From an optimization exercise on the open Yosys and OpenROAD flow, aimed at small area; shortcuts taken in it are not production practice.
At most, simulation tests tie the RTL to the original design; equivalence was not proved.
Some runs may be left out. An edit can pass the tests and still lose a function that they never use.
No functional check of the RTL was part of runs 6 to 10.

`design/flow/run.sh`:
```
#!/bin/bash
# synth_recipe.tcl (not shown) runs the flow's synth.tcl, then flattens the netlist and writes it again
# the make line also repeats each setting of config.mk as NAME=value (left out here)
make -C /OpenROAD-flow-scripts/flow DESIGN_CONFIG=/design/flow/config.mk WORK_HOME=/design/flow/orfs CLKGATE_MAP_FILE= SYNTH_SCRIPT=/design/flow/synth_recipe.tcl finish
```
`design/flow/config.mk`:
```
export PLATFORM = sky130hd
export DESIGN_NAME = dot_product_TOP
export DESIGN_NICKNAME = dot_product_TOP
export VERILOG_FILES = /design/flow/design.v
export SDC_FILE = /design/flow/constraint.sdc
export NUM_CORES = 4
export LEC_CHECK = 0
export CAP_MARGIN = 20
export CORE_MARGIN = 2
export CORE_UTILIZATION = 40
export SLEW_MARGIN = 20
```
`design/flow/constraint.sdc`:
```
create_clock -name core_clock -period 10.0 [get_ports {clk}]
set_input_delay 2.0000 -clock core_clock [delete_from_list [all_inputs] [get_ports {clk}]]
set_output_delay 2.0000 -clock core_clock [all_outputs]
set_load 0.01 [all_outputs]
```
`design/flow/design.v`:
```
  module dot_product_stage_1 (stage1_in_1, stage1_in_2, clk, stage1_out_x, stage1_out_y, stage1_out_z);
  input [56:0] 	stage1_in_1;
  input [56:0] 	stage1_in_2;
  input         clk; 
  output [18:0] stage1_out_x;
  output [18:0] stage1_out_y;
  output [18:0] stage1_out_z;
  reg [18:0] reg_x1; 
  reg [18:0] reg_x2;
  reg [18:0] reg_y1;      
  reg [18:0] reg_y2;      
  reg [18:0] reg_z1;   
  reg [18:0] reg_z2;
  reg [36:0] temp_stage1_out_x;     
  reg [36:0] temp_stage1_out_y;     
  reg [36:0] temp_stage1_out_z;
  reg [18:0] temp_out_x;
  reg [18:0] temp_out_y;       
  reg [18:0] temp_out_z;
  always @ *
    begin: ARITHMETIC_BLOCK
      reg_x1[18:0] = stage1_in_1[56:38];      
      reg_x2[18:0] = stage1_in_2[56:38];
      reg_y1[18:0] = stage1_in_1[37:19];      
      reg_y2[18:0] = stage1_in_2[37:19];
      reg_z1[18:0] = stage1_in_1[18:0];       
      reg_z2[18:0] = stage1_in_2[18:0];
      temp_stage1_out_x[36] = reg_x1[18] ^ reg_x2[18];       
      temp_stage1_out_x[35:0] = reg_x1[17:0] * reg_x2[17:0];   
      temp_stage1_out_y[36] = reg_y1[18] ^ reg_y2[18];       
      temp_stage1_out_y[35:0] = reg_y1[17:0] * reg_y2[17:0];   
      temp_stage1_out_z[36] = reg_z1[18] ^ reg_z2[18];       
      temp_stage1_out_z[35:0] = reg_z1[17:0] * reg_z2[17:0];   
    end
  always @ (posedge clk)
    begin: OVERFLOW_HANDLING_DELAY_BLOCK
      temp_out_x[18:0] <= {|temp_stage1_out_x[35:28]}  ?  { temp_stage1_out_x[36], {18{1'b1}} } : { temp_stage1_out_x[36], temp_stage1_out_x[27:10] };
      temp_out_y[18:0] <= {|temp_stage1_out_y[35:28]}  ?  { temp_stage1_out_y[36], {18{1'b1}} } : { temp_stage1_out_y[36], temp_stage1_out_y[27:10] };
      temp_out_z[18:0] <= {|temp_stage1_out_z[35:28]}  ?  { temp_stage1_out_z[36], {18{1'b1}} } : { temp_stage1_out_z[36], temp_stage1_out_z[27:10] };
    end 
  assign stage1_out_x[18:0] = temp_out_x[18:0];
  assign stage1_out_y[18:0] = temp_out_y[18:0];
  assign stage1_out_z[18:0] = temp_out_z[18:0];
endmodule
module dot_product_stage_2(stage2_in_1, stage2_in_2, stage2_in_3, clk, stage2_out);
  input [18:0] stage2_in_1;
  input [18:0] stage2_in_2;
  input [18:0] stage2_in_3;
  input clk;
  output [18:0] stage2_out;
  localparam ALL_POS = 3'b000;
  localparam Z_NEG   = 3'b001;
  localparam Y_NEG   = 3'b010;
  localparam YZ_NEG  = 3'b011;   
  localparam X_NEG   = 3'b100;
  localparam XZ_NEG  = 3'b101;
  localparam XY_NEG  = 3'b110;
  localparam XYZ_NEG = 3'b111;
  reg [18:0] product_x;   
  reg [18:0] product_y;     
  reg [18:0] product_z; 
  reg [18:0] temp_sum_xy;     
  reg [18:0] temp_sum_yz;     
  reg [18:0] temp_sum_xz;     
  reg [20:0] temp_sum;   
  reg [18:0] temp_out;
  reg [18:0] final_temp_out;
  reg [2:0] concatenated_sign_bits;  
  always @ *
    begin: ADDITION    
      product_x[18:0] = stage2_in_1;
      product_y[18:0] = stage2_in_2;
      product_z[18:0] = stage2_in_3;
      concatenated_sign_bits[2:0] = {product_x[18], product_y[18], product_z[18]};
      temp_sum_xy[18:0] = product_x[17:0] + product_y[17:0]; 
      temp_sum_yz[18:0] = product_y[17:0] + product_z[17:0];    
      temp_sum_xz[18:0] = product_z[17:0] + product_x[17:0];
      case (concatenated_sign_bits[2:0])
        ALL_POS: begin
                   temp_sum[19:0] = product_x[17:0] + product_y[17:0] + product_z[17:0];
                   temp_sum[20] = 1'b0;  
                 end   
        Z_NEG:   begin
                   if(temp_sum_xy[18:0] > product_z[17:0])
                     begin
                       temp_sum[19:0] = temp_sum_xy[18:0] - product_z[17:0];
                       temp_sum[20] = 1'b0;  
                     end
                   else    
                     begin
                       temp_sum[19:0] = product_z[17:0] - temp_sum_xy[18:0];
                       temp_sum[20] = 1'b1;  
                     end
                 end   
        Y_NEG:   begin
                   if(temp_sum_xz[18:0] > product_y[17:0])
                     begin
                       temp_sum[19:0] = temp_sum_xz[18:0] - product_y[17:0];
                       temp_sum[20] = 1'b0;  
                     end 
                   else    
                     begin
                       temp_sum[19:0] = product_y[17:0] - temp_sum_xz[18:0];
                       temp_sum[20] = 1'b1;  
                     end
                 end   
        YZ_NEG:  begin
                   if(temp_sum_yz[18:0] > product_x[17:0])
                     begin
                       temp_sum[19:0] = temp_sum_yz[18:0] - product_x[17:0];
                       temp_sum[20] = 1'b1;  
                     end
                   else   
                     begin
                       temp_sum[19:0] = product_x[17:0] - temp_sum_yz[18:0];
                       temp_sum[20] = 1'b0;  
                     end
                 end   
        X_NEG:   begin
                   if(temp_sum_yz[18:0] > product_x[17:0])
                     begin
                       temp_sum[19:0] = temp_sum_yz[18:0] - product_x[17:0];
                       temp_sum[20] = 1'b0;  
                     end
                   else    
                     begin
                       temp_sum[19:0] = product_x[17:0] - temp_sum_yz[18:0];
                       temp_sum[20] = 1'b1;  
                     end
                 end   
        XZ_NEG:  begin
                   if(temp_sum_xz[18:0] > product_y[17:0])
                     begin
                       temp_sum[19:0] = temp_sum_xz[18:0] - product_y[17:0];
                       temp_sum[20] = 1'b1;  
                     end
                   else   
                     begin
                       temp_sum[19:0] = product_y[17:0] - temp_sum_xz[18:0];
                       temp_sum[20] = 1'b0;  
                     end
                 end   
        XY_NEG:  begin
                   if(temp_sum_xy[18:0] > product_z[17:0])
                     begin
                       temp_sum[19:0] = temp_sum_xy[18:0] - product_z[17:0];
                       temp_sum[20] = 1'b1;  
                     end
                   else   
                     begin
                       temp_sum[19:0] = product_z[17:0] - temp_sum_xy[18:0];
                       temp_sum[20] = 1'b0;  
                     end
                 end   
        XYZ_NEG: begin
                   temp_sum[19:0] = product_x[17:0] + product_y[17:0] + product_z[17:0];
                   temp_sum[20] = 1'b1;  
                 end
      endcase   
      if(|temp_sum[19:18] == 1)                          
        begin
          temp_out[18:0] = {temp_sum[20], {18{1'b1}}}; 
        end
      else                  
        begin
          temp_out[18:0] = {temp_sum[20], temp_sum[17:0]};  
        end
    end  
  always @ (posedge clk)
    begin : STAGE2_TIMING_CONTROL
      final_temp_out[18:0] <= temp_out[18:0];
    end  
  assign stage2_out[18:0] = final_temp_out[18:0];
endmodule 
module dot_product_TOP (in_vector_1, in_vector_2, clk, out_scalar);
  input [56:0] in_vector_1;
  input [56:0] in_vector_2;
  input clk;
  output [18:0] out_scalar; 
  wire [18:0] stage1_out_x;
  wire [18:0] stage1_out_y;
  wire [18:0] stage1_out_z;
  dot_product_stage_1 STAGE1 (  .stage1_in_1    (in_vector_1), 
                                .stage1_in_2    (in_vector_2), 
                                .clk            (clk), 
                                .stage1_out_x   (stage1_out_x), 
                                .stage1_out_y   (stage1_out_y), 
                                .stage1_out_z   (stage1_out_z)
                             );     
  dot_product_stage_2 STAGE2 (  .stage2_in_1    (stage1_out_x),
                                .stage2_in_2    (stage1_out_y),
                                .stage2_in_3    (stage1_out_z),
                                .clk            (clk), 
                                .stage2_out     (out_scalar)
                             );     
endmodule
```
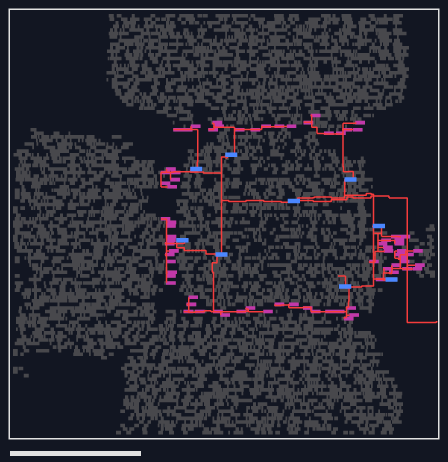
**Above:** run 1 (routed clock nets over the placement).
The bar under the picture is 100 um long.
flip-flops -> magenta  # count 76
clock wires -> red  # length 1440 um
clock-net drivers -> blue  # count 9
routed clock nets = 10
later-pin clock latency in the skew report: 0.37 ns
Layout Skew: 0.008977 ns

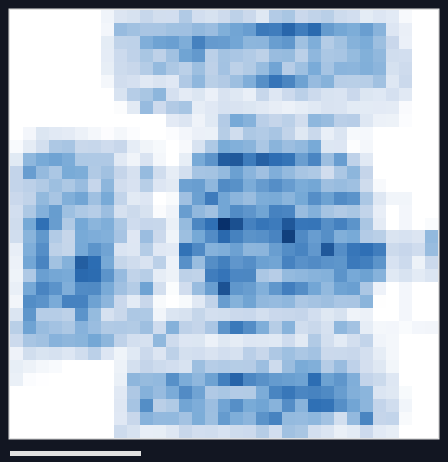
**Above:** run 1 (signal metal coverage by tile).
The bar under the picture is 100 um long. 33 x 33 tiles, from white (low) to dark blue (high), scaled to the fullest tile. Values are wire area over tile area, all layers added.
nearly empty tiles = 19%
densest ninth of the die = centre
emptiest ninth of the die = north-west
tiles over half the peak = 19%
mean over tiles = 0.16
routed vias: 32380
Routed WL per cell: 16.85 um
Tot GR Track Use: 0.2037

==> reports/metrics.cfg, run 1 <==
[timing]
worstMarginPinSlew_ns = 0.9399
min_period_ns = 8.855
rsz0062_at_grt = false
fmax_mhz = 112.9
period_share = 0.8855
whs_ns = 0.7655
maxSlewHeadroom = 0.3714
setup_viol = 0

[die]
start_util = 0.4029
die_w_um = 326.7
core_region_area_um2 = 103300
die_area_um2 = 106700
num_rows = 118
die_y_um = 326.7

[synthesis]
post_synth_xor_area_fraction = 0.02966
synth.distinct_cells = 92
synthSimpleGateAreaFrac = 0.1834
yosys-top-cells-area = fa_1 37%, ha_1 15%, inv_1 9.0%
synth_compound_area_frac = 0.1050
synth_area_leader_cell = fa_1
synth_top_family_by_area = adder cells
yosysMostFrequentCell = inv_1

[worst_setup_path]
cp_common_cell = fa_1
path_class = primary input to flop
start_kind = primary input
cp-end-kind = flop
critPathTopFamily = adder cells
slowest_delay_ns = 0.86
cp_num_buf_inv = 6
critPathSlowestCell = clkdlybuf4s50_1

[routing]
ant_nets = 0
dr.pass1.iters = 7
met3_length_um = 5928
drt-met1-wl_um = 49940
drt_iter0_drc = 2242
top_layer = met4
wl_met2_um = 48840
routed_wl_um = 106500

[place]
gp_congestion = 0.8994

[clock_tree]
ctsHoldBuffers = 0
htree_levels = 3
root_buffer = clkbuf_16
clkTransAtPathRegs_ns = 0.06

[job]
cap_violations = 0

[status]
run_status = timing/DRC/antenna clean

[grt]
grt_busiest_layer = met2
grt_pass1_wl_um = 176300

[cells_and_area]
fill_cells = 10400

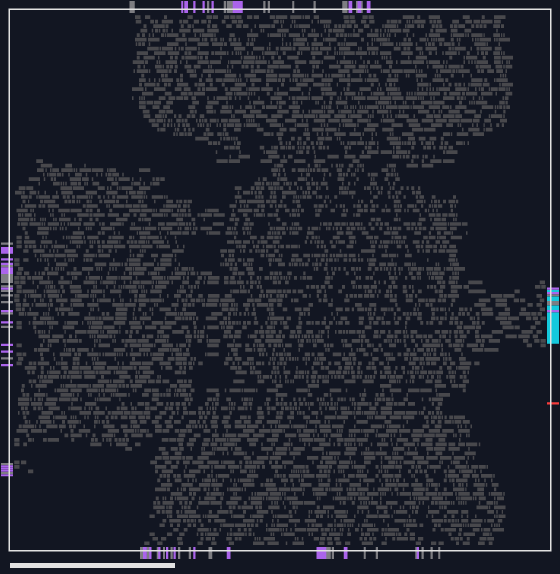
**Above:** run 1 (ports around the boundary).
The bar under the picture is 100 um long. Pins as bars across the die edge, other pins in grey.
in_vector_1 -> purple  # pins 57, direction input, edge 18 south, 18 west, 18 north, 3 east
out_scalar -> cyan  # pins 19, direction output, edge east
clk -> red  # pins 1, direction input, edge east
all pins by edge = 39 south, 36 north, 33 west, 26 east

run 1: final cells by class:
type / count / area share
multi-input cells: 3664 / 0.7965
inverters: 1005 / 0.08454
well taps: 1380 / 0.03869
repair buffers: 181 / 0.03791
flip-flops and latches: 76 / 0.03410
clock buffers: 10 / 0.005131
clock inverters: 6 / 0.003056
diodes: 1 / 0.00005608
run 1: sequential cells by signal, summed over array words and instances, names as in the netlist:
register / count
STAGE1.temp_out_x: 19
STAGE1.temp_out_y: 19
STAGE1.temp_out_z: 19
STAGE2.final_temp_out: 19
run 1: final timing paths:
kind | from | depth (start not counted) | to | slack [ns]
worst min register to register | STAGE1.temp_out_y[18]$_DFF_P_ | 1 | STAGE2.final_temp_out[18]$_DFF_P_ | 0.77
worst max-delay path | in_vector_1[28] | 25 | STAGE1.temp_out_y[16]$_SDFF_PP1_ | 1.15
worst max register to register | STAGE1.temp_out_y[1]$_SDFF_PP1_ | 24 | STAGE2.final_temp_out[16]$_SDFF_PP1_ | 2.43
worst min-delay path | STAGE1.temp_out_y[18]$_DFF_P_ | 1 | STAGE2.final_temp_out[18]$_DFF_P_ | 0.77
**Run 1: cell placement**

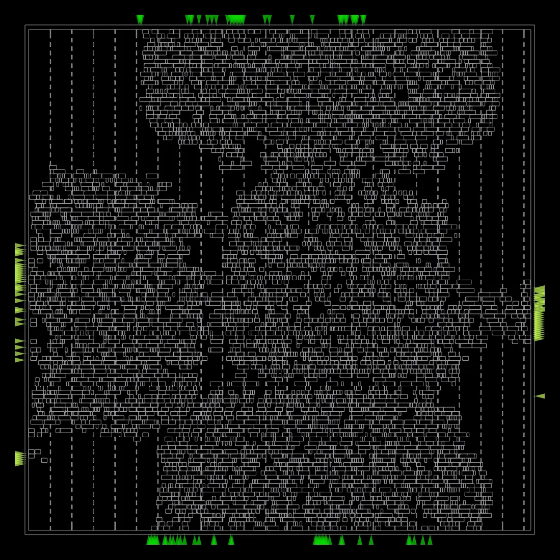

==> run 2: too many edits to list; what changed since run 1 <==
design/flow/design.v: 196 -> 1444 lines; modules unchanged: 0
  dot_product_stage_1: edited, 44 -> 13 lines
  vd_mul: new, 1204 lines
  vd_fa: new, 6 lines
  vd_gtn: new, 6 lines
  vd_xnor: new, 5 lines
  vd_or: new, 5 lines
  vd_gt: new, 6 lines
  dot_product_stage_2: edited, 130 -> 177 lines
  dot_product_TOP: edited, 22 -> 22 lines
==> module vd_gt as of run 2 <==
module vd_gt (a, b, g, t);
  input a, b;
  output g, t;
  assign g = a & b;
  assign t = a | b;
endmodule
==> module vd_gtn as of run 2 <==
module vd_gtn (an, bn, g, t);
  input an, bn;
  output g, t;
  assign g = ~(an | bn);
  assign t = ~(an & bn);
endmodule
==> module vd_fa as of run 2 <==
module vd_fa (a, b, ci, s, co);
  input a, b, ci;
  output s, co;
  assign s = a ^ b ^ ci;
  assign co = (a & b) | (ci & (a ^ b));
endmodule
==> module vd_or as of run 2 <==
module vd_or (a, b, y);
  input a, b;
  output y;
  assign y = a | b;
endmodule
==> module vd_xnor as of run 2 <==
module vd_xnor (a, b, y);
  input a, b;
  output y;
  assign y = ~(a ^ b);
endmodule
==> module dot_product_TOP as of run 2 <==
module dot_product_TOP (in_vector_1, in_vector_2, clk, out_scalar);
  input [56:0] in_vector_1;
  input [56:0] in_vector_2;
  input clk;
  output [18:0] out_scalar;
  wire [18:0] prod_x, prod_y, prod_z;
  wire [18:0] sum;
  reg [18:0] stage1_x, stage1_y, stage1_z;
  reg [18:0] stage2_out;
  dot_product_stage_1 STAGE1 (.stage1_in_1(in_vector_1), .stage1_in_2(in_vector_2),
                              .stage1_out_x(prod_x), .stage1_out_y(prod_y), .stage1_out_z(prod_z));
  always @(posedge clk) begin
    stage1_x <= prod_x;
    stage1_y <= prod_y;
    stage1_z <= prod_z;
  end
  dot_product_stage_2 STAGE2 (.stage2_in_1(stage1_x), .stage2_in_2(stage1_y),
                              .stage2_in_3(stage1_z), .stage2_out(sum));
  always @(posedge clk)
    stage2_out <= sum;
  assign out_scalar = stage2_out;
endmodule
==> module dot_product_stage_2 as of run 2 <==
module dot_product_stage_2 (stage2_in_1, stage2_in_2, stage2_in_3, stage2_out);
  input [18:0] stage2_in_1;
  input [18:0] stage2_in_2;
  input [18:0] stage2_in_3;
  output [18:0] stage2_out;
  wire sx = stage2_in_1[18];
  wire ey = stage2_in_2[18] ^ sx;
  wire ez = stage2_in_3[18] ^ sx;
  wire [17:0] tx = stage2_in_1[17:0];
  wire [17:0] yy = stage2_in_2[17:0] ^ {18{ey}};
  wire [17:0] zz = stage2_in_3[17:0] ^ {18{ez}};
  wire [19:0] u;
  wire s1;
  wire c2;
  vd_fa u2 (.a(tx[0]), .b(yy[0]), .ci(zz[0]), .s(s1), .co(c2));
  wire s3;
  wire c4;
  vd_fa u4 (.a(tx[1]), .b(yy[1]), .ci(zz[1]), .s(s3), .co(c4));
  wire s5;
  wire c6;
  vd_fa u6 (.a(tx[2]), .b(yy[2]), .ci(zz[2]), .s(s5), .co(c6));
  wire s7;
  wire c8;
  vd_fa u8 (.a(tx[3]), .b(yy[3]), .ci(zz[3]), .s(s7), .co(c8));
  wire s9;
  wire c10;
  vd_fa u10 (.a(tx[4]), .b(yy[4]), .ci(zz[4]), .s(s9), .co(c10));
  wire s11;
  wire c12;
  vd_fa u12 (.a(tx[5]), .b(yy[5]), .ci(zz[5]), .s(s11), .co(c12));
  wire s13;
  wire c14;
  vd_fa u14 (.a(tx[6]), .b(yy[6]), .ci(zz[6]), .s(s13), .co(c14));
  wire s15;
  wire c16;
  vd_fa u16 (.a(tx[7]), .b(yy[7]), .ci(zz[7]), .s(s15), .co(c16));
  wire s17;
  wire c18;
  vd_fa u18 (.a(tx[8]), .b(yy[8]), .ci(zz[8]), .s(s17), .co(c18));
  wire s19;
  wire c20;
  vd_fa u20 (.a(tx[9]), .b(yy[9]), .ci(zz[9]), .s(s19), .co(c20));
  wire s21;
  wire c22;
  vd_fa u22 (.a(tx[10]), .b(yy[10]), .ci(zz[10]), .s(s21), .co(c22));
  wire s23;
  wire c24;
  vd_fa u24 (.a(tx[11]), .b(yy[11]), .ci(zz[11]), .s(s23), .co(c24));
  wire s25;
  wire c26;
  vd_fa u26 (.a(tx[12]), .b(yy[12]), .ci(zz[12]), .s(s25), .co(c26));
  wire s27;
  wire c28;
  vd_fa u28 (.a(tx[13]), .b(yy[13]), .ci(zz[13]), .s(s27), .co(c28));
  wire s29;
  wire c30;
  vd_fa u30 (.a(tx[14]), .b(yy[14]), .ci(zz[14]), .s(s29), .co(c30));
  wire s31;
  wire c32;
  vd_fa u32 (.a(tx[15]), .b(yy[15]), .ci(zz[15]), .s(s31), .co(c32));
  wire s33;
  wire c34;
  vd_fa u34 (.a(tx[16]), .b(yy[16]), .ci(zz[16]), .s(s33), .co(c34));
  wire s35;
  wire c36;
  vd_fa u36 (.a(tx[17]), .b(yy[17]), .ci(zz[17]), .s(s35), .co(c36));
  wire s37;
  wire c38;
  vd_fa u38 (.a(ey), .b(ez), .ci(s1), .s(s37), .co(c38));
  wire s39;
  wire c40;
  vd_fa u40 (.a(c2), .b(s3), .ci(c38), .s(s39), .co(c40));
  wire s41;
  wire c42;
  vd_fa u42 (.a(c4), .b(s5), .ci(c40), .s(s41), .co(c42));
  wire s43;
  wire c44;
  vd_fa u44 (.a(c6), .b(s7), .ci(c42), .s(s43), .co(c44));
  wire s45;
  wire c46;
  vd_fa u46 (.a(c8), .b(s9), .ci(c44), .s(s45), .co(c46));
  wire s47;
  wire c48;
  vd_fa u48 (.a(c10), .b(s11), .ci(c46), .s(s47), .co(c48));
  wire s49;
  wire c50;
  vd_fa u50 (.a(c12), .b(s13), .ci(c48), .s(s49), .co(c50));
  wire s51;
  wire c52;
  vd_fa u52 (.a(c14), .b(s15), .ci(c50), .s(s51), .co(c52));
  wire s53;
  wire c54;
  vd_fa u54 (.a(c16), .b(s17), .ci(c52), .s(s53), .co(c54));
  wire s55;
  wire c56;
  vd_fa u56 (.a(c18), .b(s19), .ci(c54), .s(s55), .co(c56));
  wire s57;
  wire c58;
  vd_fa u58 (.a(c20), .b(s21), .ci(c56), .s(s57), .co(c58));
  wire s59;
  wire c60;
  vd_fa u60 (.a(c22), .b(s23), .ci(c58), .s(s59), .co(c60));
  wire s61;
  wire c62;
  vd_fa u62 (.a(c24), .b(s25), .ci(c60), .s(s61), .co(c62));
  wire s63;
  wire c64;
  vd_fa u64 (.a(c26), .b(s27), .ci(c62), .s(s63), .co(c64));
  wire g65;
  wire t66;
  vd_gt u66 (.a(c28), .b(s29), .g(g65), .t(t66));
  wire s67;
  assign s67 = (t66 & ~g65) ^ c64;
  wire c68;
  assign c68 = g65 | (t66 & c64);
  wire g69;
  wire t70;
  vd_gt u70 (.a(c30), .b(s31), .g(g69), .t(t70));
  wire s71;
  assign s71 = (t70 & ~g69) ^ c68;
  wire c72;
  assign c72 = g69 | (t70 & c68);
  wire g73;
  wire t74;
  vd_gt u74 (.a(c32), .b(s33), .g(g73), .t(t74));
  wire s75;
  assign s75 = (t74 & ~g73) ^ c72;
  wire c76;
  assign c76 = g73 | (t74 & c72);
  wire g77;
  wire t78;
  vd_gt u78 (.a(c34), .b(s35), .g(g77), .t(t78));
  wire s79;
  assign s79 = (t78 & ~g77) ^ c76;
  wire c80;
  assign c80 = g77 | (t78 & c76);
  wire s81;
  wire c82;
  assign s81 = c36 ^ c80;
  assign c82 = c36 & c80;
  assign u[0] = s37;
  assign u[1] = s39;
  assign u[2] = s41;
  assign u[3] = s43;
  assign u[4] = s45;
  assign u[5] = s47;
  assign u[6] = s49;
  assign u[7] = s51;
  assign u[8] = s53;
  assign u[9] = s55;
  assign u[10] = s57;
  assign u[11] = s59;
  assign u[12] = s61;
  assign u[13] = s63;
  assign u[14] = s67;
  assign u[15] = s71;
  assign u[16] = s75;
  assign u[17] = s79;
  assign u[18] = s81;
  assign u[19] = c82;
  wire [17:0] lo = u[17:0];
  wire lo_zero = ~(|lo);
  wire [2:0] hi = {1'b0, u[19:18]} - {2'b00, ey} - {2'b00, ez};
  wire hi_pos  = ~hi[2] & (hi[1:0] != 2'b00);       
  wire hi_zero = (hi == 3'b000);
  wire hi_m1   = (hi == 3'b111);                    
  wire ovf  = hi_pos | (hi[2] & ~hi_m1) | (hi_m1 & lo_zero);
  wire [17:0] below;                                 
  assign below[0] = 1'b0;
  genvar k;
  generate for (k = 1; k < 18; k = k + 1) begin : g_or
    assign below[k] = below[k-1] | lo[k-1];
  end endgenerate
  wire [17:0] mag = (lo ^ ({18{hi_m1}} & below)) | {18{ovf}};
  wire sgn = (hi_zero & lo_zero) ? (sx ^ stage2_in_2[18] ^ stage2_in_3[18]) : (sx ^ hi[2]);
  assign stage2_out = {sgn, mag};
endmodule
==> module dot_product_stage_1 as of run 2 <==
module dot_product_stage_1 (stage1_in_1, stage1_in_2, stage1_out_x, stage1_out_y, stage1_out_z);
  input [56:0] stage1_in_1;
  input [56:0] stage1_in_2;
  output [18:0] stage1_out_x;
  output [18:0] stage1_out_y;
  output [18:0] stage1_out_z;
  vd_mul MX (.a(stage1_in_1[55:38]), .b(stage1_in_2[55:38]), .t(stage1_out_x[17:0]));
  vd_mul MY (.a(stage1_in_1[36:19]), .b(stage1_in_2[36:19]), .t(stage1_out_y[17:0]));
  vd_mul MZ (.a(stage1_in_1[17:0]),  .b(stage1_in_2[17:0]),  .t(stage1_out_z[17:0]));
  assign stage1_out_x[18] = stage1_in_1[56] ^ stage1_in_2[56];
  assign stage1_out_y[18] = stage1_in_1[37] ^ stage1_in_2[37];
  assign stage1_out_z[18] = stage1_in_1[18] ^ stage1_in_2[18];
endmodule
--- a/design/flow/config.mk
+++ b/design/flow/config.mk
@@ -10,2 +10,4 @@
 export CORE_UTILIZATION = 40
 export SLEW_MARGIN = 20
+export SYNTH_HIERARCHICAL = 1
+export SYNTH_MINIMUM_KEEP_SIZE = 0
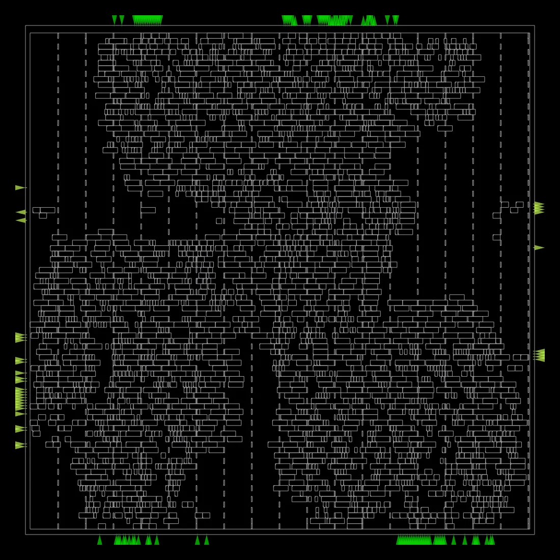
**Above:** run 2 (cell placement).
num rows: 91
FF+latch count: 76
final instance count without filler cells: 3412

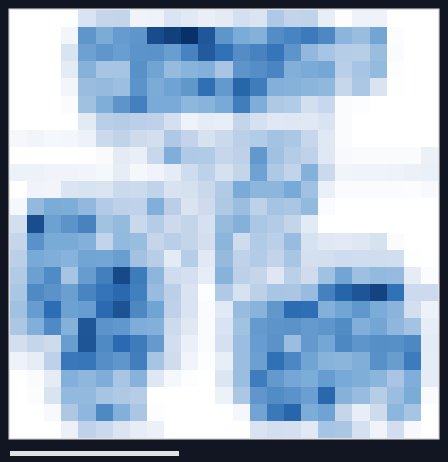
**Above:** run 2 (signal metal coverage by tile).
The bar under the picture is 100 um long. 25 x 25 tiles, from white (low) to dark blue (high), scaled to the fullest tile. Values are wire area over tile area, all layers added.
fullest tile = 0.60
tiles over half the peak = 22%
mean over tiles = 0.18
nearly empty tiles = 17%

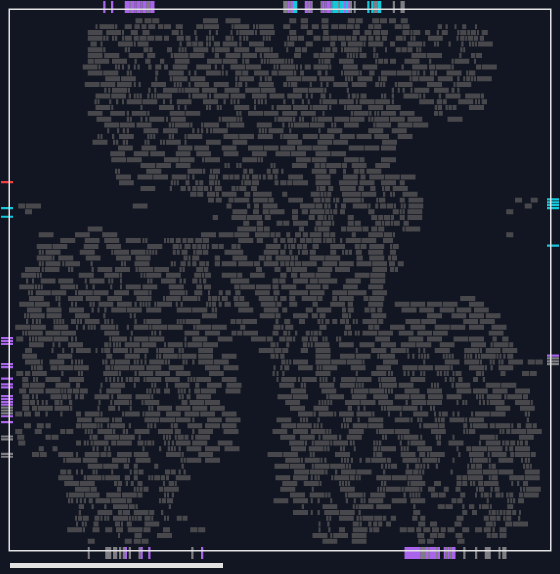
**Above:** run 2 (ports around the boundary).
The bar under the picture is 100 um long. Pins as bars across the die edge, other pins in grey.
out_scalar -> cyan  # pins 19, direction output, edge 12 north, 5 east, 2 west
clk -> red  # pins 1, direction input, edge west
in_vector_1 -> purple  # pins 57, direction input, edge 21 south, 21 north, 14 west, 1 east
all pins by edge = 54 north, 47 south, 24 west, 9 east
I/O Buffers: 133
Chip Width: 254.0 um

==> run 2 against run 1 <==
Effect of this change:
- non-clock buffer count up 54
- worst setup slack worse by 0.67 ns
- utilization is 1.5 points higher
- global-route usage is 3.2 points higher
- critical path depth grew 6
- die area is 40% lower
- final cell count shrank 46%
- largest cell class unchanged
==> reports/metrics.cfg, run 2 <==
[cells_and_area]
nets = 3445  ; was 6326
multi_input_area_share = 0.8175  ; was 0.7965
largest_cell_class = multi-input gates  ; unchanged
inverters = 19  ; was 1005
multiInputGateArea_um2 = 22530  ; was 35540 um^2
drive_above_1_share = 0.05789  ; was 0.02570
num-multi-input-gates = 2228  ; was 3664
n_clock_buffer = 9  ; was 10
fill_cells = 5839  ; was 10400
nNonClkBuffers = 235  ; was 181
diodes = 1  ; unchanged
final-clk-cell-share = 0.01049  ; was 0.008187
buf_share = 0.07610  ; was 0.03791
sh_seq_area = 0.05521  ; was 0.03410

[synthesis]
syn_avg_cell_area_um2 = 9.857  ; was 8.440 um^2
yosys-top-cells-area = fa_1 61%, nand2_1 14%, dfxtp_1 6.1%  ; was fa_1 37%, ha_1 15%, inv_1 9.0%
synth.distinct_cells = 60  ; was 92
synthAdderAreaFrac = 0.6089  ; was 0.5220
mappedNetlistArea_um2 = 25000  ; was 41640 um^2
synthFlopType = dfxtp_1  ; unchanged
post_synth_xor_area_fraction = 0.04720  ; was 0.02966
synthMuxAreaShare = 0.002803  ; was 0.01349
syn_inst = 2536  ; was 4934
ys_warn_count = 7  ; was 2
ys_seq_elements = 76  ; unchanged
synth_compound_area_frac = 0.05006  ; was 0.1050
ys_top_cells_by_count = 953 x nand2_1, 759 x fa_1, 174 x clkbuf_1  ; was 1003 x inv_1, 772 x fa_1, 645 x nand2_1
synth.top_cell.area_share = 0.6079  ; was 0.3711
synth-seq-area-share = 0.06087  ; was 0.03654
yosysMostFrequentCell = nand2_1  ; was inv_1
synthSimpleGateAreaFrac = 0.1921  ; was 0.1834
synth_area_leader_cell = fa_1  ; unchanged
synth_top_family_by_area = adder cells  ; unchanged

[worst_setup_path]
path_class = flop to flop  ; was primary input to flop
ff2ff_path_depth = 31  ; was 24
reg2reg_to = stage2_out[4]$_DFF_P_  ; was STAGE2.final_temp_out[16]$_SDFF_PP1_
critPathTopFamily = adder cells  ; unchanged
worstSetupPathDepth = 31  ; was 25
cp-endpoint = stage2_out[4]$_DFF_P_  ; was STAGE1.temp_out_y[16]$_SDFF_PP1_
cp-end-kind = flop  ; unchanged
cp_num_buf_inv = 4  ; was 6
regToRegStartpoint = stage1_x[18]$_DFF_P_  ; was STAGE1.temp_out_y[1]$_SDFF_PP1_
critPathSlowestCell = fa_1  ; was clkdlybuf4s50_1
start_kind = flop  ; was primary input
crit_fanout = 18  ; unchanged
slowest_delay_ns = 0.49  ; was 0.86 ns
cp_data_arrival_time_ns = 9.74  ; was 9.09 ns
cp_common_cell = fa_1  ; unchanged
startpoint = stage1_x[18]$_DFF_P_  ; was in_vector_1[28]
ff2ff_setup_slack_ns = 0.48  ; was 2.43 ns

[timing]
skew_ns = 0.01180  ; was 0.008977 ns
fmax_mhz = 105.0  ; was 112.9 MHz
period_share = 0.9523  ; was 0.8855
worstMarginPinSlew_ns = 0.8688  ; was 0.9399 ns
min_period_ns = 9.523  ; was 8.855 ns
whs_ns = 0.5833  ; was 0.7655 ns
final.setup.worst_slack_ns = 0.4770  ; was 1.145 ns
rsz0062_at_grt = false  ; unchanged
maxSlewHeadroom = 0.4190  ; was 0.3714
drv_slew = 0  ; unchanged
setup_viol = 0  ; unchanged

[clock_tree]
htree_levels = 3  ; unchanged
root_buffer = clkbuf_16  ; unchanged
ctsHoldBuffers = 0  ; unchanged
clkTransAtPathRegs_ns = 0.07  ; was 0.06 ns
clk_latency_ns = 0.34  ; was 0.37 ns
cts_tree = built  ; unchanged
clockBufferDepth = 2  ; unchanged

[routing]
wire_per_inst_um = 21.08  ; was 16.85 um
wl_met2_um = 36230  ; was 48840 um
drt-met1-wl_um = 28250  ; was 49940 um
routed_wl_um = 71910  ; was 106500 um
drt_iter0_drc = 1296  ; was 2242
top_layer = met5  ; was met4
vias = 18720  ; was 32380
dr.pass1.iters = 5  ; was 7
met3_length_um = 5247  ; was 5928 um
ant_nets = 0  ; unchanged

[grt]
grtUsageMet3 = 0.03134  ; was 0.02332
grt_pass1_wl_um = 117200  ; was 176300 um
grt_busiest_layer = met2  ; unchanged
overflow = 0  ; unchanged
grt_pass1_vias = 21330  ; was 33130
grtUsageTotal = 0.2357  ; was 0.2037
grt.met2_usage = 0.4053  ; was 0.3292
use_met1 = 0.3113  ; was 0.2956

[die]
die_area_um2 = 64510  ; was 106700 um^2
start_util = 0.4051  ; was 0.4029
n_tap_cell = 837  ; was 1380
ioPinCount = 134  ; unchanged
core_region_area_um2 = 61710  ; was 103300 um^2

[job]
cap_violations = 0  ; unchanged

[place]
gp_congestion = 0.8842  ; was 0.8994

[status]
run_status = timing/DRC/antenna clean  ; unchanged

-- run 2: changes by cell type after synthesis, sizes merged, moves of 57 or more --
cell	delta
inv	-989
ha	-500
and2	-481
nand2	+305
a21oi	-171
o21ai	-128
nor2	-79
a21o	-57
-- run 2: worst min path at each step --
| stage | from | end | slack [ns] | cells past startpoint |
|---|---|---|---|---|
| after global routing | stage1_x[18]$_DFF_P_ | stage2_out[18]$_DFF_P_ | 0.61 | 1 |
| after detailed placement | stage1_x[18]$_DFF_P_ | stage2_out[18]$_DFF_P_ | 0.58 | 1 |
| after floorplan | stage1_x[18]$_DFF_P_ | stage2_out[18]$_DFF_P_ | 0.72 | 3 |
| after global placement | stage1_x[18]$_DFF_P_ | stage2_out[18]$_DFF_P_ | 0.57 | 1 |
| after CTS | stage1_x[18]$_DFF_P_ | stage2_out[18]$_DFF_P_ | 0.59 | 1 |
| final | stage1_x[18]$_DFF_P_ | stage2_out[18]$_DFF_P_ | 0.58 | 1 |
-- run 2: repair_timing --
item | in CTS | in global routing
setup buffers | 0 | 5
resized for setup | 0 | 1
setup endpoints to repair | 0 | 3
**Run 2: routed clock nets over the placement**

The bar under the picture is 100 um long.
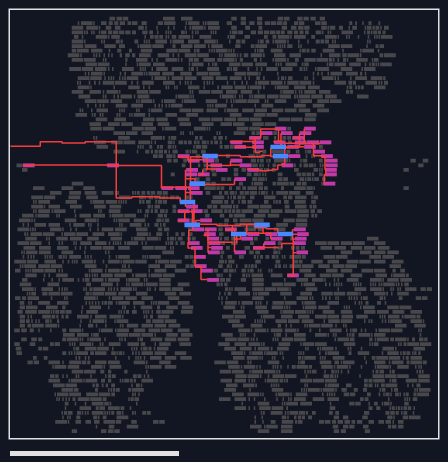

==> run 3, diff against run 2 <==
--- a/design/flow/config.mk
+++ b/design/flow/config.mk
@@ -8,5 +8,5 @@
 export CAP_MARGIN = 20
 export CORE_MARGIN = 2
-export CORE_UTILIZATION = 40
+export CORE_UTILIZATION = 70
 export SLEW_MARGIN = 20
 export SYNTH_HIERARCHICAL = 1
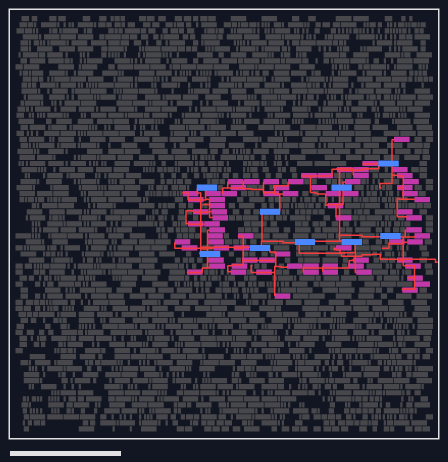
**Above:** run 3 (routed clock nets over the placement).
The bar under the picture is 50 um long.
flip-flops -> magenta  # count 76
clock wires -> red  # length 832 um
clock-net drivers -> blue  # count 9
routed clock nets = 10
Layout Skew: 0.005118 ns
later-pin clock latency in the skew report: 0.33 ns

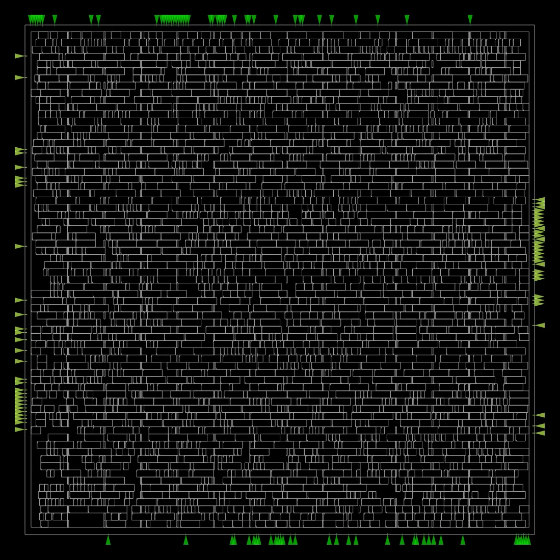
**Above:** run 3 (cell placement).
sequential cell area share: 0.05631
Filler Cell Count: 2511
CORE AREA: 35400 um^2

==> run 3 against run 2 <==
Effect of this change:
- still clean on timing, DRC and antenna
- register-to-register slack got worse by 0.03 ns
- fmax is 0.28% lower
- design area shrank 1.9%
- area after synthesis unchanged
- worst hold slack better by 0.0028 ns
- final cell count down 11%
- synthesized cell count unchanged
- non-clock buffer count fell by 7
- sequential share of layout area up 0.11 points
- die area fell by 42%
- critical path type unchanged
- largest cell class unchanged
==> reports/metrics.cfg, run 3 <==
[worst_setup_path]
ff2ff_setup_slack_ns = 0.45  ; was 0.48 ns
critPathTopFamily = adder cells  ; unchanged
cp-end-kind = flop  ; unchanged
start_kind = flop  ; unchanged
cp_data_arrival_time_ns = 9.77  ; was 9.74 ns
startpoint = stage1_x[18]$_DFF_P_  ; unchanged
slowest_delay_ns = 0.47  ; was 0.49 ns
reg2reg_to = stage2_out[0]$_DFF_P_  ; was stage2_out[4]$_DFF_P_
cp_common_cell = fa_1  ; unchanged
crit_fanout = 18  ; unchanged

[clock_tree]
cts_resized = 0  ; unchanged
postCtsSetupBuffers = 0  ; unchanged
htree_levels = 3  ; unchanged
ctsHoldBuffers = 0  ; unchanged
clkTransAtPathRegs_ns = 0.05  ; was 0.07 ns
cts_tree = built  ; unchanged
clockBufferDepth = 2  ; unchanged

[routing]
drt-met1-wl_um = 23810  ; was 28250 um
wire_per_inst_um = 21.90  ; was 21.08 um
ant_nets = 0  ; unchanged
wl_met2_um = 31660  ; was 36230 um
vias = 19200  ; was 18720
dr.pass1.iters = 6  ; was 5
drt_iter0_drc = 1563  ; was 1296
top_layer = met4  ; was met5

[cells_and_area]
diodes = 0  ; was 1
drive_above_1_share = 0.05376  ; was 0.05789

[timing]
min_period_ns = 9.549  ; was 9.523 ns
worstMarginPinSlew_ns = 0.8528  ; was 0.8688 ns
period_share = 0.9549  ; was 0.9523
maxSlewHeadroom = 0.4297  ; was 0.4190
drv_slew = 0  ; unchanged
rsz0062_at_grt = false  ; unchanged

[die]
die_w_um = 193.0  ; was 254.0 um
start_util = 0.7062  ; was 0.4051
num_rows = 69  ; was 91
die_y_um = 193.0  ; was 254.0 um
ioPinCount = 134  ; unchanged

[grt]
grt_pass1_vias = 21260  ; was 21330
grtUsageTotal = 0.3848  ; was 0.2357
use_met1 = 0.5058  ; was 0.3113
grt_busiest_layer = met2  ; unchanged
overflow = 0  ; unchanged
grtUsageMet3 = 0.09629  ; was 0.03134

[place]
gp_congestion = 0.9600  ; was 0.8842
portBuffers = 133  ; unchanged

[status]
run_status = timing/DRC/antenna clean  ; unchanged

[synthesis]
synthMuxAreaShare = 0.002803  ; unchanged
synthSimpleGateAreaFrac = 0.1921  ; unchanged
synth.top_cell.area_share = 0.6079  ; unchanged
ys_seq_elements = 76  ; unchanged
synth_compound_area_frac = 0.05006  ; unchanged
synth-seq-area-share = 0.06087  ; unchanged
post_synth_xor_area_fraction = 0.04720  ; unchanged
synthAdderAreaFrac = 0.6089  ; unchanged
ys_warn_count = 7  ; unchanged
synthFlopType = dfxtp_1  ; unchanged
synth.distinct_cells = 60  ; unchanged
yosys-top-cells-area = fa_1 61%, nand2_1 14%, dfxtp_1 6.1%  ; unchanged
mappedNetlistArea_um2 = 25000  ; unchanged
syn_avg_cell_area_um2 = 9.857  ; unchanged

[hold_path]
min_from = stage1_x[18]$_DFF_P_  ; unchanged
whs_path_depth = 1  ; unchanged

[job]
cap_violations = 0  ; unchanged

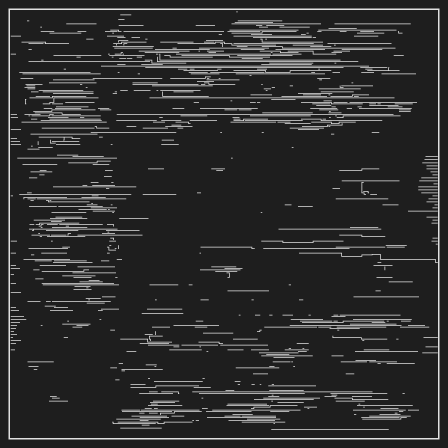
**Above:** run 3 (metal 3).
share of all routed wire = 12%
nets with wire on the layer = 341

run 3: cell counts after synthesis:
Identical to the previous run, type by type.
run 3: per-stage QoR:
step	worst slack (ns)	instances	hold slack [ns]
after floorplan	0.2840	2536	0.7204
after global placement	0.5348	3008	0.5779
after detailed placement	0.2844	3008	0.5827
after CTS	0.3547	3024	0.5847
after global routing	0.01035	3028	0.5982
final	0.4507	3028	0.5860
run 3: layout make-up:
cell class                 count  area [um^2]  area share
clock buffer                  15        277.8     0.01028
clock inverter                 1        5.005   0.0001852
multi-input combinational   2228        22520      0.8336
sequential                    76         1521     0.05631
tap                          461        576.8     0.02135
inverter                      19        71.32    0.002640
timing repair buffer         228         2044     0.07567
run 3: worst max path at each step:
stage                     depth (start not counted)                     end  slack [ns]
after floorplan                                  33  stage2_out[11]$_DFF_P_        0.28
after global placement                           23    stage1_x[12]$_DFF_P_        0.53
after detailed placement                         23    stage1_x[12]$_DFF_P_        0.28
after CTS                                        30   stage2_out[0]$_DFF_P_        0.35
after global routing                             31   stage2_out[5]$_DFF_P_        0.01
final                                            30   stage2_out[0]$_DFF_P_        0.45
**Run 3: signal metal coverage by tile**

The bar under the picture is 50 um long. 39 x 39 tiles, from white (low) to dark blue (high), scaled to the fullest tile. Values are wire area over tile area, all layers added.
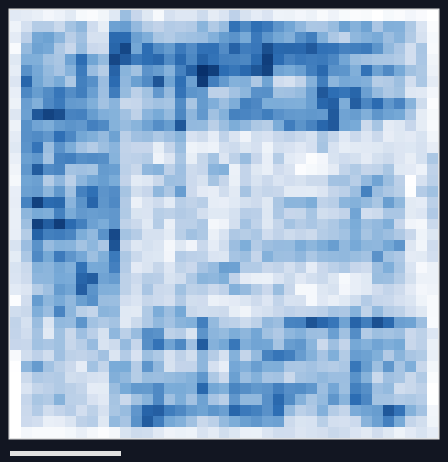

==> run 4, diff against run 3 <==
==> design/flow/flow/run.sh (new file) <==
#!/bin/bash
# The standard layout, with the port buffers of a chosen cell.
set -euo pipefail
export BUFFER_PORTS_ARGS="-buffer_cell sky130_fd_sc_hd__buf_2"
bash standard.sh > standard.log 2>&1
==> design/flow/standard.sh (new file) <==
#!/bin/bash
# synth_recipe.tcl (not shown) runs the flow's synth.tcl, then flattens the netlist and writes it again
# the make line also repeats each setting of config.mk as NAME=value (left out here)
make -C /OpenROAD-flow-scripts/flow DESIGN_CONFIG=/design/flow/config.mk WORK_HOME=/design/flow/orfs CLKGATE_MAP_FILE= SYNTH_SCRIPT=/design/flow/synth_recipe.tcl "${@:-finish}"
removed: design/flow/run.sh
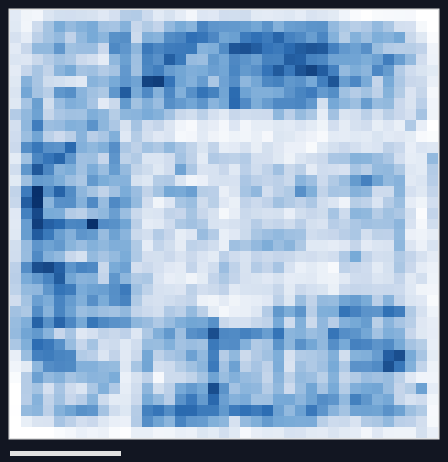
**Above:** run 4 (signal metal coverage by tile).
The bar under the picture is 50 um long. 39 x 39 tiles, from white (low) to dark blue (high), scaled to the fullest tile. Values are wire area over tile area, all layers added.
mean over tiles = 0.30
tiles over half the peak = 25%
fullest tile = 0.84
densest ninth of the die = west
nearly empty tiles = 0.90%

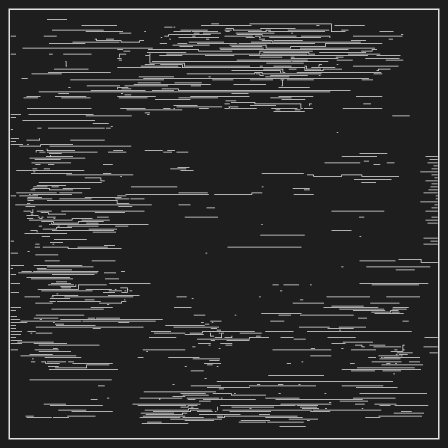
**Above:** run 4 (metal 3).
longest straight run = 131 um
wire length on this layer = 8070 um
share of all routed wire = 12%
nets with wire on the layer = 319
Routed WL: 64690 um
routed vias: 18960

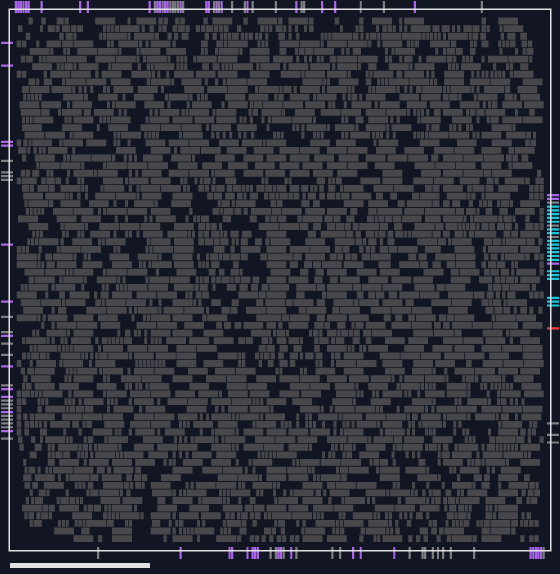
**Above:** run 4 (ports around the boundary).
The bar under the picture is 50 um long. Pins as bars across the die edge, other pins in grey.
in_vector_1 -> purple  # pins 57, direction input, edge 24 north, 18 south, 12 west, 3 east
out_scalar -> cyan  # pins 19, direction output, edge east
clk -> red  # pins 1, direction input, edge east
all pins by edge = 42 north, 34 south, 29 east, 29 west
Die Y-Extent: 193.0 um
Chip Width: 193.0 um

==> run 4 against run 3 <==
Effect of this change:
- via count is 1.3% lower
- register-to-register slack is essentially flat
- global-route usage down 0.91 points
- count of clock-buffer cells in the layout is 6 lower
- clock skew about the same
- fmax barely moved
- die area unchanged
- largest cell class unchanged
- wire length decreased by 2.4%
- critical endpoint unchanged
- worst setup slack got worse by 0.0032 ns
- design area decreased by 3.7%
==> reports/metrics.cfg, run 4 <==
[synthesis]
synth.top_cell.area_share = 0.6079  ; unchanged
async_flop_share = 0  ; unchanged
synth_area_leader_cell = fa_1  ; unchanged
syn_avg_cell_area_um2 = 9.857  ; unchanged
mappedNetlistArea_um2 = 25000  ; unchanged
syn_inst = 2536  ; unchanged
synth.distinct_cells = 60  ; unchanged
ys_top_cells_by_count = 953 x nand2_1, 759 x fa_1, 174 x clkbuf_1  ; unchanged
yosysMostFrequentCell = nand2_1  ; unchanged
ys_warn_count = 7  ; unchanged
synth-edff-count = 0  ; unchanged
synthFlopType = dfxtp_1  ; unchanged
yosys-top-cells-area = fa_1 61%, nand2_1 14%, dfxtp_1 6.1%  ; unchanged
synth-seq-area-share = 0.06087  ; unchanged
ys_seq_elements = 76  ; unchanged

[clock_tree]
cts_tree = built  ; unchanged
clk_latency_ns = 0.34  ; was 0.33 ns
ctsHoldBuffers = 0  ; unchanged
cts_resized = 0  ; unchanged
clockBufferDepth = 2  ; unchanged
cts_buffers = 9  ; unchanged
htree_levels = 3  ; unchanged
clock-sinks = 76  ; unchanged
clkTransAtPathRegs_ns = 0.06  ; was 0.05 ns
root_buffer = clkbuf_16  ; unchanged
postCtsSetupBuffers = 0  ; unchanged

[status]
run_status = timing/DRC/antenna clean  ; unchanged

[timing]
min_period_ns = 9.553  ; was 9.549 ns
skew_ns = 0.004694  ; was 0.005118 ns
whs_ns = 0.6259  ; was 0.5860 ns
final.setup.worst_slack_ns = 0.4475  ; was 0.4507 ns
worstMarginPinSlew_ns = 1.014  ; was 0.8528 ns
rsz0062_at_grt = false  ; unchanged
drv_slew = 0  ; unchanged
setup_viol = 0  ; unchanged
maxSlewHeadroom = 0.3175  ; was 0.4297
period_share = 0.9553  ; was 0.9549
fmax_mhz = 104.7  ; about the same

[routing]
dr.pass1.iters = 7  ; was 6
ant_nets = 0  ; unchanged
wire_per_inst_um = 21.73  ; was 21.90 um
met3_length_um = 8074  ; was 7726 um
drt-met1-wl_um = 23300  ; was 23810 um
wl_met2_um = 30530  ; was 31660 um
drc_errors = 0  ; unchanged
drt_iter0_drc = 1708  ; was 1563
top_layer = met5  ; was met4

[grt]
grt_antenna_before_repair = 1  ; was 0
grt_max_degree = 20  ; was 19
grt_busiest_layer = met2  ; unchanged
grt.met2_usage = 0.5933  ; was 0.6246
grt_pass1_vias = 20590  ; was 21260
overflow = 0  ; unchanged
grtUsageMet3 = 0.09991  ; was 0.09629
grtUsageTotal = 0.3757  ; was 0.3848
grt_pass1_wl_um = 106400  ; was 109100 um
use_met1 = 0.5085  ; was 0.5058

[cells_and_area]
fill_cells = 2603  ; was 2511
register_area_um2 = 1521  ; unchanged
nets = 3387  ; was 3438
areaGrowthSynthToFinish_pct = 4.054  ; was 8.089%
multiInputGateArea_um2 = 22520  ; unchanged
instances_no_fill = 2977  ; was 3028
final_cell_mix = 953 x nand2_1, 759 x fa_1, 133 x buf_2  ; was 953 x nand2_1, 759 x fa_1, 133 x clkdlybuf4s50_1
layout_commonest_cell = nand2_1  ; unchanged
drive_above_1_share = 0.08863  ; was 0.05376
diodes = 0  ; unchanged

[worst_setup_path]
cp_num_buf_inv = 2  ; was 3
critPathTopFamily = adder cells  ; unchanged
crit_fanout = 8  ; was 18
cp_common_cell = fa_1  ; unchanged
cp_data_arrival_time_ns = 9.78  ; was 9.77 ns
required_ns = 10.23  ; was 10.22 ns
start_kind = flop  ; unchanged
cp-end-kind = flop  ; unchanged
slowest_delay_ns = 0.47  ; about the same
critPathSlowestCell = fa_1  ; unchanged
path_class = flop to flop  ; unchanged

[place]
gp_congestion = 0.9866  ; was 0.9600
dp_worst_setup_slack_ns = 0.4147  ; was 0.2844 ns
dp.cells = 2956  ; was 3008
postPlaceCellArea_um2 = 25650  ; was 26710 um^2
portBuffers = 133  ; unchanged

[hold_path]
hold_class = flop to flop  ; unchanged

[die]
num_rows = 69  ; unchanged
core_region_area_um2 = 35400  ; unchanged
ioPinCount = 134  ; unchanged
die_area_um2 = 37240  ; unchanged
start_util = 0.7062  ; unchanged

[job]
cap_violations = 0  ; unchanged

==> run 4: logic make-up after synthesis <==
group,Yosys count,share of synthesized area
compound gates,171,0.05006
xor+xnor,133,0.04720
fa+ha+maj,761,0.6089
buf+inv,232,0.03814
flops,76,0.06087
mux,7,0.002803
simple gates,1156,0.1921
==> run 4: final cells by class <==
cell class | count | share of cell area
Clock buffer | 9 | 0.008659
Clock inverter | 7 | 0.003752
Inverter | 19 | 0.002742
Multi-Input combinational cell | 2228 | 0.8659
Sequential cell | 76 | 0.05850
Tap cell | 461 | 0.02218
Timing Repair Buffer | 177 | 0.03829
==> run 4: worst paths after layout <==
check	startpoint	end	slack, ns	cells after the start
setup / recovery	stage1_x[18]$_DFF_P_	stage2_out[0]$_DFF_P_	0.45	30
hold / removal	stage1_x[18]$_DFF_P_	stage2_out[18]$_DFF_P_	0.63	1
setup reg to reg	stage1_x[18]$_DFF_P_	stage2_out[0]$_DFF_P_	0.45	30
hold reg to reg	stage1_x[18]$_DFF_P_	stage2_out[18]$_DFF_P_	0.63	1
**Run 4: cell placement**

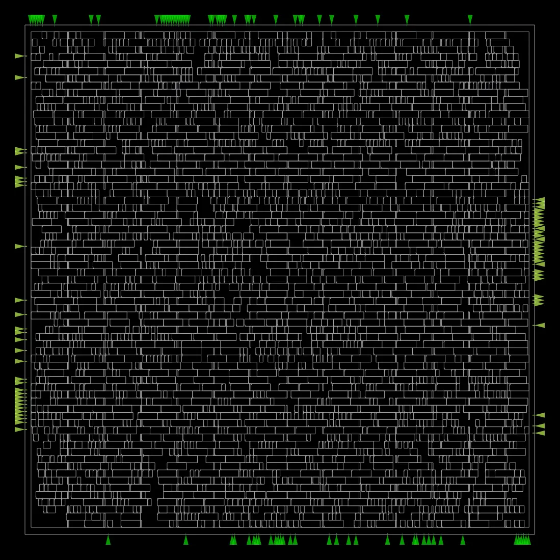

==> run 5, diff against run 4 <==
==> design/flow/flow/run.sh (replaced) <==
#!/bin/bash
# The standard layout, with the port buffers of a chosen cell.
set -euo pipefail
export BUFFER_PORTS_ARGS="-buffer_cell sky130_fd_sc_hd__buf_4"
bash standard.sh > standard.log 2>&1
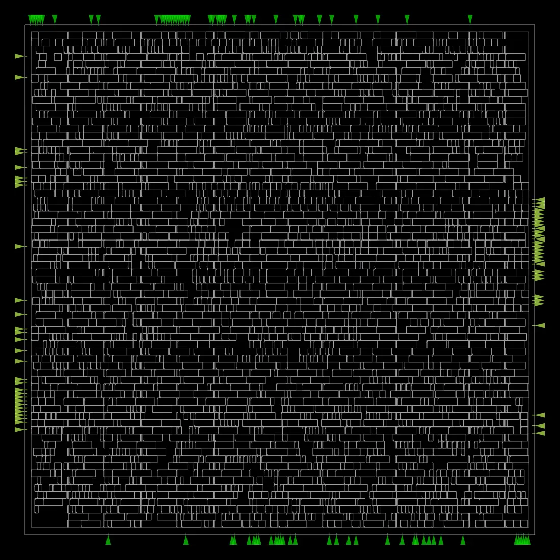
**Above:** run 5 (cell placement).
final instance count without filler cells: 2942
num rows: 69
final core utilization: 0.7369
Filler Cell Count: 2553
sequential cell area share: 0.05833

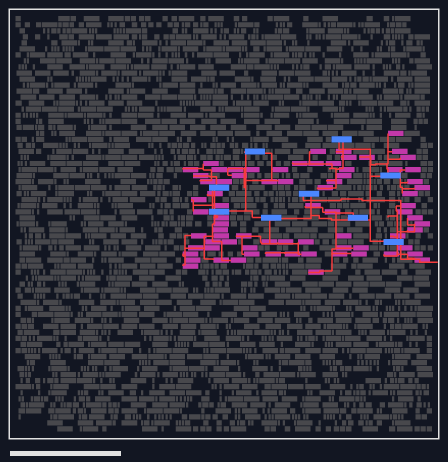
**Above:** run 5 (routed clock nets over the placement).
The bar under the picture is 50 um long.
clock-net drivers -> blue  # count 9
flip-flops -> magenta  # count 76
clock wires -> red  # length 900 um
routed clock nets = 10
later-pin clock latency in the skew report: 0.34 ns
Layout Skew: 0.002783 ns

==> run 5 against run 4 <==
Effect of this change:
- fmax down 0.33%
- design area is 0.28% higher
- area after synthesis did not move
- flip-flop and latch count unchanged
- critical path depth is the same
- register-to-register slack got worse by 0.03 ns
- synthesized cell count stayed put
- non-clock buffer count shrank 35
==> reports/metrics.cfg, run 5 <==
[status]
run_status = timing/DRC/antenna clean  ; unchanged

[cells_and_area]
num-multi-input-gates = 2228  ; unchanged
nets = 3352  ; was 3387
drive_above_1_share = 0.07578  ; was 0.08863
areaGrowthSynthToFinish_pct = 4.345  ; was 4.054%
largest_cell_class = multi-input gates  ; unchanged
multi_input_area_share = 0.8635  ; was 0.8659
final_cell_mix = 953 x nand2_1, 759 x fa_1, 142 x buf_4  ; was 953 x nand2_1, 759 x fa_1, 133 x buf_2
inverters = 19  ; unchanged
nNonClkBuffers = 142  ; was 177
flops_and_latches = 76  ; unchanged
final-clk-cell-share = 0.01247  ; was 0.01241
multiInputGateArea_um2 = 22520  ; unchanged

[grt]
grt_max_degree = 20  ; unchanged
use_met1 = 0.5032  ; was 0.5085
grt.met2_usage = 0.5864  ; was 0.5933
overflow = 0  ; unchanged
grt_antenna_before_repair = 0  ; was 1
grtUsageTotal = 0.3617  ; was 0.3757

[clock_tree]
htree_levels = 3  ; unchanged
clkTransAtPathRegs_ns = 0.06  ; about the same
clockBufferDepth = 2  ; unchanged

[routing]
wire_per_inst_um = 21.27  ; was 21.73 um
dr.pass1.iters = 7  ; unchanged
drt_iter0_drc = 1272  ; was 1708
routed_wl_um = 62570  ; was 64690 um
met3_length_um = 6655  ; was 8074 um
vias = 18730  ; was 18960

[worst_setup_path]
ff2ff_setup_slack_ns = 0.42  ; was 0.45 ns
start_kind = flop  ; unchanged
crit_fanout = 18  ; was 8
ff2ff_path_depth = 30  ; unchanged
critPathSlowestCell = fa_1  ; unchanged
cp_common_cell = fa_1  ; unchanged
slowest_delay_ns = 0.50  ; was 0.47 ns
startpoint = stage1_x[18]$_DFF_P_  ; unchanged
reg2reg_to = stage2_out[0]$_DFF_P_  ; unchanged
path_class = flop to flop  ; unchanged
regToRegStartpoint = stage1_x[18]$_DFF_P_  ; unchanged

[job]
cap_violations = 0  ; unchanged

[timing]
min_period_ns = 9.585  ; was 9.553 ns
maxSlewHeadroom = 0.4437  ; was 0.3175
rsz0062_at_grt = false  ; unchanged
setup_viol = 0  ; unchanged
final.setup.worst_slack_ns = 0.4155  ; was 0.4475 ns

[synthesis]
synth_area_leader_cell = fa_1  ; unchanged
ys_seq_elements = 76  ; unchanged
synth.top_cell.area_share = 0.6079  ; unchanged
synth.distinct_cells = 60  ; unchanged
synthFlopType = dfxtp_1  ; unchanged

[hold_path]
hold_class = flop to flop  ; unchanged

[place]
portBuffers = 133  ; unchanged
postPlaceCellArea_um2 = 25730  ; was 25650 um^2

[die]
die_y_um = 193.0  ; unchanged
start_util = 0.7062  ; unchanged
die_w_um = 193.0  ; unchanged
core_region_area_um2 = 35400  ; unchanged
ioPinCount = 134  ; unchanged
die_area_um2 = 37240  ; unchanged

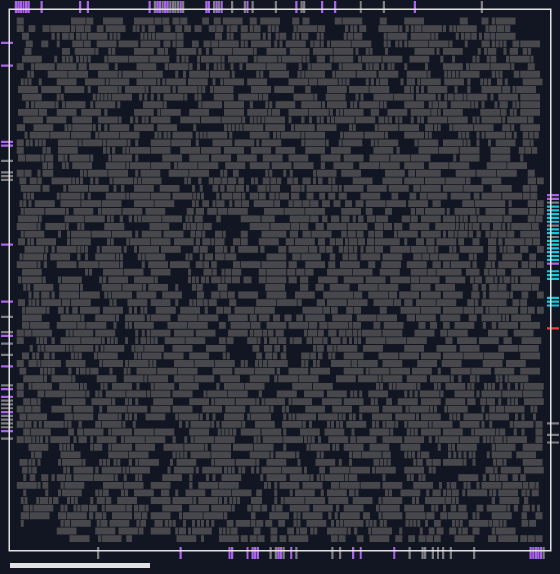
**Above:** run 5 (ports around the boundary).
The bar under the picture is 50 um long. Pins as bars across the die edge, other pins in grey.
in_vector_1 -> purple  # pins 57, direction input, edge 24 north, 18 south, 12 west, 3 east
out_scalar -> cyan  # pins 19, direction output, edge east
clk -> red  # pins 1, direction input, edge east
all pins by edge = 42 north, 34 south, 29 east, 29 west

[run 5: changes by cell type in the layout (fill, tap and decap cells not counted)]
cell        change
buf_2         -133
buf_4          +98
clkbuf_8        +1
clkinv_2        +1
clkinvlp_4      -1
inv_6           -1
[run 5: cells by family after synthesis]
logic type	after synthesis	synth area share
buffers and inverters	232	0.03814
AO/OA/AOI/OAI	171	0.05006
flip-flops	76	0.06087
adder cells (fa/ha/maj)	761	0.6089
AND/OR/NAND/NOR	1156	0.1921
XOR/XNOR	133	0.04720
multiplexers	7	0.002803
[run 5: per-stage QoR]
stage,hold WS (ns),cells,utilization
floorplan,0.7204,2536,-
global placement,0.5780,2922,0.7268
detailed placement,0.5920,2922,0.7268
CTS,0.5991,2938,0.7360
global route,0.6322,2942,0.7369
finish,0.6052,2942,0.7369
[run 5: what timing repair did]
action | CTS | global route
resized for setup | 0 | 0
setup buffers | 0 | 4
endpoints found under the setup margin | 0 | 1
[run 5: worst max-delay path, delay by kind of cell (launching register included)]
family	cells	cell delay [ns]
buf+inv	3	0.51
flops	1	0.44
fa+ha+maj	17	6.64
xor+xnor	2	0.38
compound gates	3	0.71
simple gates	5	0.80
**Run 5: signal metal coverage by tile**

The bar under the picture is 50 um long. 39 x 39 tiles, from white (low) to dark blue (high), scaled to the fullest tile. Values are wire area over tile area, all layers added.
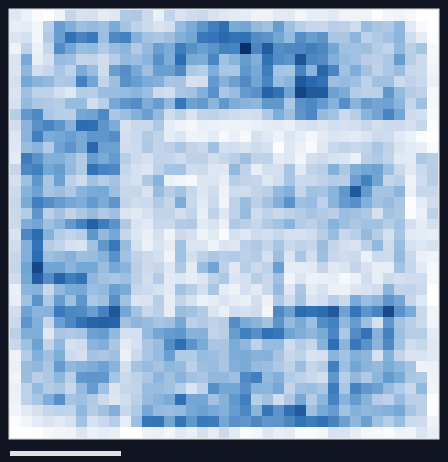

==> run 6, diff against run 5 <==
--- a/design/flow/design.v
+++ b/design/flow/design.v
@@ -1084,5 +1084,5 @@
   vd_fa u502 (.a(s399), .b(c448), .ci(s449), .s(s501), .co(c502));
   wire c503;
-  assign c503 = pn[1] | pn[18];
+  vd_or o503 (.a(pn[1]), .b(pn[18]), .y(c503));
   wire c504;
   assign c504 = (pn[36] & s451) | (pn[36] & c503) | (s451 & c503);
==> design/flow/flow/run.sh (replaced) <==
#!/bin/bash
# The standard layout, with the port buffers of a chosen cell.
set -euo pipefail
export BUFFER_PORTS_ARGS="-buffer_cell sky130_fd_sc_hd__buf_2"
bash standard.sh > standard.log 2>&1
--- a/design/flow/config.mk
+++ b/design/flow/config.mk
@@ -6,8 +6,8 @@
 export NUM_CORES = 4
 export LEC_CHECK = 0
-export CAP_MARGIN = 20
+export CAP_MARGIN = 0
 export CORE_MARGIN = 2
 export CORE_UTILIZATION = 70
-export SLEW_MARGIN = 20
+export SLEW_MARGIN = 0
 export SYNTH_HIERARCHICAL = 1
 export SYNTH_MINIMUM_KEEP_SIZE = 0
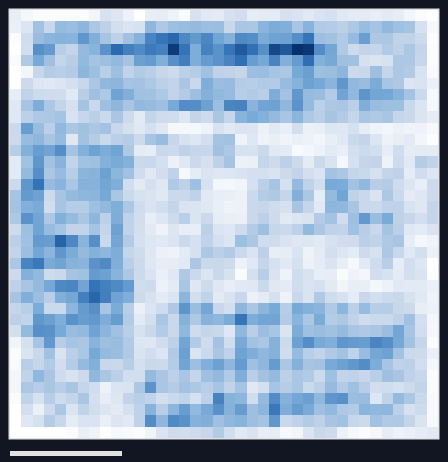
**Above:** run 6 (signal metal coverage by tile).
The bar under the picture is 50 um long. 38 x 38 tiles, from white (low) to dark blue (high), scaled to the fullest tile. Values are wire area over tile area, all layers added.
tiles over half the peak = 12%
mean over tiles = 0.30
nearly empty tiles = 1.4%
fullest tile = 0.99

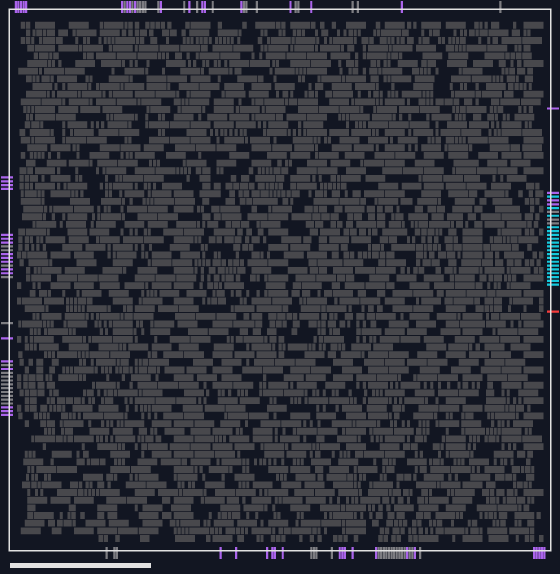
**Above:** run 6 (ports around the boundary).
The bar under the picture is 50 um long. Pins as bars across the die edge, other pins in grey.
in_vector_1 -> purple  # pins 57, direction input, edge 18 west, 18 south, 17 north, 4 east
out_scalar -> cyan  # pins 19, direction output, edge east
clk -> red  # pins 1, direction input, edge east
all pins by edge = 39 south, 35 north, 33 west, 27 east

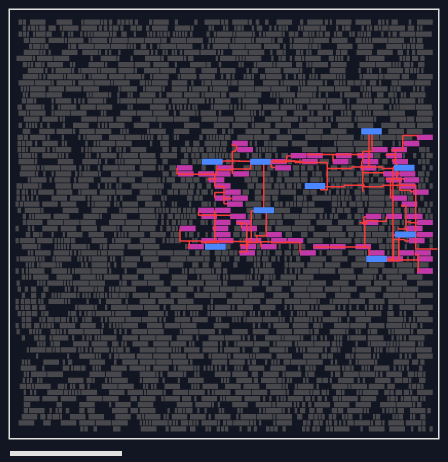
**Above:** run 6 (routed clock nets over the placement).
The bar under the picture is 50 um long.
clock wires -> red  # length 906 um
flip-flops -> magenta  # count 76
clock-net drivers -> blue  # count 9
routed clock nets = 10
Layout Skew: 0.004252 ns

==> run 6 against run 5 <==
Effect of this change:
- fmax is 0.46% higher
- die area decreased by 1.3%
- final cell count increased by 1.3%
- via count shrank 1.1%
- first-iteration DRC count grew 24%
- design area decreased by 0.63%
- sequential share of layout area about the same
- utilization grew 1.2 points
- synthesized cell count decreased by 1.2%
==> reports/metrics.cfg, run 6 <==
[status]
run_status = timing/DRC/antenna clean  ; unchanged

[die]
die_w_um = 191.7  ; was 193.0 um
start_util = 0.7123  ; was 0.7062
die_area_um2 = 36750  ; was 37240 um^2
num_rows = 68  ; was 69

[synthesis]
synth-edff-count = 0  ; unchanged
synthMuxAreaShare = 0.0004058  ; was 0.002803
yosys-top-cells-area = fa_1 62%, nand2_1 15%, dfxtp_1 6.2%  ; was fa_1 61%, nand2_1 14%, dfxtp_1 6.1%
post_synth_xor_area_fraction = 0.04677  ; was 0.04720
mappedNetlistArea_um2 = 24670  ; was 25000 um^2
synth-seq-area-share = 0.06168  ; was 0.06087
synth.distinct_cells = 63  ; was 60
synthAdderAreaFrac = 0.6195  ; was 0.6089
synth_top_family_by_area = adder cells  ; unchanged
synth_area_leader_cell = fa_1  ; unchanged
synth_compound_area_frac = 0.03505  ; was 0.05006

[worst_setup_path]
path_class = flop to flop  ; unchanged
cp-end-kind = flop  ; unchanged
reg2reg_to = stage2_out[0]$_DFF_P_  ; unchanged
cp_data_arrival_time_ns = 9.77  ; was 9.81 ns
ff2ff_setup_slack_ns = 0.46  ; was 0.42 ns

[routing]
wire_per_inst_um = 21.56  ; was 21.27 um
drc_errors = 0  ; unchanged
ant_nets = 0  ; unchanged
vias = 18520  ; was 18730

[hold_path]
hold_class = flop to flop  ; unchanged

[cells_and_area]
diodes = 0  ; unchanged
nets = 3398  ; was 3352
drive_above_1_share = 0.09739  ; was 0.07578
register_area_um2 = 1521  ; unchanged

[timing]
maxSlewHeadroom = 0.6229  ; was 0.4437
rsz0062_at_grt = false  ; unchanged

[job]
cap_violations = 0  ; unchanged

[clock_tree]
clock-sinks = 76  ; unchanged
cts_tree = built  ; unchanged

[grt]
overflow = 0  ; unchanged

[run 6: changes by cell type after synthesis, sizes merged, moves of 9 or more]
cell	before	now
clkbuf	174	189
nand2b	23	14
nor4	16	4
o31ai	13	4
nand2	953	995
o211ai	50	2
o21ai	17	32
a21oi	31	10
buf	39	15
[run 6: per-layer routing]
| layer | up-vias | wire length (um) | track usage |
|---|---|---|---|
| li1 | 7667 | - | - |
| met4 | 6 | 2143 | 0.1172 |
| met3 | 203 | 7299 | 0.08551 |
| met2 | 1146 | 30850 | 0.6065 |
| met1 | 9496 | 23950 | 0.5315 |
| met5 | - | 40 | 0 |
[run 6: final cells by class]
class / count / share of cell area
Tap cell: 455 / 0.02196
Multi-Input combinational cell: 2207 / 0.8592
Clock buffer: 12 / 0.009124
Timing Repair Buffer: 209 / 0.04770
Clock inverter: 3 / 0.0005793
Sequential cell: 76 / 0.05870
Inverter: 19 / 0.002752
[run 6: worst max-delay path: cells and delay by family, from the launching register on]
kind                     cells  cell delay [ns]
adder cells (fa/ha/maj)     18             6.91
XOR/XNOR                     2             0.34
AND/OR/NAND/NOR              5             0.81
AO/OA/AOI/OAI                3             0.75
buffers and inverters        2             0.17
flip-flops                   1             0.45
**Run 6: cell placement**

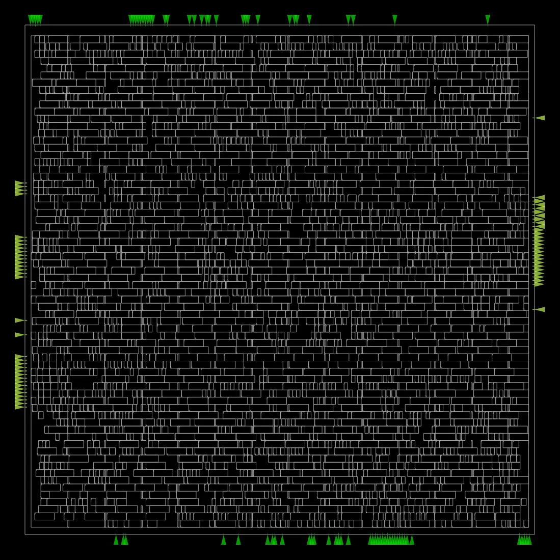

--- run 7: outline of the changes from run 6 ---
design/flow/design.v: 1444 -> 1415 lines; modules unchanged: 5
  dot_product_stage_1: edited, 13 -> 24 lines
  vd_mul: edited, 1204 -> 1212 lines
  vd_xor: new, 5 lines
  dot_product_stage_2: edited, 177 -> 129 lines
  dot_product_TOP: edited, 22 -> 17 lines
==> module vd_xor as of run 7 <==
module vd_xor (a, b, y);
  input a, b;
  output y;
  assign y = a ^ b;
endmodule
==> module dot_product_stage_1 as of run 7 <==
module dot_product_stage_1 (stage1_in_1, stage1_in_2, stage1_out);
  input [56:0] stage1_in_1;
  input [56:0] stage1_in_2;
  output [39:0] stage1_out;
  wire [17:0] tx, ty, tz;
  vd_mul MX (.a(stage1_in_1[55:38]), .b(stage1_in_2[55:38]), .t(tx));
  vd_mul MY (.a(stage1_in_1[36:19]), .b(stage1_in_2[36:19]), .t(ty));
  vd_mul MZ (.a(stage1_in_1[17:0]),  .b(stage1_in_2[17:0]),  .t(tz));
  wire sx = stage1_in_1[56] ^ stage1_in_2[56];
  wire sy = stage1_in_1[37] ^ stage1_in_2[37];
  wire sz = stage1_in_1[18] ^ stage1_in_2[18];
  wire ey = sy ^ sx;
  wire ez = sz ^ sx;
  wire [17:0] yy, zz;
  wire [17:0] sum;
  wire [18:1] carry;
  genvar k;
  generate for (k = 0; k < 18; k = k + 1) begin : g_csa
    vd_xor uy (.a(ty[k]), .b(ey), .y(yy[k]));
    vd_xor uz (.a(tz[k]), .b(ez), .y(zz[k]));
    vd_fa u (.a(tx[k]), .b(yy[k]), .ci(zz[k]), .s(sum[k]), .co(carry[k+1]));
  end endgenerate
  assign stage1_out = {sx ^ sy ^ sz, sx, ez, ey, carry, sum};
endmodule
==> module dot_product_stage_2 as of run 7 <==
module dot_product_stage_2 (stage2_in, stage2_out);
  input [39:0] stage2_in;
  output [18:0] stage2_out;
  wire [17:0] s  = stage2_in[17:0];
  wire [18:1] cy = stage2_in[35:18];
  wire ey = stage2_in[36];
  wire ez = stage2_in[37];
  wire sx = stage2_in[38];
  wire zero_sign = stage2_in[39];
  wire [19:0] u;
  wire s1;
  wire c2;
  vd_fa u2 (.a(s[0]), .b(ey), .ci(ez), .s(s1), .co(c2));
  wire s3;
  wire c4;
  vd_fa u4 (.a(cy[1]), .b(s[1]), .ci(c2), .s(s3), .co(c4));
  wire s5;
  wire c6;
  vd_fa u6 (.a(cy[2]), .b(s[2]), .ci(c4), .s(s5), .co(c6));
  wire s7;
  wire c8;
  vd_fa u8 (.a(cy[3]), .b(s[3]), .ci(c6), .s(s7), .co(c8));
  wire s9;
  wire c10;
  vd_fa u10 (.a(cy[4]), .b(s[4]), .ci(c8), .s(s9), .co(c10));
  wire s11;
  wire c12;
  vd_fa u12 (.a(cy[5]), .b(s[5]), .ci(c10), .s(s11), .co(c12));
  wire s13;
  wire c14;
  vd_fa u14 (.a(cy[6]), .b(s[6]), .ci(c12), .s(s13), .co(c14));
  wire s15;
  wire c16;
  vd_fa u16 (.a(cy[7]), .b(s[7]), .ci(c14), .s(s15), .co(c16));
  wire s17;
  wire c18;
  vd_fa u18 (.a(cy[8]), .b(s[8]), .ci(c16), .s(s17), .co(c18));
  wire s19;
  wire c20;
  vd_fa u20 (.a(cy[9]), .b(s[9]), .ci(c18), .s(s19), .co(c20));
  wire s21;
  wire c22;
  vd_fa u22 (.a(cy[10]), .b(s[10]), .ci(c20), .s(s21), .co(c22));
  wire s23;
  wire c24;
  vd_fa u24 (.a(cy[11]), .b(s[11]), .ci(c22), .s(s23), .co(c24));
  wire g25;
  wire t26;
  vd_gt u26 (.a(cy[12]), .b(s[12]), .g(g25), .t(t26));
  wire s27;
  assign s27 = (t26 & ~g25) ^ c24;
  wire c28;
  assign c28 = g25 | (t26 & c24);
  wire g29;
  wire t30;
  vd_gt u30 (.a(cy[13]), .b(s[13]), .g(g29), .t(t30));
  wire s31;
  assign s31 = (t30 & ~g29) ^ c28;
  wire c32;
  assign c32 = g29 | (t30 & c28);
  wire g33;
  wire t34;
  vd_gt u34 (.a(cy[14]), .b(s[14]), .g(g33), .t(t34));
  wire s35;
  assign s35 = (t34 & ~g33) ^ c32;
  wire c36;
  assign c36 = g33 | (t34 & c32);
  wire g37;
  wire t38;
  vd_gt u38 (.a(cy[15]), .b(s[15]), .g(g37), .t(t38));
  wire s39;
  assign s39 = (t38 & ~g37) ^ c36;
  wire c40;
  assign c40 = g37 | (t38 & c36);
  wire g41;
  wire t42;
  vd_gt u42 (.a(cy[16]), .b(s[16]), .g(g41), .t(t42));
  wire s43;
  assign s43 = (t42 & ~g41) ^ c40;
  wire c44;
  assign c44 = g41 | (t42 & c40);
  wire g45;
  wire t46;
  vd_gt u46 (.a(cy[17]), .b(s[17]), .g(g45), .t(t46));
  wire s47;
  assign s47 = (t46 & ~g45) ^ c44;
  wire c48;
  assign c48 = g45 | (t46 & c44);
  wire s49;
  wire c50;
  assign s49 = cy[18] ^ c48;
  assign c50 = cy[18] & c48;
  assign u[0] = s1;
  assign u[1] = s3;
  assign u[2] = s5;
  assign u[3] = s7;
  assign u[4] = s9;
  assign u[5] = s11;
  assign u[6] = s13;
  assign u[7] = s15;
  assign u[8] = s17;
  assign u[9] = s19;
  assign u[10] = s21;
  assign u[11] = s23;
  assign u[12] = s27;
  assign u[13] = s31;
  assign u[14] = s35;
  assign u[15] = s39;
  assign u[16] = s43;
  assign u[17] = s47;
  assign u[18] = s49;
  assign u[19] = c50;
  wire [17:0] lo = u[17:0];
  wire lo_zero = ~(|lo);
  wire [2:0] hi = {1'b0, u[19:18]} - {2'b00, ey} - {2'b00, ez};
  wire hi_pos  = ~hi[2] & (hi[1:0] != 2'b00);       
  wire hi_zero = (hi == 3'b000);
  wire hi_m1   = (hi == 3'b111);                    
  wire ovf  = hi_pos | (hi[2] & ~hi_m1) | (hi_m1 & lo_zero);
  wire [17:0] below;                                 
  assign below[0] = 1'b0;
  genvar k;
  generate for (k = 1; k < 18; k = k + 1) begin : g_or
    assign below[k] = below[k-1] | lo[k-1];
  end endgenerate
  wire [17:0] mag = (lo ^ ({18{hi_m1}} & below)) | {18{ovf}};
  wire sgn = (hi_zero & lo_zero) ? zero_sign : (sx ^ hi[2]);
  assign stage2_out = {sgn, mag};
endmodule
==> module dot_product_TOP as of run 7 <==
module dot_product_TOP (in_vector_1, in_vector_2, clk, out_scalar);
  input [56:0] in_vector_1;
  input [56:0] in_vector_2;
  input clk;
  output [18:0] out_scalar;
  wire [39:0] part;
  wire [18:0] sum;
  reg [39:0] stage1_part;
  reg [18:0] stage2_out;
  dot_product_stage_1 STAGE1 (.stage1_in_1(in_vector_1), .stage1_in_2(in_vector_2), .stage1_out(part));
  always @(posedge clk)
    stage1_part <= part;
  dot_product_stage_2 STAGE2 (.stage2_in(stage1_part), .stage2_out(sum));
  always @(posedge clk)
    stage2_out <= sum;
  assign out_scalar = stage2_out;
endmodule
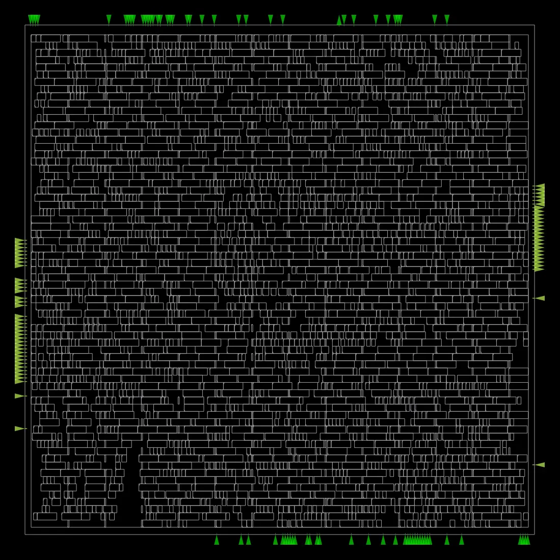
**Above:** run 7 (cell placement).
num rows: 68
final instance count without filler cells: 3010
final core utilization: 0.7472
FF+latch count: 59
Filler Cell Count: 2499

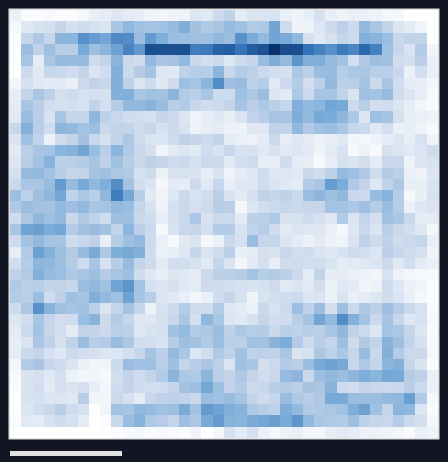
**Above:** run 7 (signal metal coverage by tile).
The bar under the picture is 50 um long. 38 x 38 tiles, from white (low) to dark blue (high), scaled to the fullest tile. Values are wire area over tile area, all layers added.
fullest tile = 1.2
mean over tiles = 0.31
tiles over half the peak = 4.8%

==> run 7 against run 6 <==
Effect of this change:
- register-to-register slack better by 0.53 ns
- sequential share of layout area is 1.3 points lower
- critical endpoint is now stage1_part[0]$_DFF_P_
- critical path type is now primary input to flop
- final cell count is 0.97% higher
- design area is 0.42% lower
- highest routed layer unchanged
- via count is 2.3% higher
- global-route usage is 0.066 points higher
- utilization is 0.13 points lower
==> reports/metrics.cfg, run 7 <==
[worst_setup_path]
cp_num_buf_inv = 1  ; was 2
path_class = primary input to flop  ; was flop to flop
critPathSlowestCell = fa_1  ; unchanged
cp_data_arrival_time_ns = 9.65  ; was 9.77 ns
critPathTopFamily = adder cells  ; unchanged
slowest_delay_ns = 0.53  ; was 0.47 ns
required_ns = 10.20  ; was 10.23 ns
cp-end-kind = flop  ; unchanged
crit_fanout = 17  ; was 9
cp_common_cell = fa_1  ; unchanged
start_kind = primary input  ; was flop
regToRegStartpoint = stage1_part[36]$_DFF_P_  ; was stage1_x[18]$_DFF_P_

[clock_tree]
cts_buffers = 9  ; unchanged
root_buffer = clkbuf_16  ; unchanged
clock-sinks = 59  ; was 76
clk_latency_ns = 0.33  ; was 0.34 ns
clockBufferDepth = 2  ; unchanged
cts_resized = 0  ; unchanged
ctsHoldBuffers = 0  ; unchanged

[cells_and_area]
drive_above_1_share = 0.09432  ; was 0.09739
largest_cell_class = multi-input gates  ; unchanged
areaGrowthSynthToFinish_pct = 5.031  ; was 5.078%
largest_reg_flops = 40
nets = 3418  ; was 3398
diodes = 0  ; unchanged
n_clock_buffer = 10  ; was 12
final-clk-cell-share = 0.01357  ; was 0.009703
sh_seq_area = 0.04576  ; was 0.05870
nNonClkBuffers = 193  ; was 209
buf_share = 0.04324  ; was 0.04770
inverters = 22  ; was 19
register_area_um2 = 1181  ; was 1521 um^2
multiInputGateArea_um2 = 22510  ; was 22270 um^2
final_cell_mix = 990 x nand2_1, 751 x fa_1, 133 x buf_2  ; was 995 x nand2_1, 759 x fa_1, 133 x buf_2

[grt]
grt_busiest_layer = met2  ; unchanged
grt.met2_usage = 0.6116  ; was 0.6065
grt_antenna_before_repair = 1  ; was 3
grt_max_degree = 20  ; was 19
use_met1 = 0.5295  ; was 0.5315
overflow = 0  ; unchanged
grtUsageTotal = 0.3814  ; was 0.3807
grt_pass1_wl_um = 106900  ; unchanged

[job]
cap_violations = 0  ; unchanged

[timing]
maxSlewHeadroom = 0.5169  ; was 0.6229
skew_ns = 0.005509  ; was 0.004252 ns
rsz0062_at_grt = false  ; unchanged
period_share = 0.9446  ; was 0.9541
worstMarginPinSlew_ns = 0.7246  ; was 0.5615 ns
final.setup.worst_slack_ns = 0.5538  ; was 0.4591 ns
setup_viol = 0  ; unchanged
min_period_ns = 9.446  ; was 9.541 ns
whs_ns = 0.4804  ; was 0.6023 ns
fmax_mhz = 105.9  ; was 104.8 MHz

[synthesis]
yosysMostFrequentCell = nand2_1  ; unchanged
yosys-top-cells-area = fa_1 61%, nand2_1 15%, dfxtp_1 4.8%  ; was fa_1 62%, nand2_1 15%, dfxtp_1 6.2%
synth-seq-area-share = 0.04807  ; was 0.06168
syn_inst = 2549  ; was 2506
mappedNetlistArea_um2 = 24570  ; was 24670 um^2
async_flop_share = 0  ; unchanged
synth_area_leader_cell = fa_1  ; unchanged
synth.top_cell.area_share = 0.6118  ; was 0.6160
synth.distinct_cells = 65  ; was 63
ys_seq_elements = 59  ; was 76
syn_avg_cell_area_um2 = 9.640  ; was 9.843 um^2
synth-edff-count = 0  ; unchanged
synthFlopType = dfxtp_1  ; unchanged

[routing]
wire_per_inst_um = 21.49  ; was 21.56 um
wl_met2_um = 31040  ; was 30850 um
vias = 18940  ; was 18520
ant_nets = 0  ; unchanged
drt-met1-wl_um = 24030  ; was 23950 um
met3_length_um = 7456  ; was 7299 um
dr.pass1.iters = 6  ; unchanged
top_layer = met5  ; unchanged
routed_wl_um = 64680  ; was 64280 um
drc_errors = 0  ; unchanged

[place]
gp_congestion = 0.9579  ; was 0.9299
portBuffers = 133  ; unchanged
dp_worst_setup_slack_ns = 0.2567  ; was 0.2886 ns
postPlaceCellArea_um2 = 25460  ; was 25630 um^2

[hold_path]
hold_class = flop to flop  ; unchanged
min_from = stage1_part[39]$_DFF_P_  ; was stage1_x[18]$_DFF_P_

[die]
start_util = 0.7114  ; was 0.7123
core_region_area_um2 = 34540  ; was 34630 um^2
n_tap_cell = 455  ; unchanged
die_area_um2 = 36620  ; was 36750 um^2

[status]
run_status = timing/DRC/antenna clean  ; unchanged

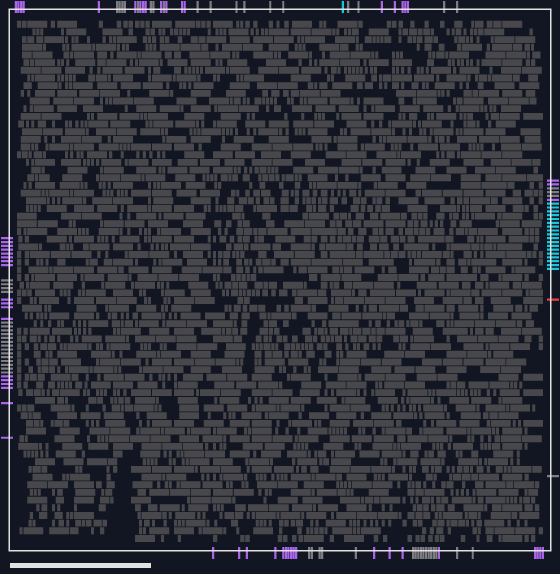
**Above:** run 7 (ports around the boundary).
The bar under the picture is 50 um long. Pins as bars across the die edge, other pins in grey.
out_scalar -> cyan  # pins 19, direction output, edge 18 east, 1 north
clk -> red  # pins 1, direction input, edge east
in_vector_1 -> purple  # pins 57, direction input, edge 18 west, 18 north, 18 south, 3 east
all pins by edge = 37 north, 36 west, 35 south, 26 east
Die Y-Extent: 191.4 um
Chip Width: 191.4 um

-- run 7: cell types whose count changed after synthesis, sizes merged, moves of 8 or more --
cell    change
a21oi      +19
and3       +10
buf        +15
clkbuf     -16
dfxtp      -17
fa          -8
nand2b     +12
nor2       +14
o21a        +9
xnor2      -33
xor2       +31
-- run 7: path summary, 6_finish.rpt --
path                                          endpoint  slack [ns]  cells past startpoint
worst max register to register  stage2_out[14]$_DFF_P_        0.99                     25
worst max-delay path            stage1_part[0]$_DFF_P_        0.55                     26
worst min-delay path            stage2_out[18]$_DFF_P_        0.48                      1
worst min register to register  stage2_out[18]$_DFF_P_        0.48                      1
-- run 7: cells by family (layout without fill, tap and decap cells) --
logic type / Yosys count / in the layout / synth area share
adders and majority gates: 759 / 759 / 0.6153
AOI/OAI and AO/OA: 152 / 152 / 0.04389
DFF: 59 / 59 / 0.04807
xor gates and xnor gates: 129 / 129 / 0.04689
and+or+nand+nor: 1223 / 1223 / 0.2085
muxes: 2 / 2 / 0.0008656
buffers and inverters: 225 / 231 / 0.03651
**Run 7: sequential cells grouped by signal name**

Other cells in grey.
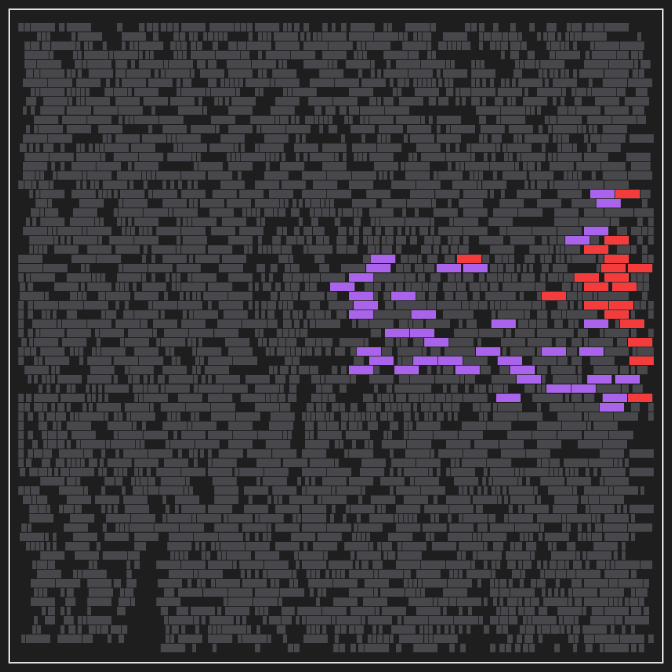

==> run 8, diff against run 7 <==
==> design/flow/flow/run.sh (replaced) <==
#!/bin/bash
# The standard layout, with buf_2 port buffers and a clock tree of small
# buffers without dummy loads.
set -euo pipefail
export BUFFER_PORTS_ARGS="-buffer_cell sky130_fd_sc_hd__buf_2"
export CTS_ARGS="-sink_clustering_enable -repair_clock_nets -dont_use_dummy_load -buf_list sky130_fd_sc_hd__clkbuf_4"
bash standard.sh > standard.log 2>&1
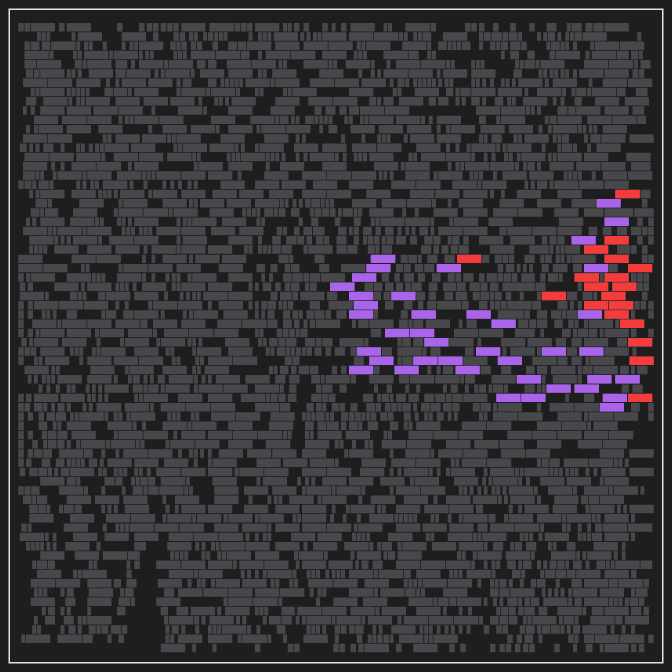
**Above:** run 8 (sequential cells grouped by signal name).
Other cells in grey.
stage2_out -> red  # sequential cells 19, where east
stage1_part -> purple  # sequential cells 40
FF/Latch Area: 1181 um^2
final core utilization: 0.7391
sequential cell area share: 0.04627

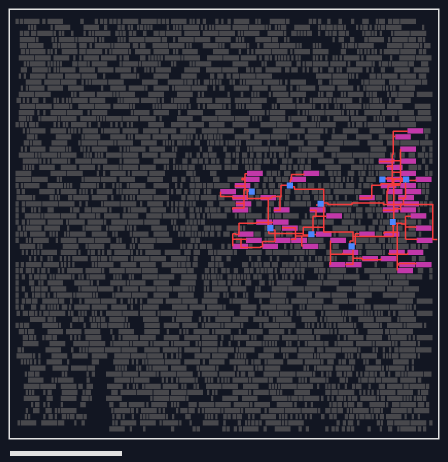
**Above:** run 8 (routed clock nets over the placement).
The bar under the picture is 50 um long.
clock wires -> red  # length 722 um
flip-flops -> magenta  # count 59
clock-net drivers -> blue  # count 9
routed clock nets = 10

==> run 8 against run 7 <==
Effect of this change:
- first-iteration DRC count decreased by 3.4%
- non-clock buffer count unchanged
- worst setup slack improved by 0.12 ns
- register-to-register slack improved by 0.04 ns
- design area decreased by 1.1%
- clock skew increased by 0.035 ns
- synthesized cell count unchanged
- sequential share of layout area increased by 0.050 points
- fmax increased by 1.2%
- critical path type unchanged
==> reports/metrics.cfg, run 8 <==
[status]
run_status = timing/DRC/antenna clean  ; unchanged

[hold_path]
whs_path_depth = 1  ; unchanged
hold_class = flop to flop  ; unchanged
holdPathEnd = stage2_out[18]$_DFF_P_  ; unchanged
min_from = stage1_part[39]$_DFF_P_  ; unchanged

[routing]
drt_iter0_drc = 1591  ; was 1647
vias = 18820  ; was 18940
routed_wl_um = 64220  ; was 64680 um
wire_per_inst_um = 21.38  ; was 21.49 um
ant_nets = 0  ; unchanged
drc_errors = 0  ; unchanged

[die]
die_w_um = 191.4  ; unchanged
core_region_area_um2 = 34540  ; unchanged
ioPinCount = 134  ; unchanged
num_rows = 68  ; unchanged

[worst_setup_path]
required_ns = 10.27  ; was 10.20 ns
worstSetupPathDepth = 25  ; was 26
critPathTopFamily = adder cells  ; unchanged
ff2ff_path_depth = 25  ; unchanged
reg2reg_to = stage2_out[14]$_DFF_P_  ; unchanged
ff2ff_setup_slack_ns = 1.03  ; was 0.99 ns
cp-endpoint = stage1_part[15]$_DFF_P_  ; was stage1_part[0]$_DFF_P_
cp_common_cell = fa_1  ; unchanged
cp-end-kind = flop  ; unchanged
critPathSlowestCell = fa_1  ; unchanged
cp_data_arrival_time_ns = 9.60  ; was 9.65 ns
slowest_delay_ns = 0.52  ; was 0.53 ns
startpoint = in_vector_1[1]  ; was in_vector_1[19]
path_class = primary input to flop  ; unchanged
cp_num_buf_inv = 2  ; was 1
regToRegStartpoint = stage1_part[36]$_DFF_P_  ; unchanged

[synthesis]
yosys-top-cells-area = fa_1 61%, nand2_1 15%, dfxtp_1 4.8%  ; unchanged
yosysMostFrequentCell = nand2_1  ; unchanged
post_synth_xor_area_fraction = 0.04689  ; unchanged
syn_inst = 2549  ; unchanged
synthSimpleGateAreaFrac = 0.2085  ; unchanged
syn_avg_cell_area_um2 = 9.640  ; unchanged
synthAdderAreaFrac = 0.6153  ; unchanged
synth_compound_area_frac = 0.04389  ; unchanged
synth.distinct_cells = 65  ; unchanged
synthFlopType = dfxtp_1  ; unchanged
synth-seq-area-share = 0.04807  ; unchanged
synth_area_leader_cell = fa_1  ; unchanged
synth-edff-count = 0  ; unchanged
ys_seq_elements = 59  ; unchanged
synth.top_cell.area_share = 0.6118  ; unchanged
ys_top_cells_by_count = 990 x nand2_1, 751 x fa_1, 173 x clkbuf_1  ; unchanged
ys_warn_count = 7  ; unchanged
async_flop_share = 0  ; unchanged

[clock_tree]
root_buffer = clkbuf_4  ; was clkbuf_16
cts_resized = 0  ; unchanged
cts_tree = built  ; unchanged
clock-sinks = 59  ; unchanged
postCtsSetupBuffers = 0  ; unchanged
cts_buffers = 9  ; unchanged
clk_latency_ns = 0.41  ; was 0.33 ns
clockBufferDepth = 2  ; unchanged
ctsHoldBuffers = 0  ; unchanged

[timing]
period_share = 0.9330  ; was 0.9446
whs_ns = 0.4476  ; was 0.4804 ns
min_period_ns = 9.330  ; was 9.446 ns
setup_viol = 0  ; unchanged
drv_slew = 0  ; unchanged
fmax_mhz = 107.2  ; was 105.9 MHz
skew_ns = 0.04042  ; was 0.005509 ns
final.setup.worst_slack_ns = 0.6698  ; was 0.5538 ns

[place]
gp_congestion = 0.9579  ; unchanged
dp_worst_setup_slack_ns = 0.2567  ; unchanged
dp.cells = 2994  ; unchanged
portBuffers = 133  ; unchanged
postPlaceCellArea_um2 = 25460  ; unchanged

[cells_and_area]
areaGrowthSynthToFinish_pct = 3.890  ; was 5.031%
layout_commonest_cell = nand2_1  ; unchanged
drive_above_1_share = 0.09184  ; was 0.09432
regMostFlops = stage1_part  ; unchanged
instances_no_fill = 3004  ; was 3010
largest_reg_flops = 40  ; unchanged
biggestRegsByFlops = stage1_part x40, stage2_out x19  ; unchanged

[grt]
grt_pass1_vias = 20590  ; was 20700
grtUsageTotal = 0.3782  ; was 0.3814
overflow = 0  ; unchanged
grt_max_degree = 20  ; unchanged

[job]
cap_violations = 0  ; unchanged

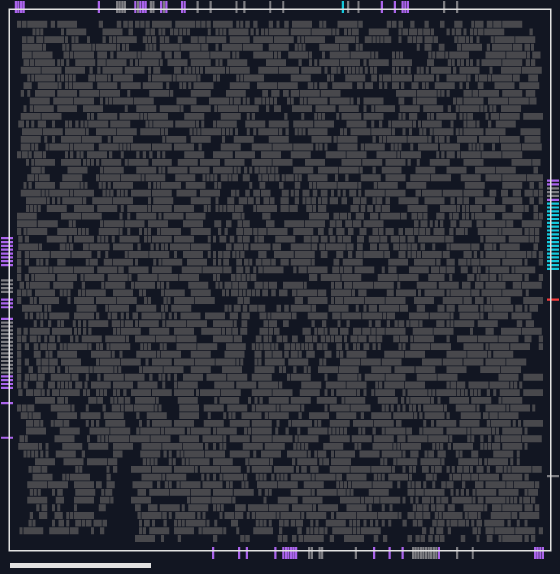
**Above:** run 8 (ports around the boundary).
The bar under the picture is 50 um long. Pins as bars across the die edge, other pins in grey.
out_scalar -> cyan  # pins 19, direction output, edge 18 east, 1 north
in_vector_1 -> purple  # pins 57, direction input, edge 18 west, 18 north, 18 south, 3 east
clk -> red  # pins 1, direction input, edge east
all pins by edge = 37 north, 36 west, 35 south, 26 east

run 8: final cells by class:
class	count	area, um^2
diodes	1	2.502
fillers	2547	9014
multi-input cells	2265	22510
repair buffers	193	1116
clock buffers	9	67.56
well taps	455	569.3
inverters	22	82.58
flip-flops and latches	59	1181
run 8: per-layer routing:
layer | routed length (um) | up-vias | global-route usage
li1 | - | 7803 | -
met1 | 23820 | 9641 | 0.5279
met2 | 30730 | 1173 | 0.6025
met3 | 7711 | 205 | 0.09124
met4 | 1934 | 2 | 0.1041
met5 | 13 | - | 0
run 8: modules after synthesis (local to each module, per instance), excerpt:
| module | flops+latches | cell area (um^2) |
|---|---|---|
| vd_xor | 0 | 8.758 |
| vd_xnor | 0 | 8.758 |
| dot_product_stage_2 | 0 | 829.5 |
| vd_mul | 0 | 1999 |
| vd_gt | 0 | 13.76 |
| vd_or | 0 | 6.256 |
| dot_product_stage_1 | 0 | 97.59 |
| vd_gtn | 0 | 7.507 |
| vd_fa | 0 | 20.02 |
**Run 8: signal metal coverage by tile**

The bar under the picture is 50 um long. 38 x 38 tiles, from white (low) to dark blue (high), scaled to the fullest tile. Values are wire area over tile area, all layers added.
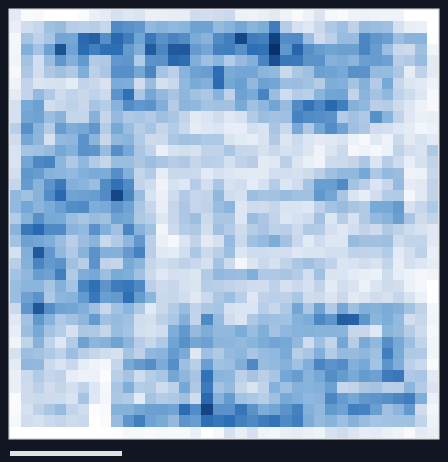

==> run 9, diff against run 8 <==
==> design/flow/flow/run.sh (replaced) <==
#!/bin/bash
# The standard layout, with buf_2 port buffers, synthesis buffers removed at
# floorplan and placement that is not timing driven.
set -euo pipefail
export BUFFER_PORTS_ARGS="-buffer_cell sky130_fd_sc_hd__buf_2"
export REMOVE_ABC_BUFFERS=1
bash standard.sh > standard.log 2>&1
--- a/design/flow/config.mk
+++ b/design/flow/config.mk
@@ -9,4 +9,5 @@
 export CORE_MARGIN = 2
 export CORE_UTILIZATION = 70
+export GPL_TIMING_DRIVEN = 0
 export SLEW_MARGIN = 0
 export SYNTH_HIERARCHICAL = 1
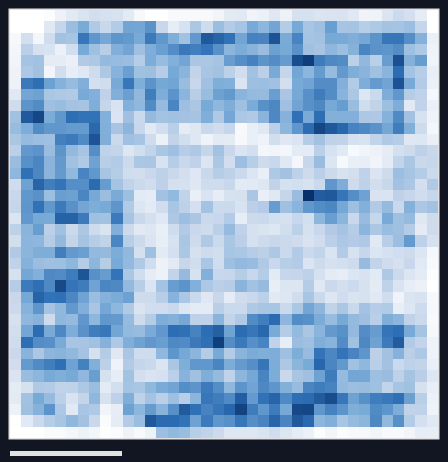
**Above:** run 9 (signal metal coverage by tile).
The bar under the picture is 50 um long. 38 x 38 tiles, from white (low) to dark blue (high), scaled to the fullest tile. Values are wire area over tile area, all layers added.
tiles over half the peak = 26%
nearly empty tiles = 1.3%
fullest tile = 0.77
mean over tiles = 0.29
densest ninth of the die = south

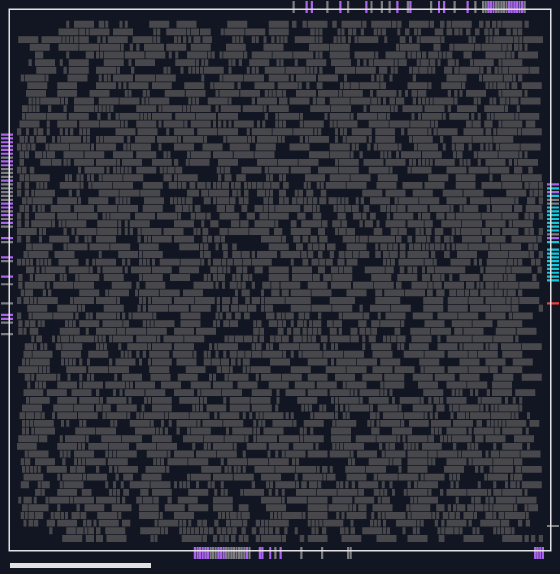
**Above:** run 9 (ports around the boundary).
The bar under the picture is 50 um long. Pins as bars across the die edge, other pins in grey.
out_scalar -> cyan  # pins 19, direction output, edge east
in_vector_1 -> purple  # pins 57, direction input, edge 18 west, 18 north, 18 south, 3 east
clk -> red  # pins 1, direction input, edge east
all pins by edge = 36 west, 36 north, 35 south, 27 east

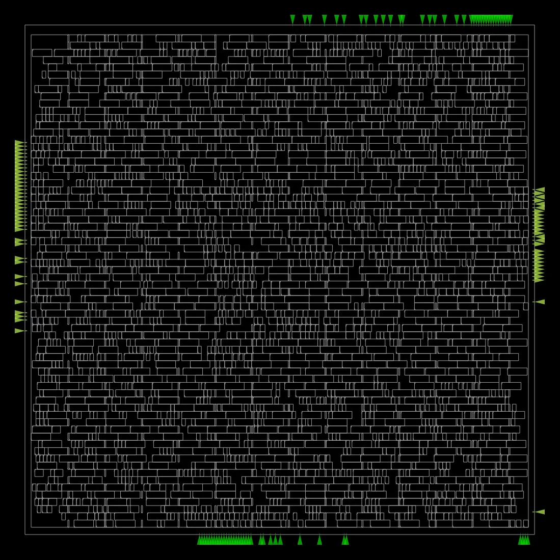
**Above:** run 9 (cell placement).
final instance count without filler cells: 2952
sequential cell area share: 0.04659
final core utilization: 0.7339
Well Taps: 455

==> run 9 against run 8 <==
Effect of this change:
- fmax fell by 2.9%
- sequential share of layout area barely moved
- critical path depth did not move
- area after synthesis did not move
- first-iteration DRC count rose by 2.1%
==> reports/metrics.cfg, run 9 <==
[synthesis]
synthAdderAreaFrac = 0.6153  ; unchanged
synth.distinct_cells = 65  ; unchanged
ys_seq_elements = 59  ; unchanged
synthMuxAreaShare = 0.0008656  ; unchanged
syn_inst = 2549  ; unchanged
ys_warn_count = 7  ; unchanged
syn_avg_cell_area_um2 = 9.640  ; unchanged
mappedNetlistArea_um2 = 24570  ; unchanged
yosys-top-cells-area = fa_1 61%, nand2_1 15%, dfxtp_1 4.8%  ; unchanged
synthSimpleGateAreaFrac = 0.2085  ; unchanged
synthFlopType = dfxtp_1  ; unchanged

[routing]
routed_wl_um = 62450  ; was 64220 um
dr.pass1.iters = 6  ; unchanged
vias = 18670  ; was 18820

[cells_and_area]
buf_share = 0.02744  ; was 0.04372
biggestRegsByFlops = stage1_part x40, stage2_out x19  ; unchanged
final_cell_mix = 990 x nand2_1, 751 x fa_1, 133 x buf_2  ; unchanged
diodes = 0  ; was 1
largest_reg_flops = 40  ; unchanged
areaGrowthSynthToFinish_pct = 3.167  ; was 3.890%
nNonClkBuffers = 135  ; was 193
inverters = 22  ; unchanged
layout_commonest_cell = nand2_1  ; unchanged
flops_and_latches = 59  ; unchanged
drive_above_1_share = 0.07409  ; was 0.09184

[grt]
grtUsageTotal = 0.3699  ; was 0.3782
grt_pass1_wl_um = 104400  ; was 106200 um
grt_max_degree = 20  ; unchanged
overflow = 0  ; unchanged
grt_antenna_before_repair = 0  ; was 1

[clock_tree]
cts_tree = built  ; unchanged
clockBufferDepth = 2  ; unchanged
cts_buffers = 9  ; unchanged
ctsHoldBuffers = 0  ; unchanged
postCtsSetupBuffers = 0  ; unchanged

[timing]
skew_ns = 0.006522  ; was 0.04042 ns
rsz0062_at_grt = false  ; unchanged
fmax_mhz = 104.1  ; was 107.2 MHz
period_share = 0.9609  ; was 0.9330
setup_viol = 0  ; unchanged

[die]
ioPinCount = 134  ; unchanged
die_w_um = 191.4  ; unchanged
start_util = 0.7114  ; unchanged

[place]
postPlaceCellArea_um2 = 25040  ; was 25460 um^2
dp.cells = 2936  ; was 2994
gp_congestion = 0.8913  ; was 0.9579

[worst_setup_path]
slowest_delay_ns = 0.52  ; about the same

[status]
run_status = timing/DRC/antenna clean  ; unchanged

[hold_path]
hold_class = flop to flop  ; unchanged

-- run 9: worst paths after layout --
path | depth (start not counted) | startpoint | to | slack, ns
worst min register to register | 1 | stage1_part[39]$_DFF_P_ | stage2_out[18]$_DFF_P_ | 0.44
worst max register to register | 25 | stage1_part[0]$_DFF_P_ | stage2_out[14]$_DFF_P_ | 1.06
worst max-delay path | 25 | in_vector_2[3] | stage1_part[3]$_DFF_P_ | 0.39
worst min-delay path | 1 | stage1_part[39]$_DFF_P_ | stage2_out[18]$_DFF_P_ | 0.44
-- run 9: metal layers --
layer	global-route usage	vias up	routed length [um]
li1	-	7695	-
met1	0.5001	9639	22680
met2	0.6097	1155	31040
met3	0.07086	182	6677
met4	0.1243	0	2044
met5	0	-	0
-- run 9: timing repair --
item                       in CTS  in global routing
setup endpoints to repair       0                 10
resized for setup               0                  2
hold endpoints to repair        0                  0
**Run 9: sequential cells grouped by signal name**

Other cells in grey.
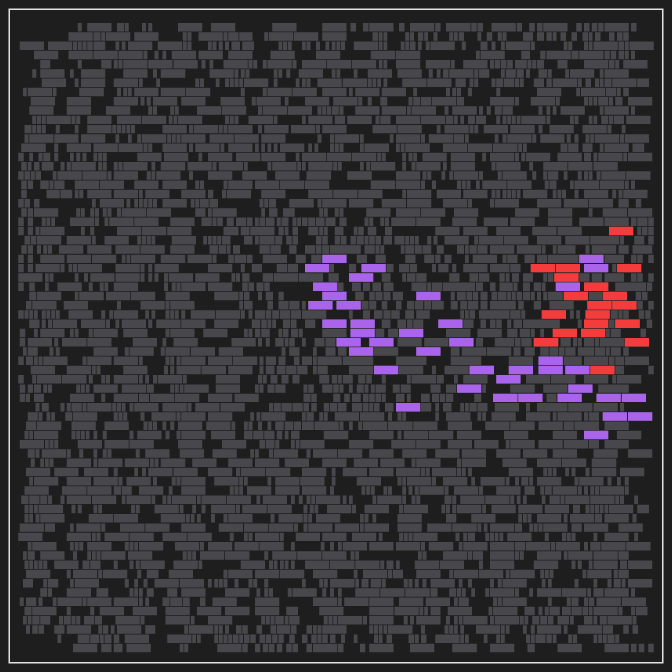

==> run 10, diff against run 9 <==
==> design/flow/flow/run.sh (replaced) <==
#!/bin/bash
# The standard layout with: buf_2 port buffers, synthesis buffers removed at
# floorplan (placement is not timing driven), and a clock tree of clkbuf_4
# without dummy loads.
set -euo pipefail
export BUFFER_PORTS_ARGS="-buffer_cell sky130_fd_sc_hd__buf_2"
export REMOVE_ABC_BUFFERS=1
export CTS_ARGS="-sink_clustering_enable -repair_clock_nets -dont_use_dummy_load -buf_list sky130_fd_sc_hd__clkbuf_4"
bash standard.sh > standard.log 2>&1
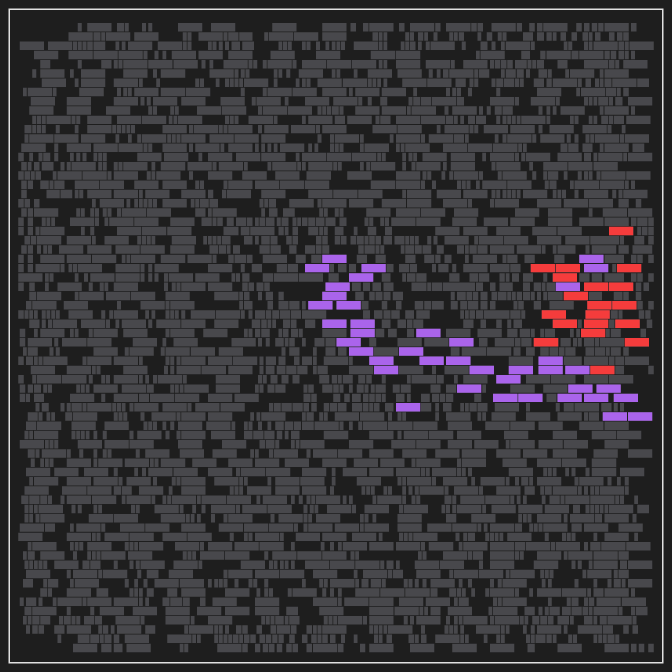
**Above:** run 10 (sequential cells grouped by signal name).
Other cells in grey.
stage1_part -> purple  # sequential cells 40
stage2_out -> red  # sequential cells 19, where east
sequential cell area share: 0.04704
final core utilization: 0.7270

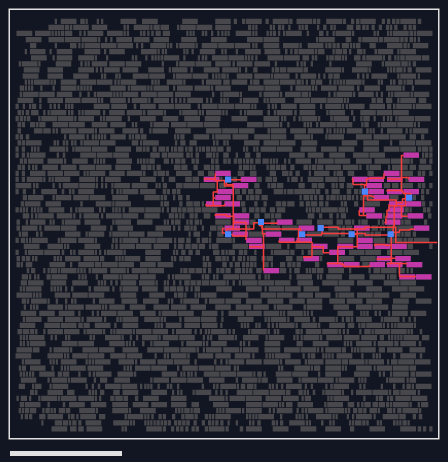
**Above:** run 10 (routed clock nets over the placement).
The bar under the picture is 50 um long.
clock wires -> red  # length 619 um
flip-flops -> magenta  # count 59
clock-net drivers -> blue  # count 9
flops lie = east

==> run 10 against run 9 <==
Effect of this change:
- global-route usage fell by 0.37 points
- final cell count fell by 0.24%
- utilization is 0.70 points lower
- non-clock buffer count unchanged
- highest routed layer unchanged
- register-to-register slack better by 0.03 ns
- still clean
- die area did not move
- worst hold slack worse by 0.0034 ns
- synthesized cell count did not move
- critical path type unchanged
==> reports/metrics.cfg, run 10 <==
[worst_setup_path]
cp-endpoint = stage1_part[0]$_DFF_P_  ; was stage1_part[3]$_DFF_P_
cp_data_arrival_time_ns = 9.82  ; about the same
ff2ff_setup_slack_ns = 1.09  ; was 1.06 ns
startpoint = in_vector_2[25]  ; was in_vector_2[3]
crit_fanout = 18  ; unchanged
reg2reg_to = stage2_out[14]$_DFF_P_  ; unchanged
critPathTopFamily = adder cells  ; unchanged
regToRegStartpoint = stage1_part[0]$_DFF_P_  ; unchanged
ff2ff_path_depth = 25  ; unchanged
cp_common_cell = fa_1  ; unchanged
critPathSlowestCell = fa_1  ; unchanged

[synthesis]
synth-seq-area-share = 0.04807  ; unchanged
syn_inst = 2549  ; unchanged
ys_warn_count = 7  ; unchanged
synthFlopType = dfxtp_1  ; unchanged
syn_avg_cell_area_um2 = 9.640  ; unchanged
ys_top_cells_by_count = 990 x nand2_1, 751 x fa_1, 173 x clkbuf_1  ; unchanged
synth.distinct_cells = 65  ; unchanged

[die]
die_w_um = 191.4  ; unchanged
n_tap_cell = 455  ; unchanged
die_area_um2 = 36620  ; unchanged
num_rows = 68  ; unchanged

[timing]
skew_ns = 0.04614  ; was 0.006522 ns
maxSlewHeadroom = 0.5241  ; was 0.5372
rsz0062_at_grt = false  ; unchanged
min_period_ns = 9.543  ; was 9.609 ns

[hold_path]
whs_path_depth = 1  ; unchanged
hold_class = flop to flop  ; unchanged
min_from = stage1_part[39]$_DFF_P_  ; unchanged

[cells_and_area]
register_area_um2 = 1181  ; unchanged
drive_above_1_share = 0.07108  ; was 0.07409
inverters = 22  ; unchanged
flops_and_latches = 59  ; unchanged
diodes = 0  ; unchanged
nets = 3360  ; unchanged
final_cell_mix = 990 x nand2_1, 751 x fa_1, 133 x buf_2  ; unchanged
largest_reg_flops = 40  ; unchanged
num-multi-input-gates = 2265  ; unchanged
final-clk-cell-share = 0.002691  ; was 0.01194

[job]
cap_violations = 0  ; unchanged

[clock_tree]
clock-sinks = 59  ; unchanged
ctsHoldBuffers = 0  ; unchanged

[routing]
wl_met2_um = 30670  ; was 31040 um
wire_per_inst_um = 21.04  ; was 21.15 um
drc_errors = 0  ; unchanged
top_layer = met4  ; unchanged
met3_length_um = 6740  ; was 6677 um

[status]
run_status = timing/DRC/antenna clean  ; unchanged

[grt]
grtUsageMet3 = 0.06756  ; was 0.07086
overflow = 0  ; unchanged
grt_busiest_layer = met2  ; unchanged
grt_max_degree = 20  ; unchanged
use_met1 = 0.4995  ; was 0.5001
grt_antenna_before_repair = 0  ; unchanged

[place]
gp_congestion = 0.8913  ; unchanged

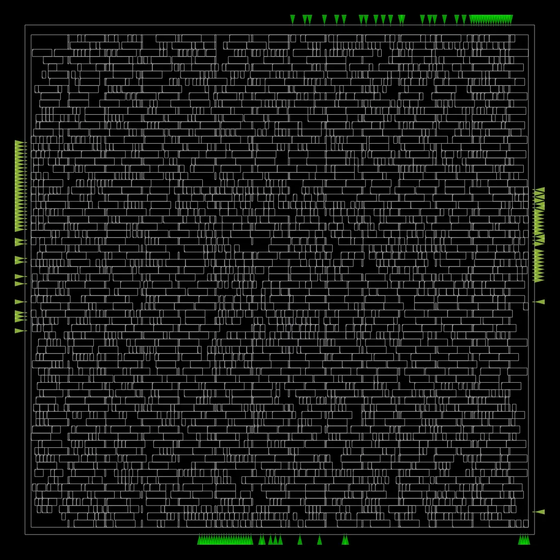
**Above:** run 10 (cell placement).
final instance count without filler cells: 2945
CORE AREA: 34540 um^2
Filler Cell Count: 2596

run 10: cell count changes in the layout (fill, tap and decap cells not counted), moves of 2 or more:
cell,before,now
clkbuf_4,0,9
clkbuf_16,9,0
clkinvlp_4,2,0
clkinv_2,2,0
run 10: through the flow:
stage | hold slack [ns] | area [um^2] | std cells | utilization
2_1_floorplan | 0.4104 | 23760 | 2346 | -
3_3_place_gp | 0.4285 | 24990 | 2934 | 0.7236
3_5_place_dp | 0.4439 | 25040 | 2936 | 0.7249
4_1_cts | 0.4460 | 25110 | 2945 | 0.7268
5_1_grt | 0.4822 | 25110 | 2945 | 0.7270
6_report | 0.4385 | 25110 | 2945 | 0.7270
run 10: logic make-up (layout without fill, tap and decap cells):
kind of cell	count (synthesis)	after routing	synth area share
AO/OA/AOI/OAI	152	152	0.04389
XOR/XNOR	129	129	0.04689
adder cells (fa/ha/maj)	759	759	0.6153
buffers and inverters	225	166	0.03651
flip-flops	59	59	0.04807
multiplexers	2	2	0.0008656
AND/OR/NAND/NOR	1223	1223	0.2085

==> notes/layouts.md <==
Pictures saved along the way, in no particular order.

Metal 3.
image #1
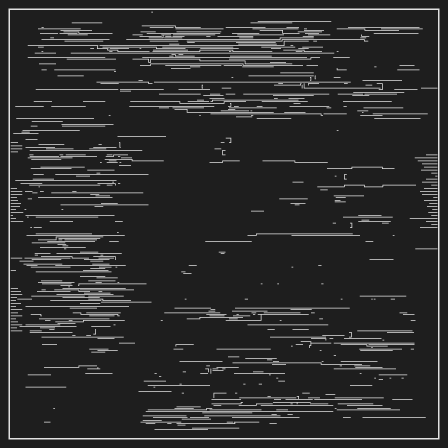
image #2
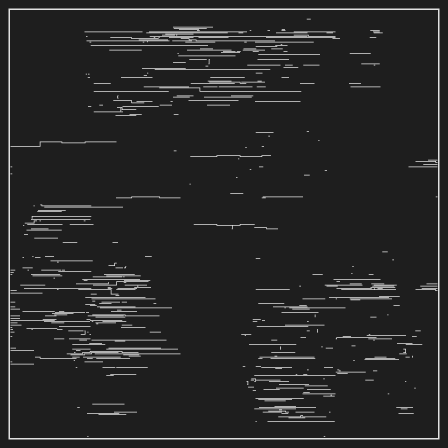
| picture | from |
|---|---|
| image #1 | run 6 |
| image #2 | run 2 |

Key to image #1:
main direction = horizontal
wire length on this layer = 7300 um
longest straight run = 118 um
nets with wire on the layer = 326
share of all routed wire = 11%


==> notes/layouts.md <==
Pictures saved along the way, in no particular order.

Routed clock nets over the placement.
The bar under the picture is 50 um long.
panel A
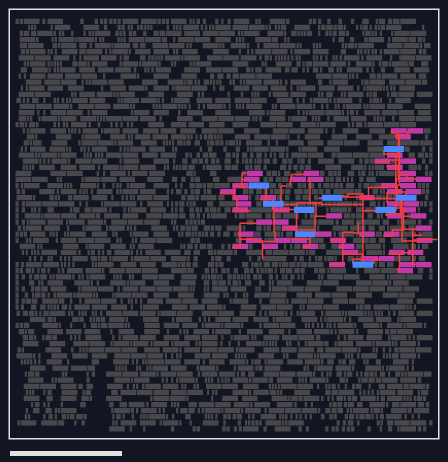
panel B
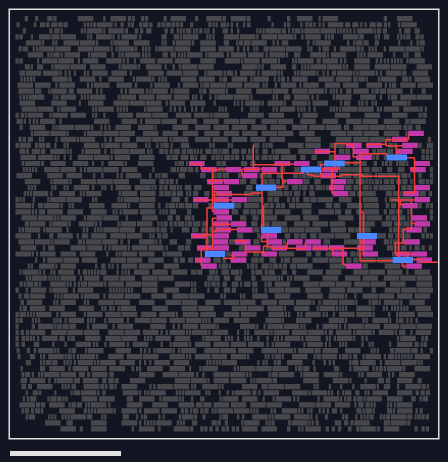
| from | picture |
|---|---|
| run 4 | panel B |
| run 7 | panel A |

Key to panel B:
clock-net drivers -> blue  # count 9
clock wires -> red  # length 863 um
flip-flops -> magenta  # count 76
routed clock nets = 10

[what the ideal ports hide]
Ports are ideal in the flow. The routed layouts listed here were re-timed in OpenROAD.
Step 1 assumes that a clkbuf_16 drives the clock port and a buf_2 every other input.
Step 2 adds t to the input delays and takes it off the output delays; t is the mean of the earliest and latest rising clock arrival at the registers after step 1. Input paths then give back, and output paths get back, about the clock's delay inside the block.
Slacks: no drivers / after step 1 / after step 2; pairs: no drivers / after step 1.
run	t, ns	setup WS [ns]	worst setup path after step 2	latest minus earliest clock arrival (ns)
run 1	0.423	1.145 / 1.148 / 0.724	input to register	0.009 / 0.009
run 2	0.375	0.477 / 0.477 / 0.313	input to register	0.012 / 0.012
run 3	0.364	0.451 / 0.451 / 0.258	input to register	0.006 / 0.006
run 4	0.377	0.447 / 0.447 / 0.447	register to register	0.006 / 0.006
run 5	0.373	0.415 / 0.415 / 0.415	register to register	0.004 / 0.004
run 6	0.376	0.459 / 0.459 / 0.236	input to register	0.004 / 0.004
run 7	0.362	0.554 / 0.565 / 0.202	input to register	0.006 / 0.005
run 8	0.421	0.670 / 0.680 / 0.259	input to register	0.040 / 0.040
run 9	0.361	0.391 / 0.405 / 0.043	input to register	0.007 / 0.007
run 10	0.403	0.457 / 0.459 / 0.056	input to register	0.046 / 0.046
After both steps every run listed still meets setup and hold. The setup slack of run 1, which loses most, moves by +0.003 ns with the drivers and by -0.421 ns with both steps.
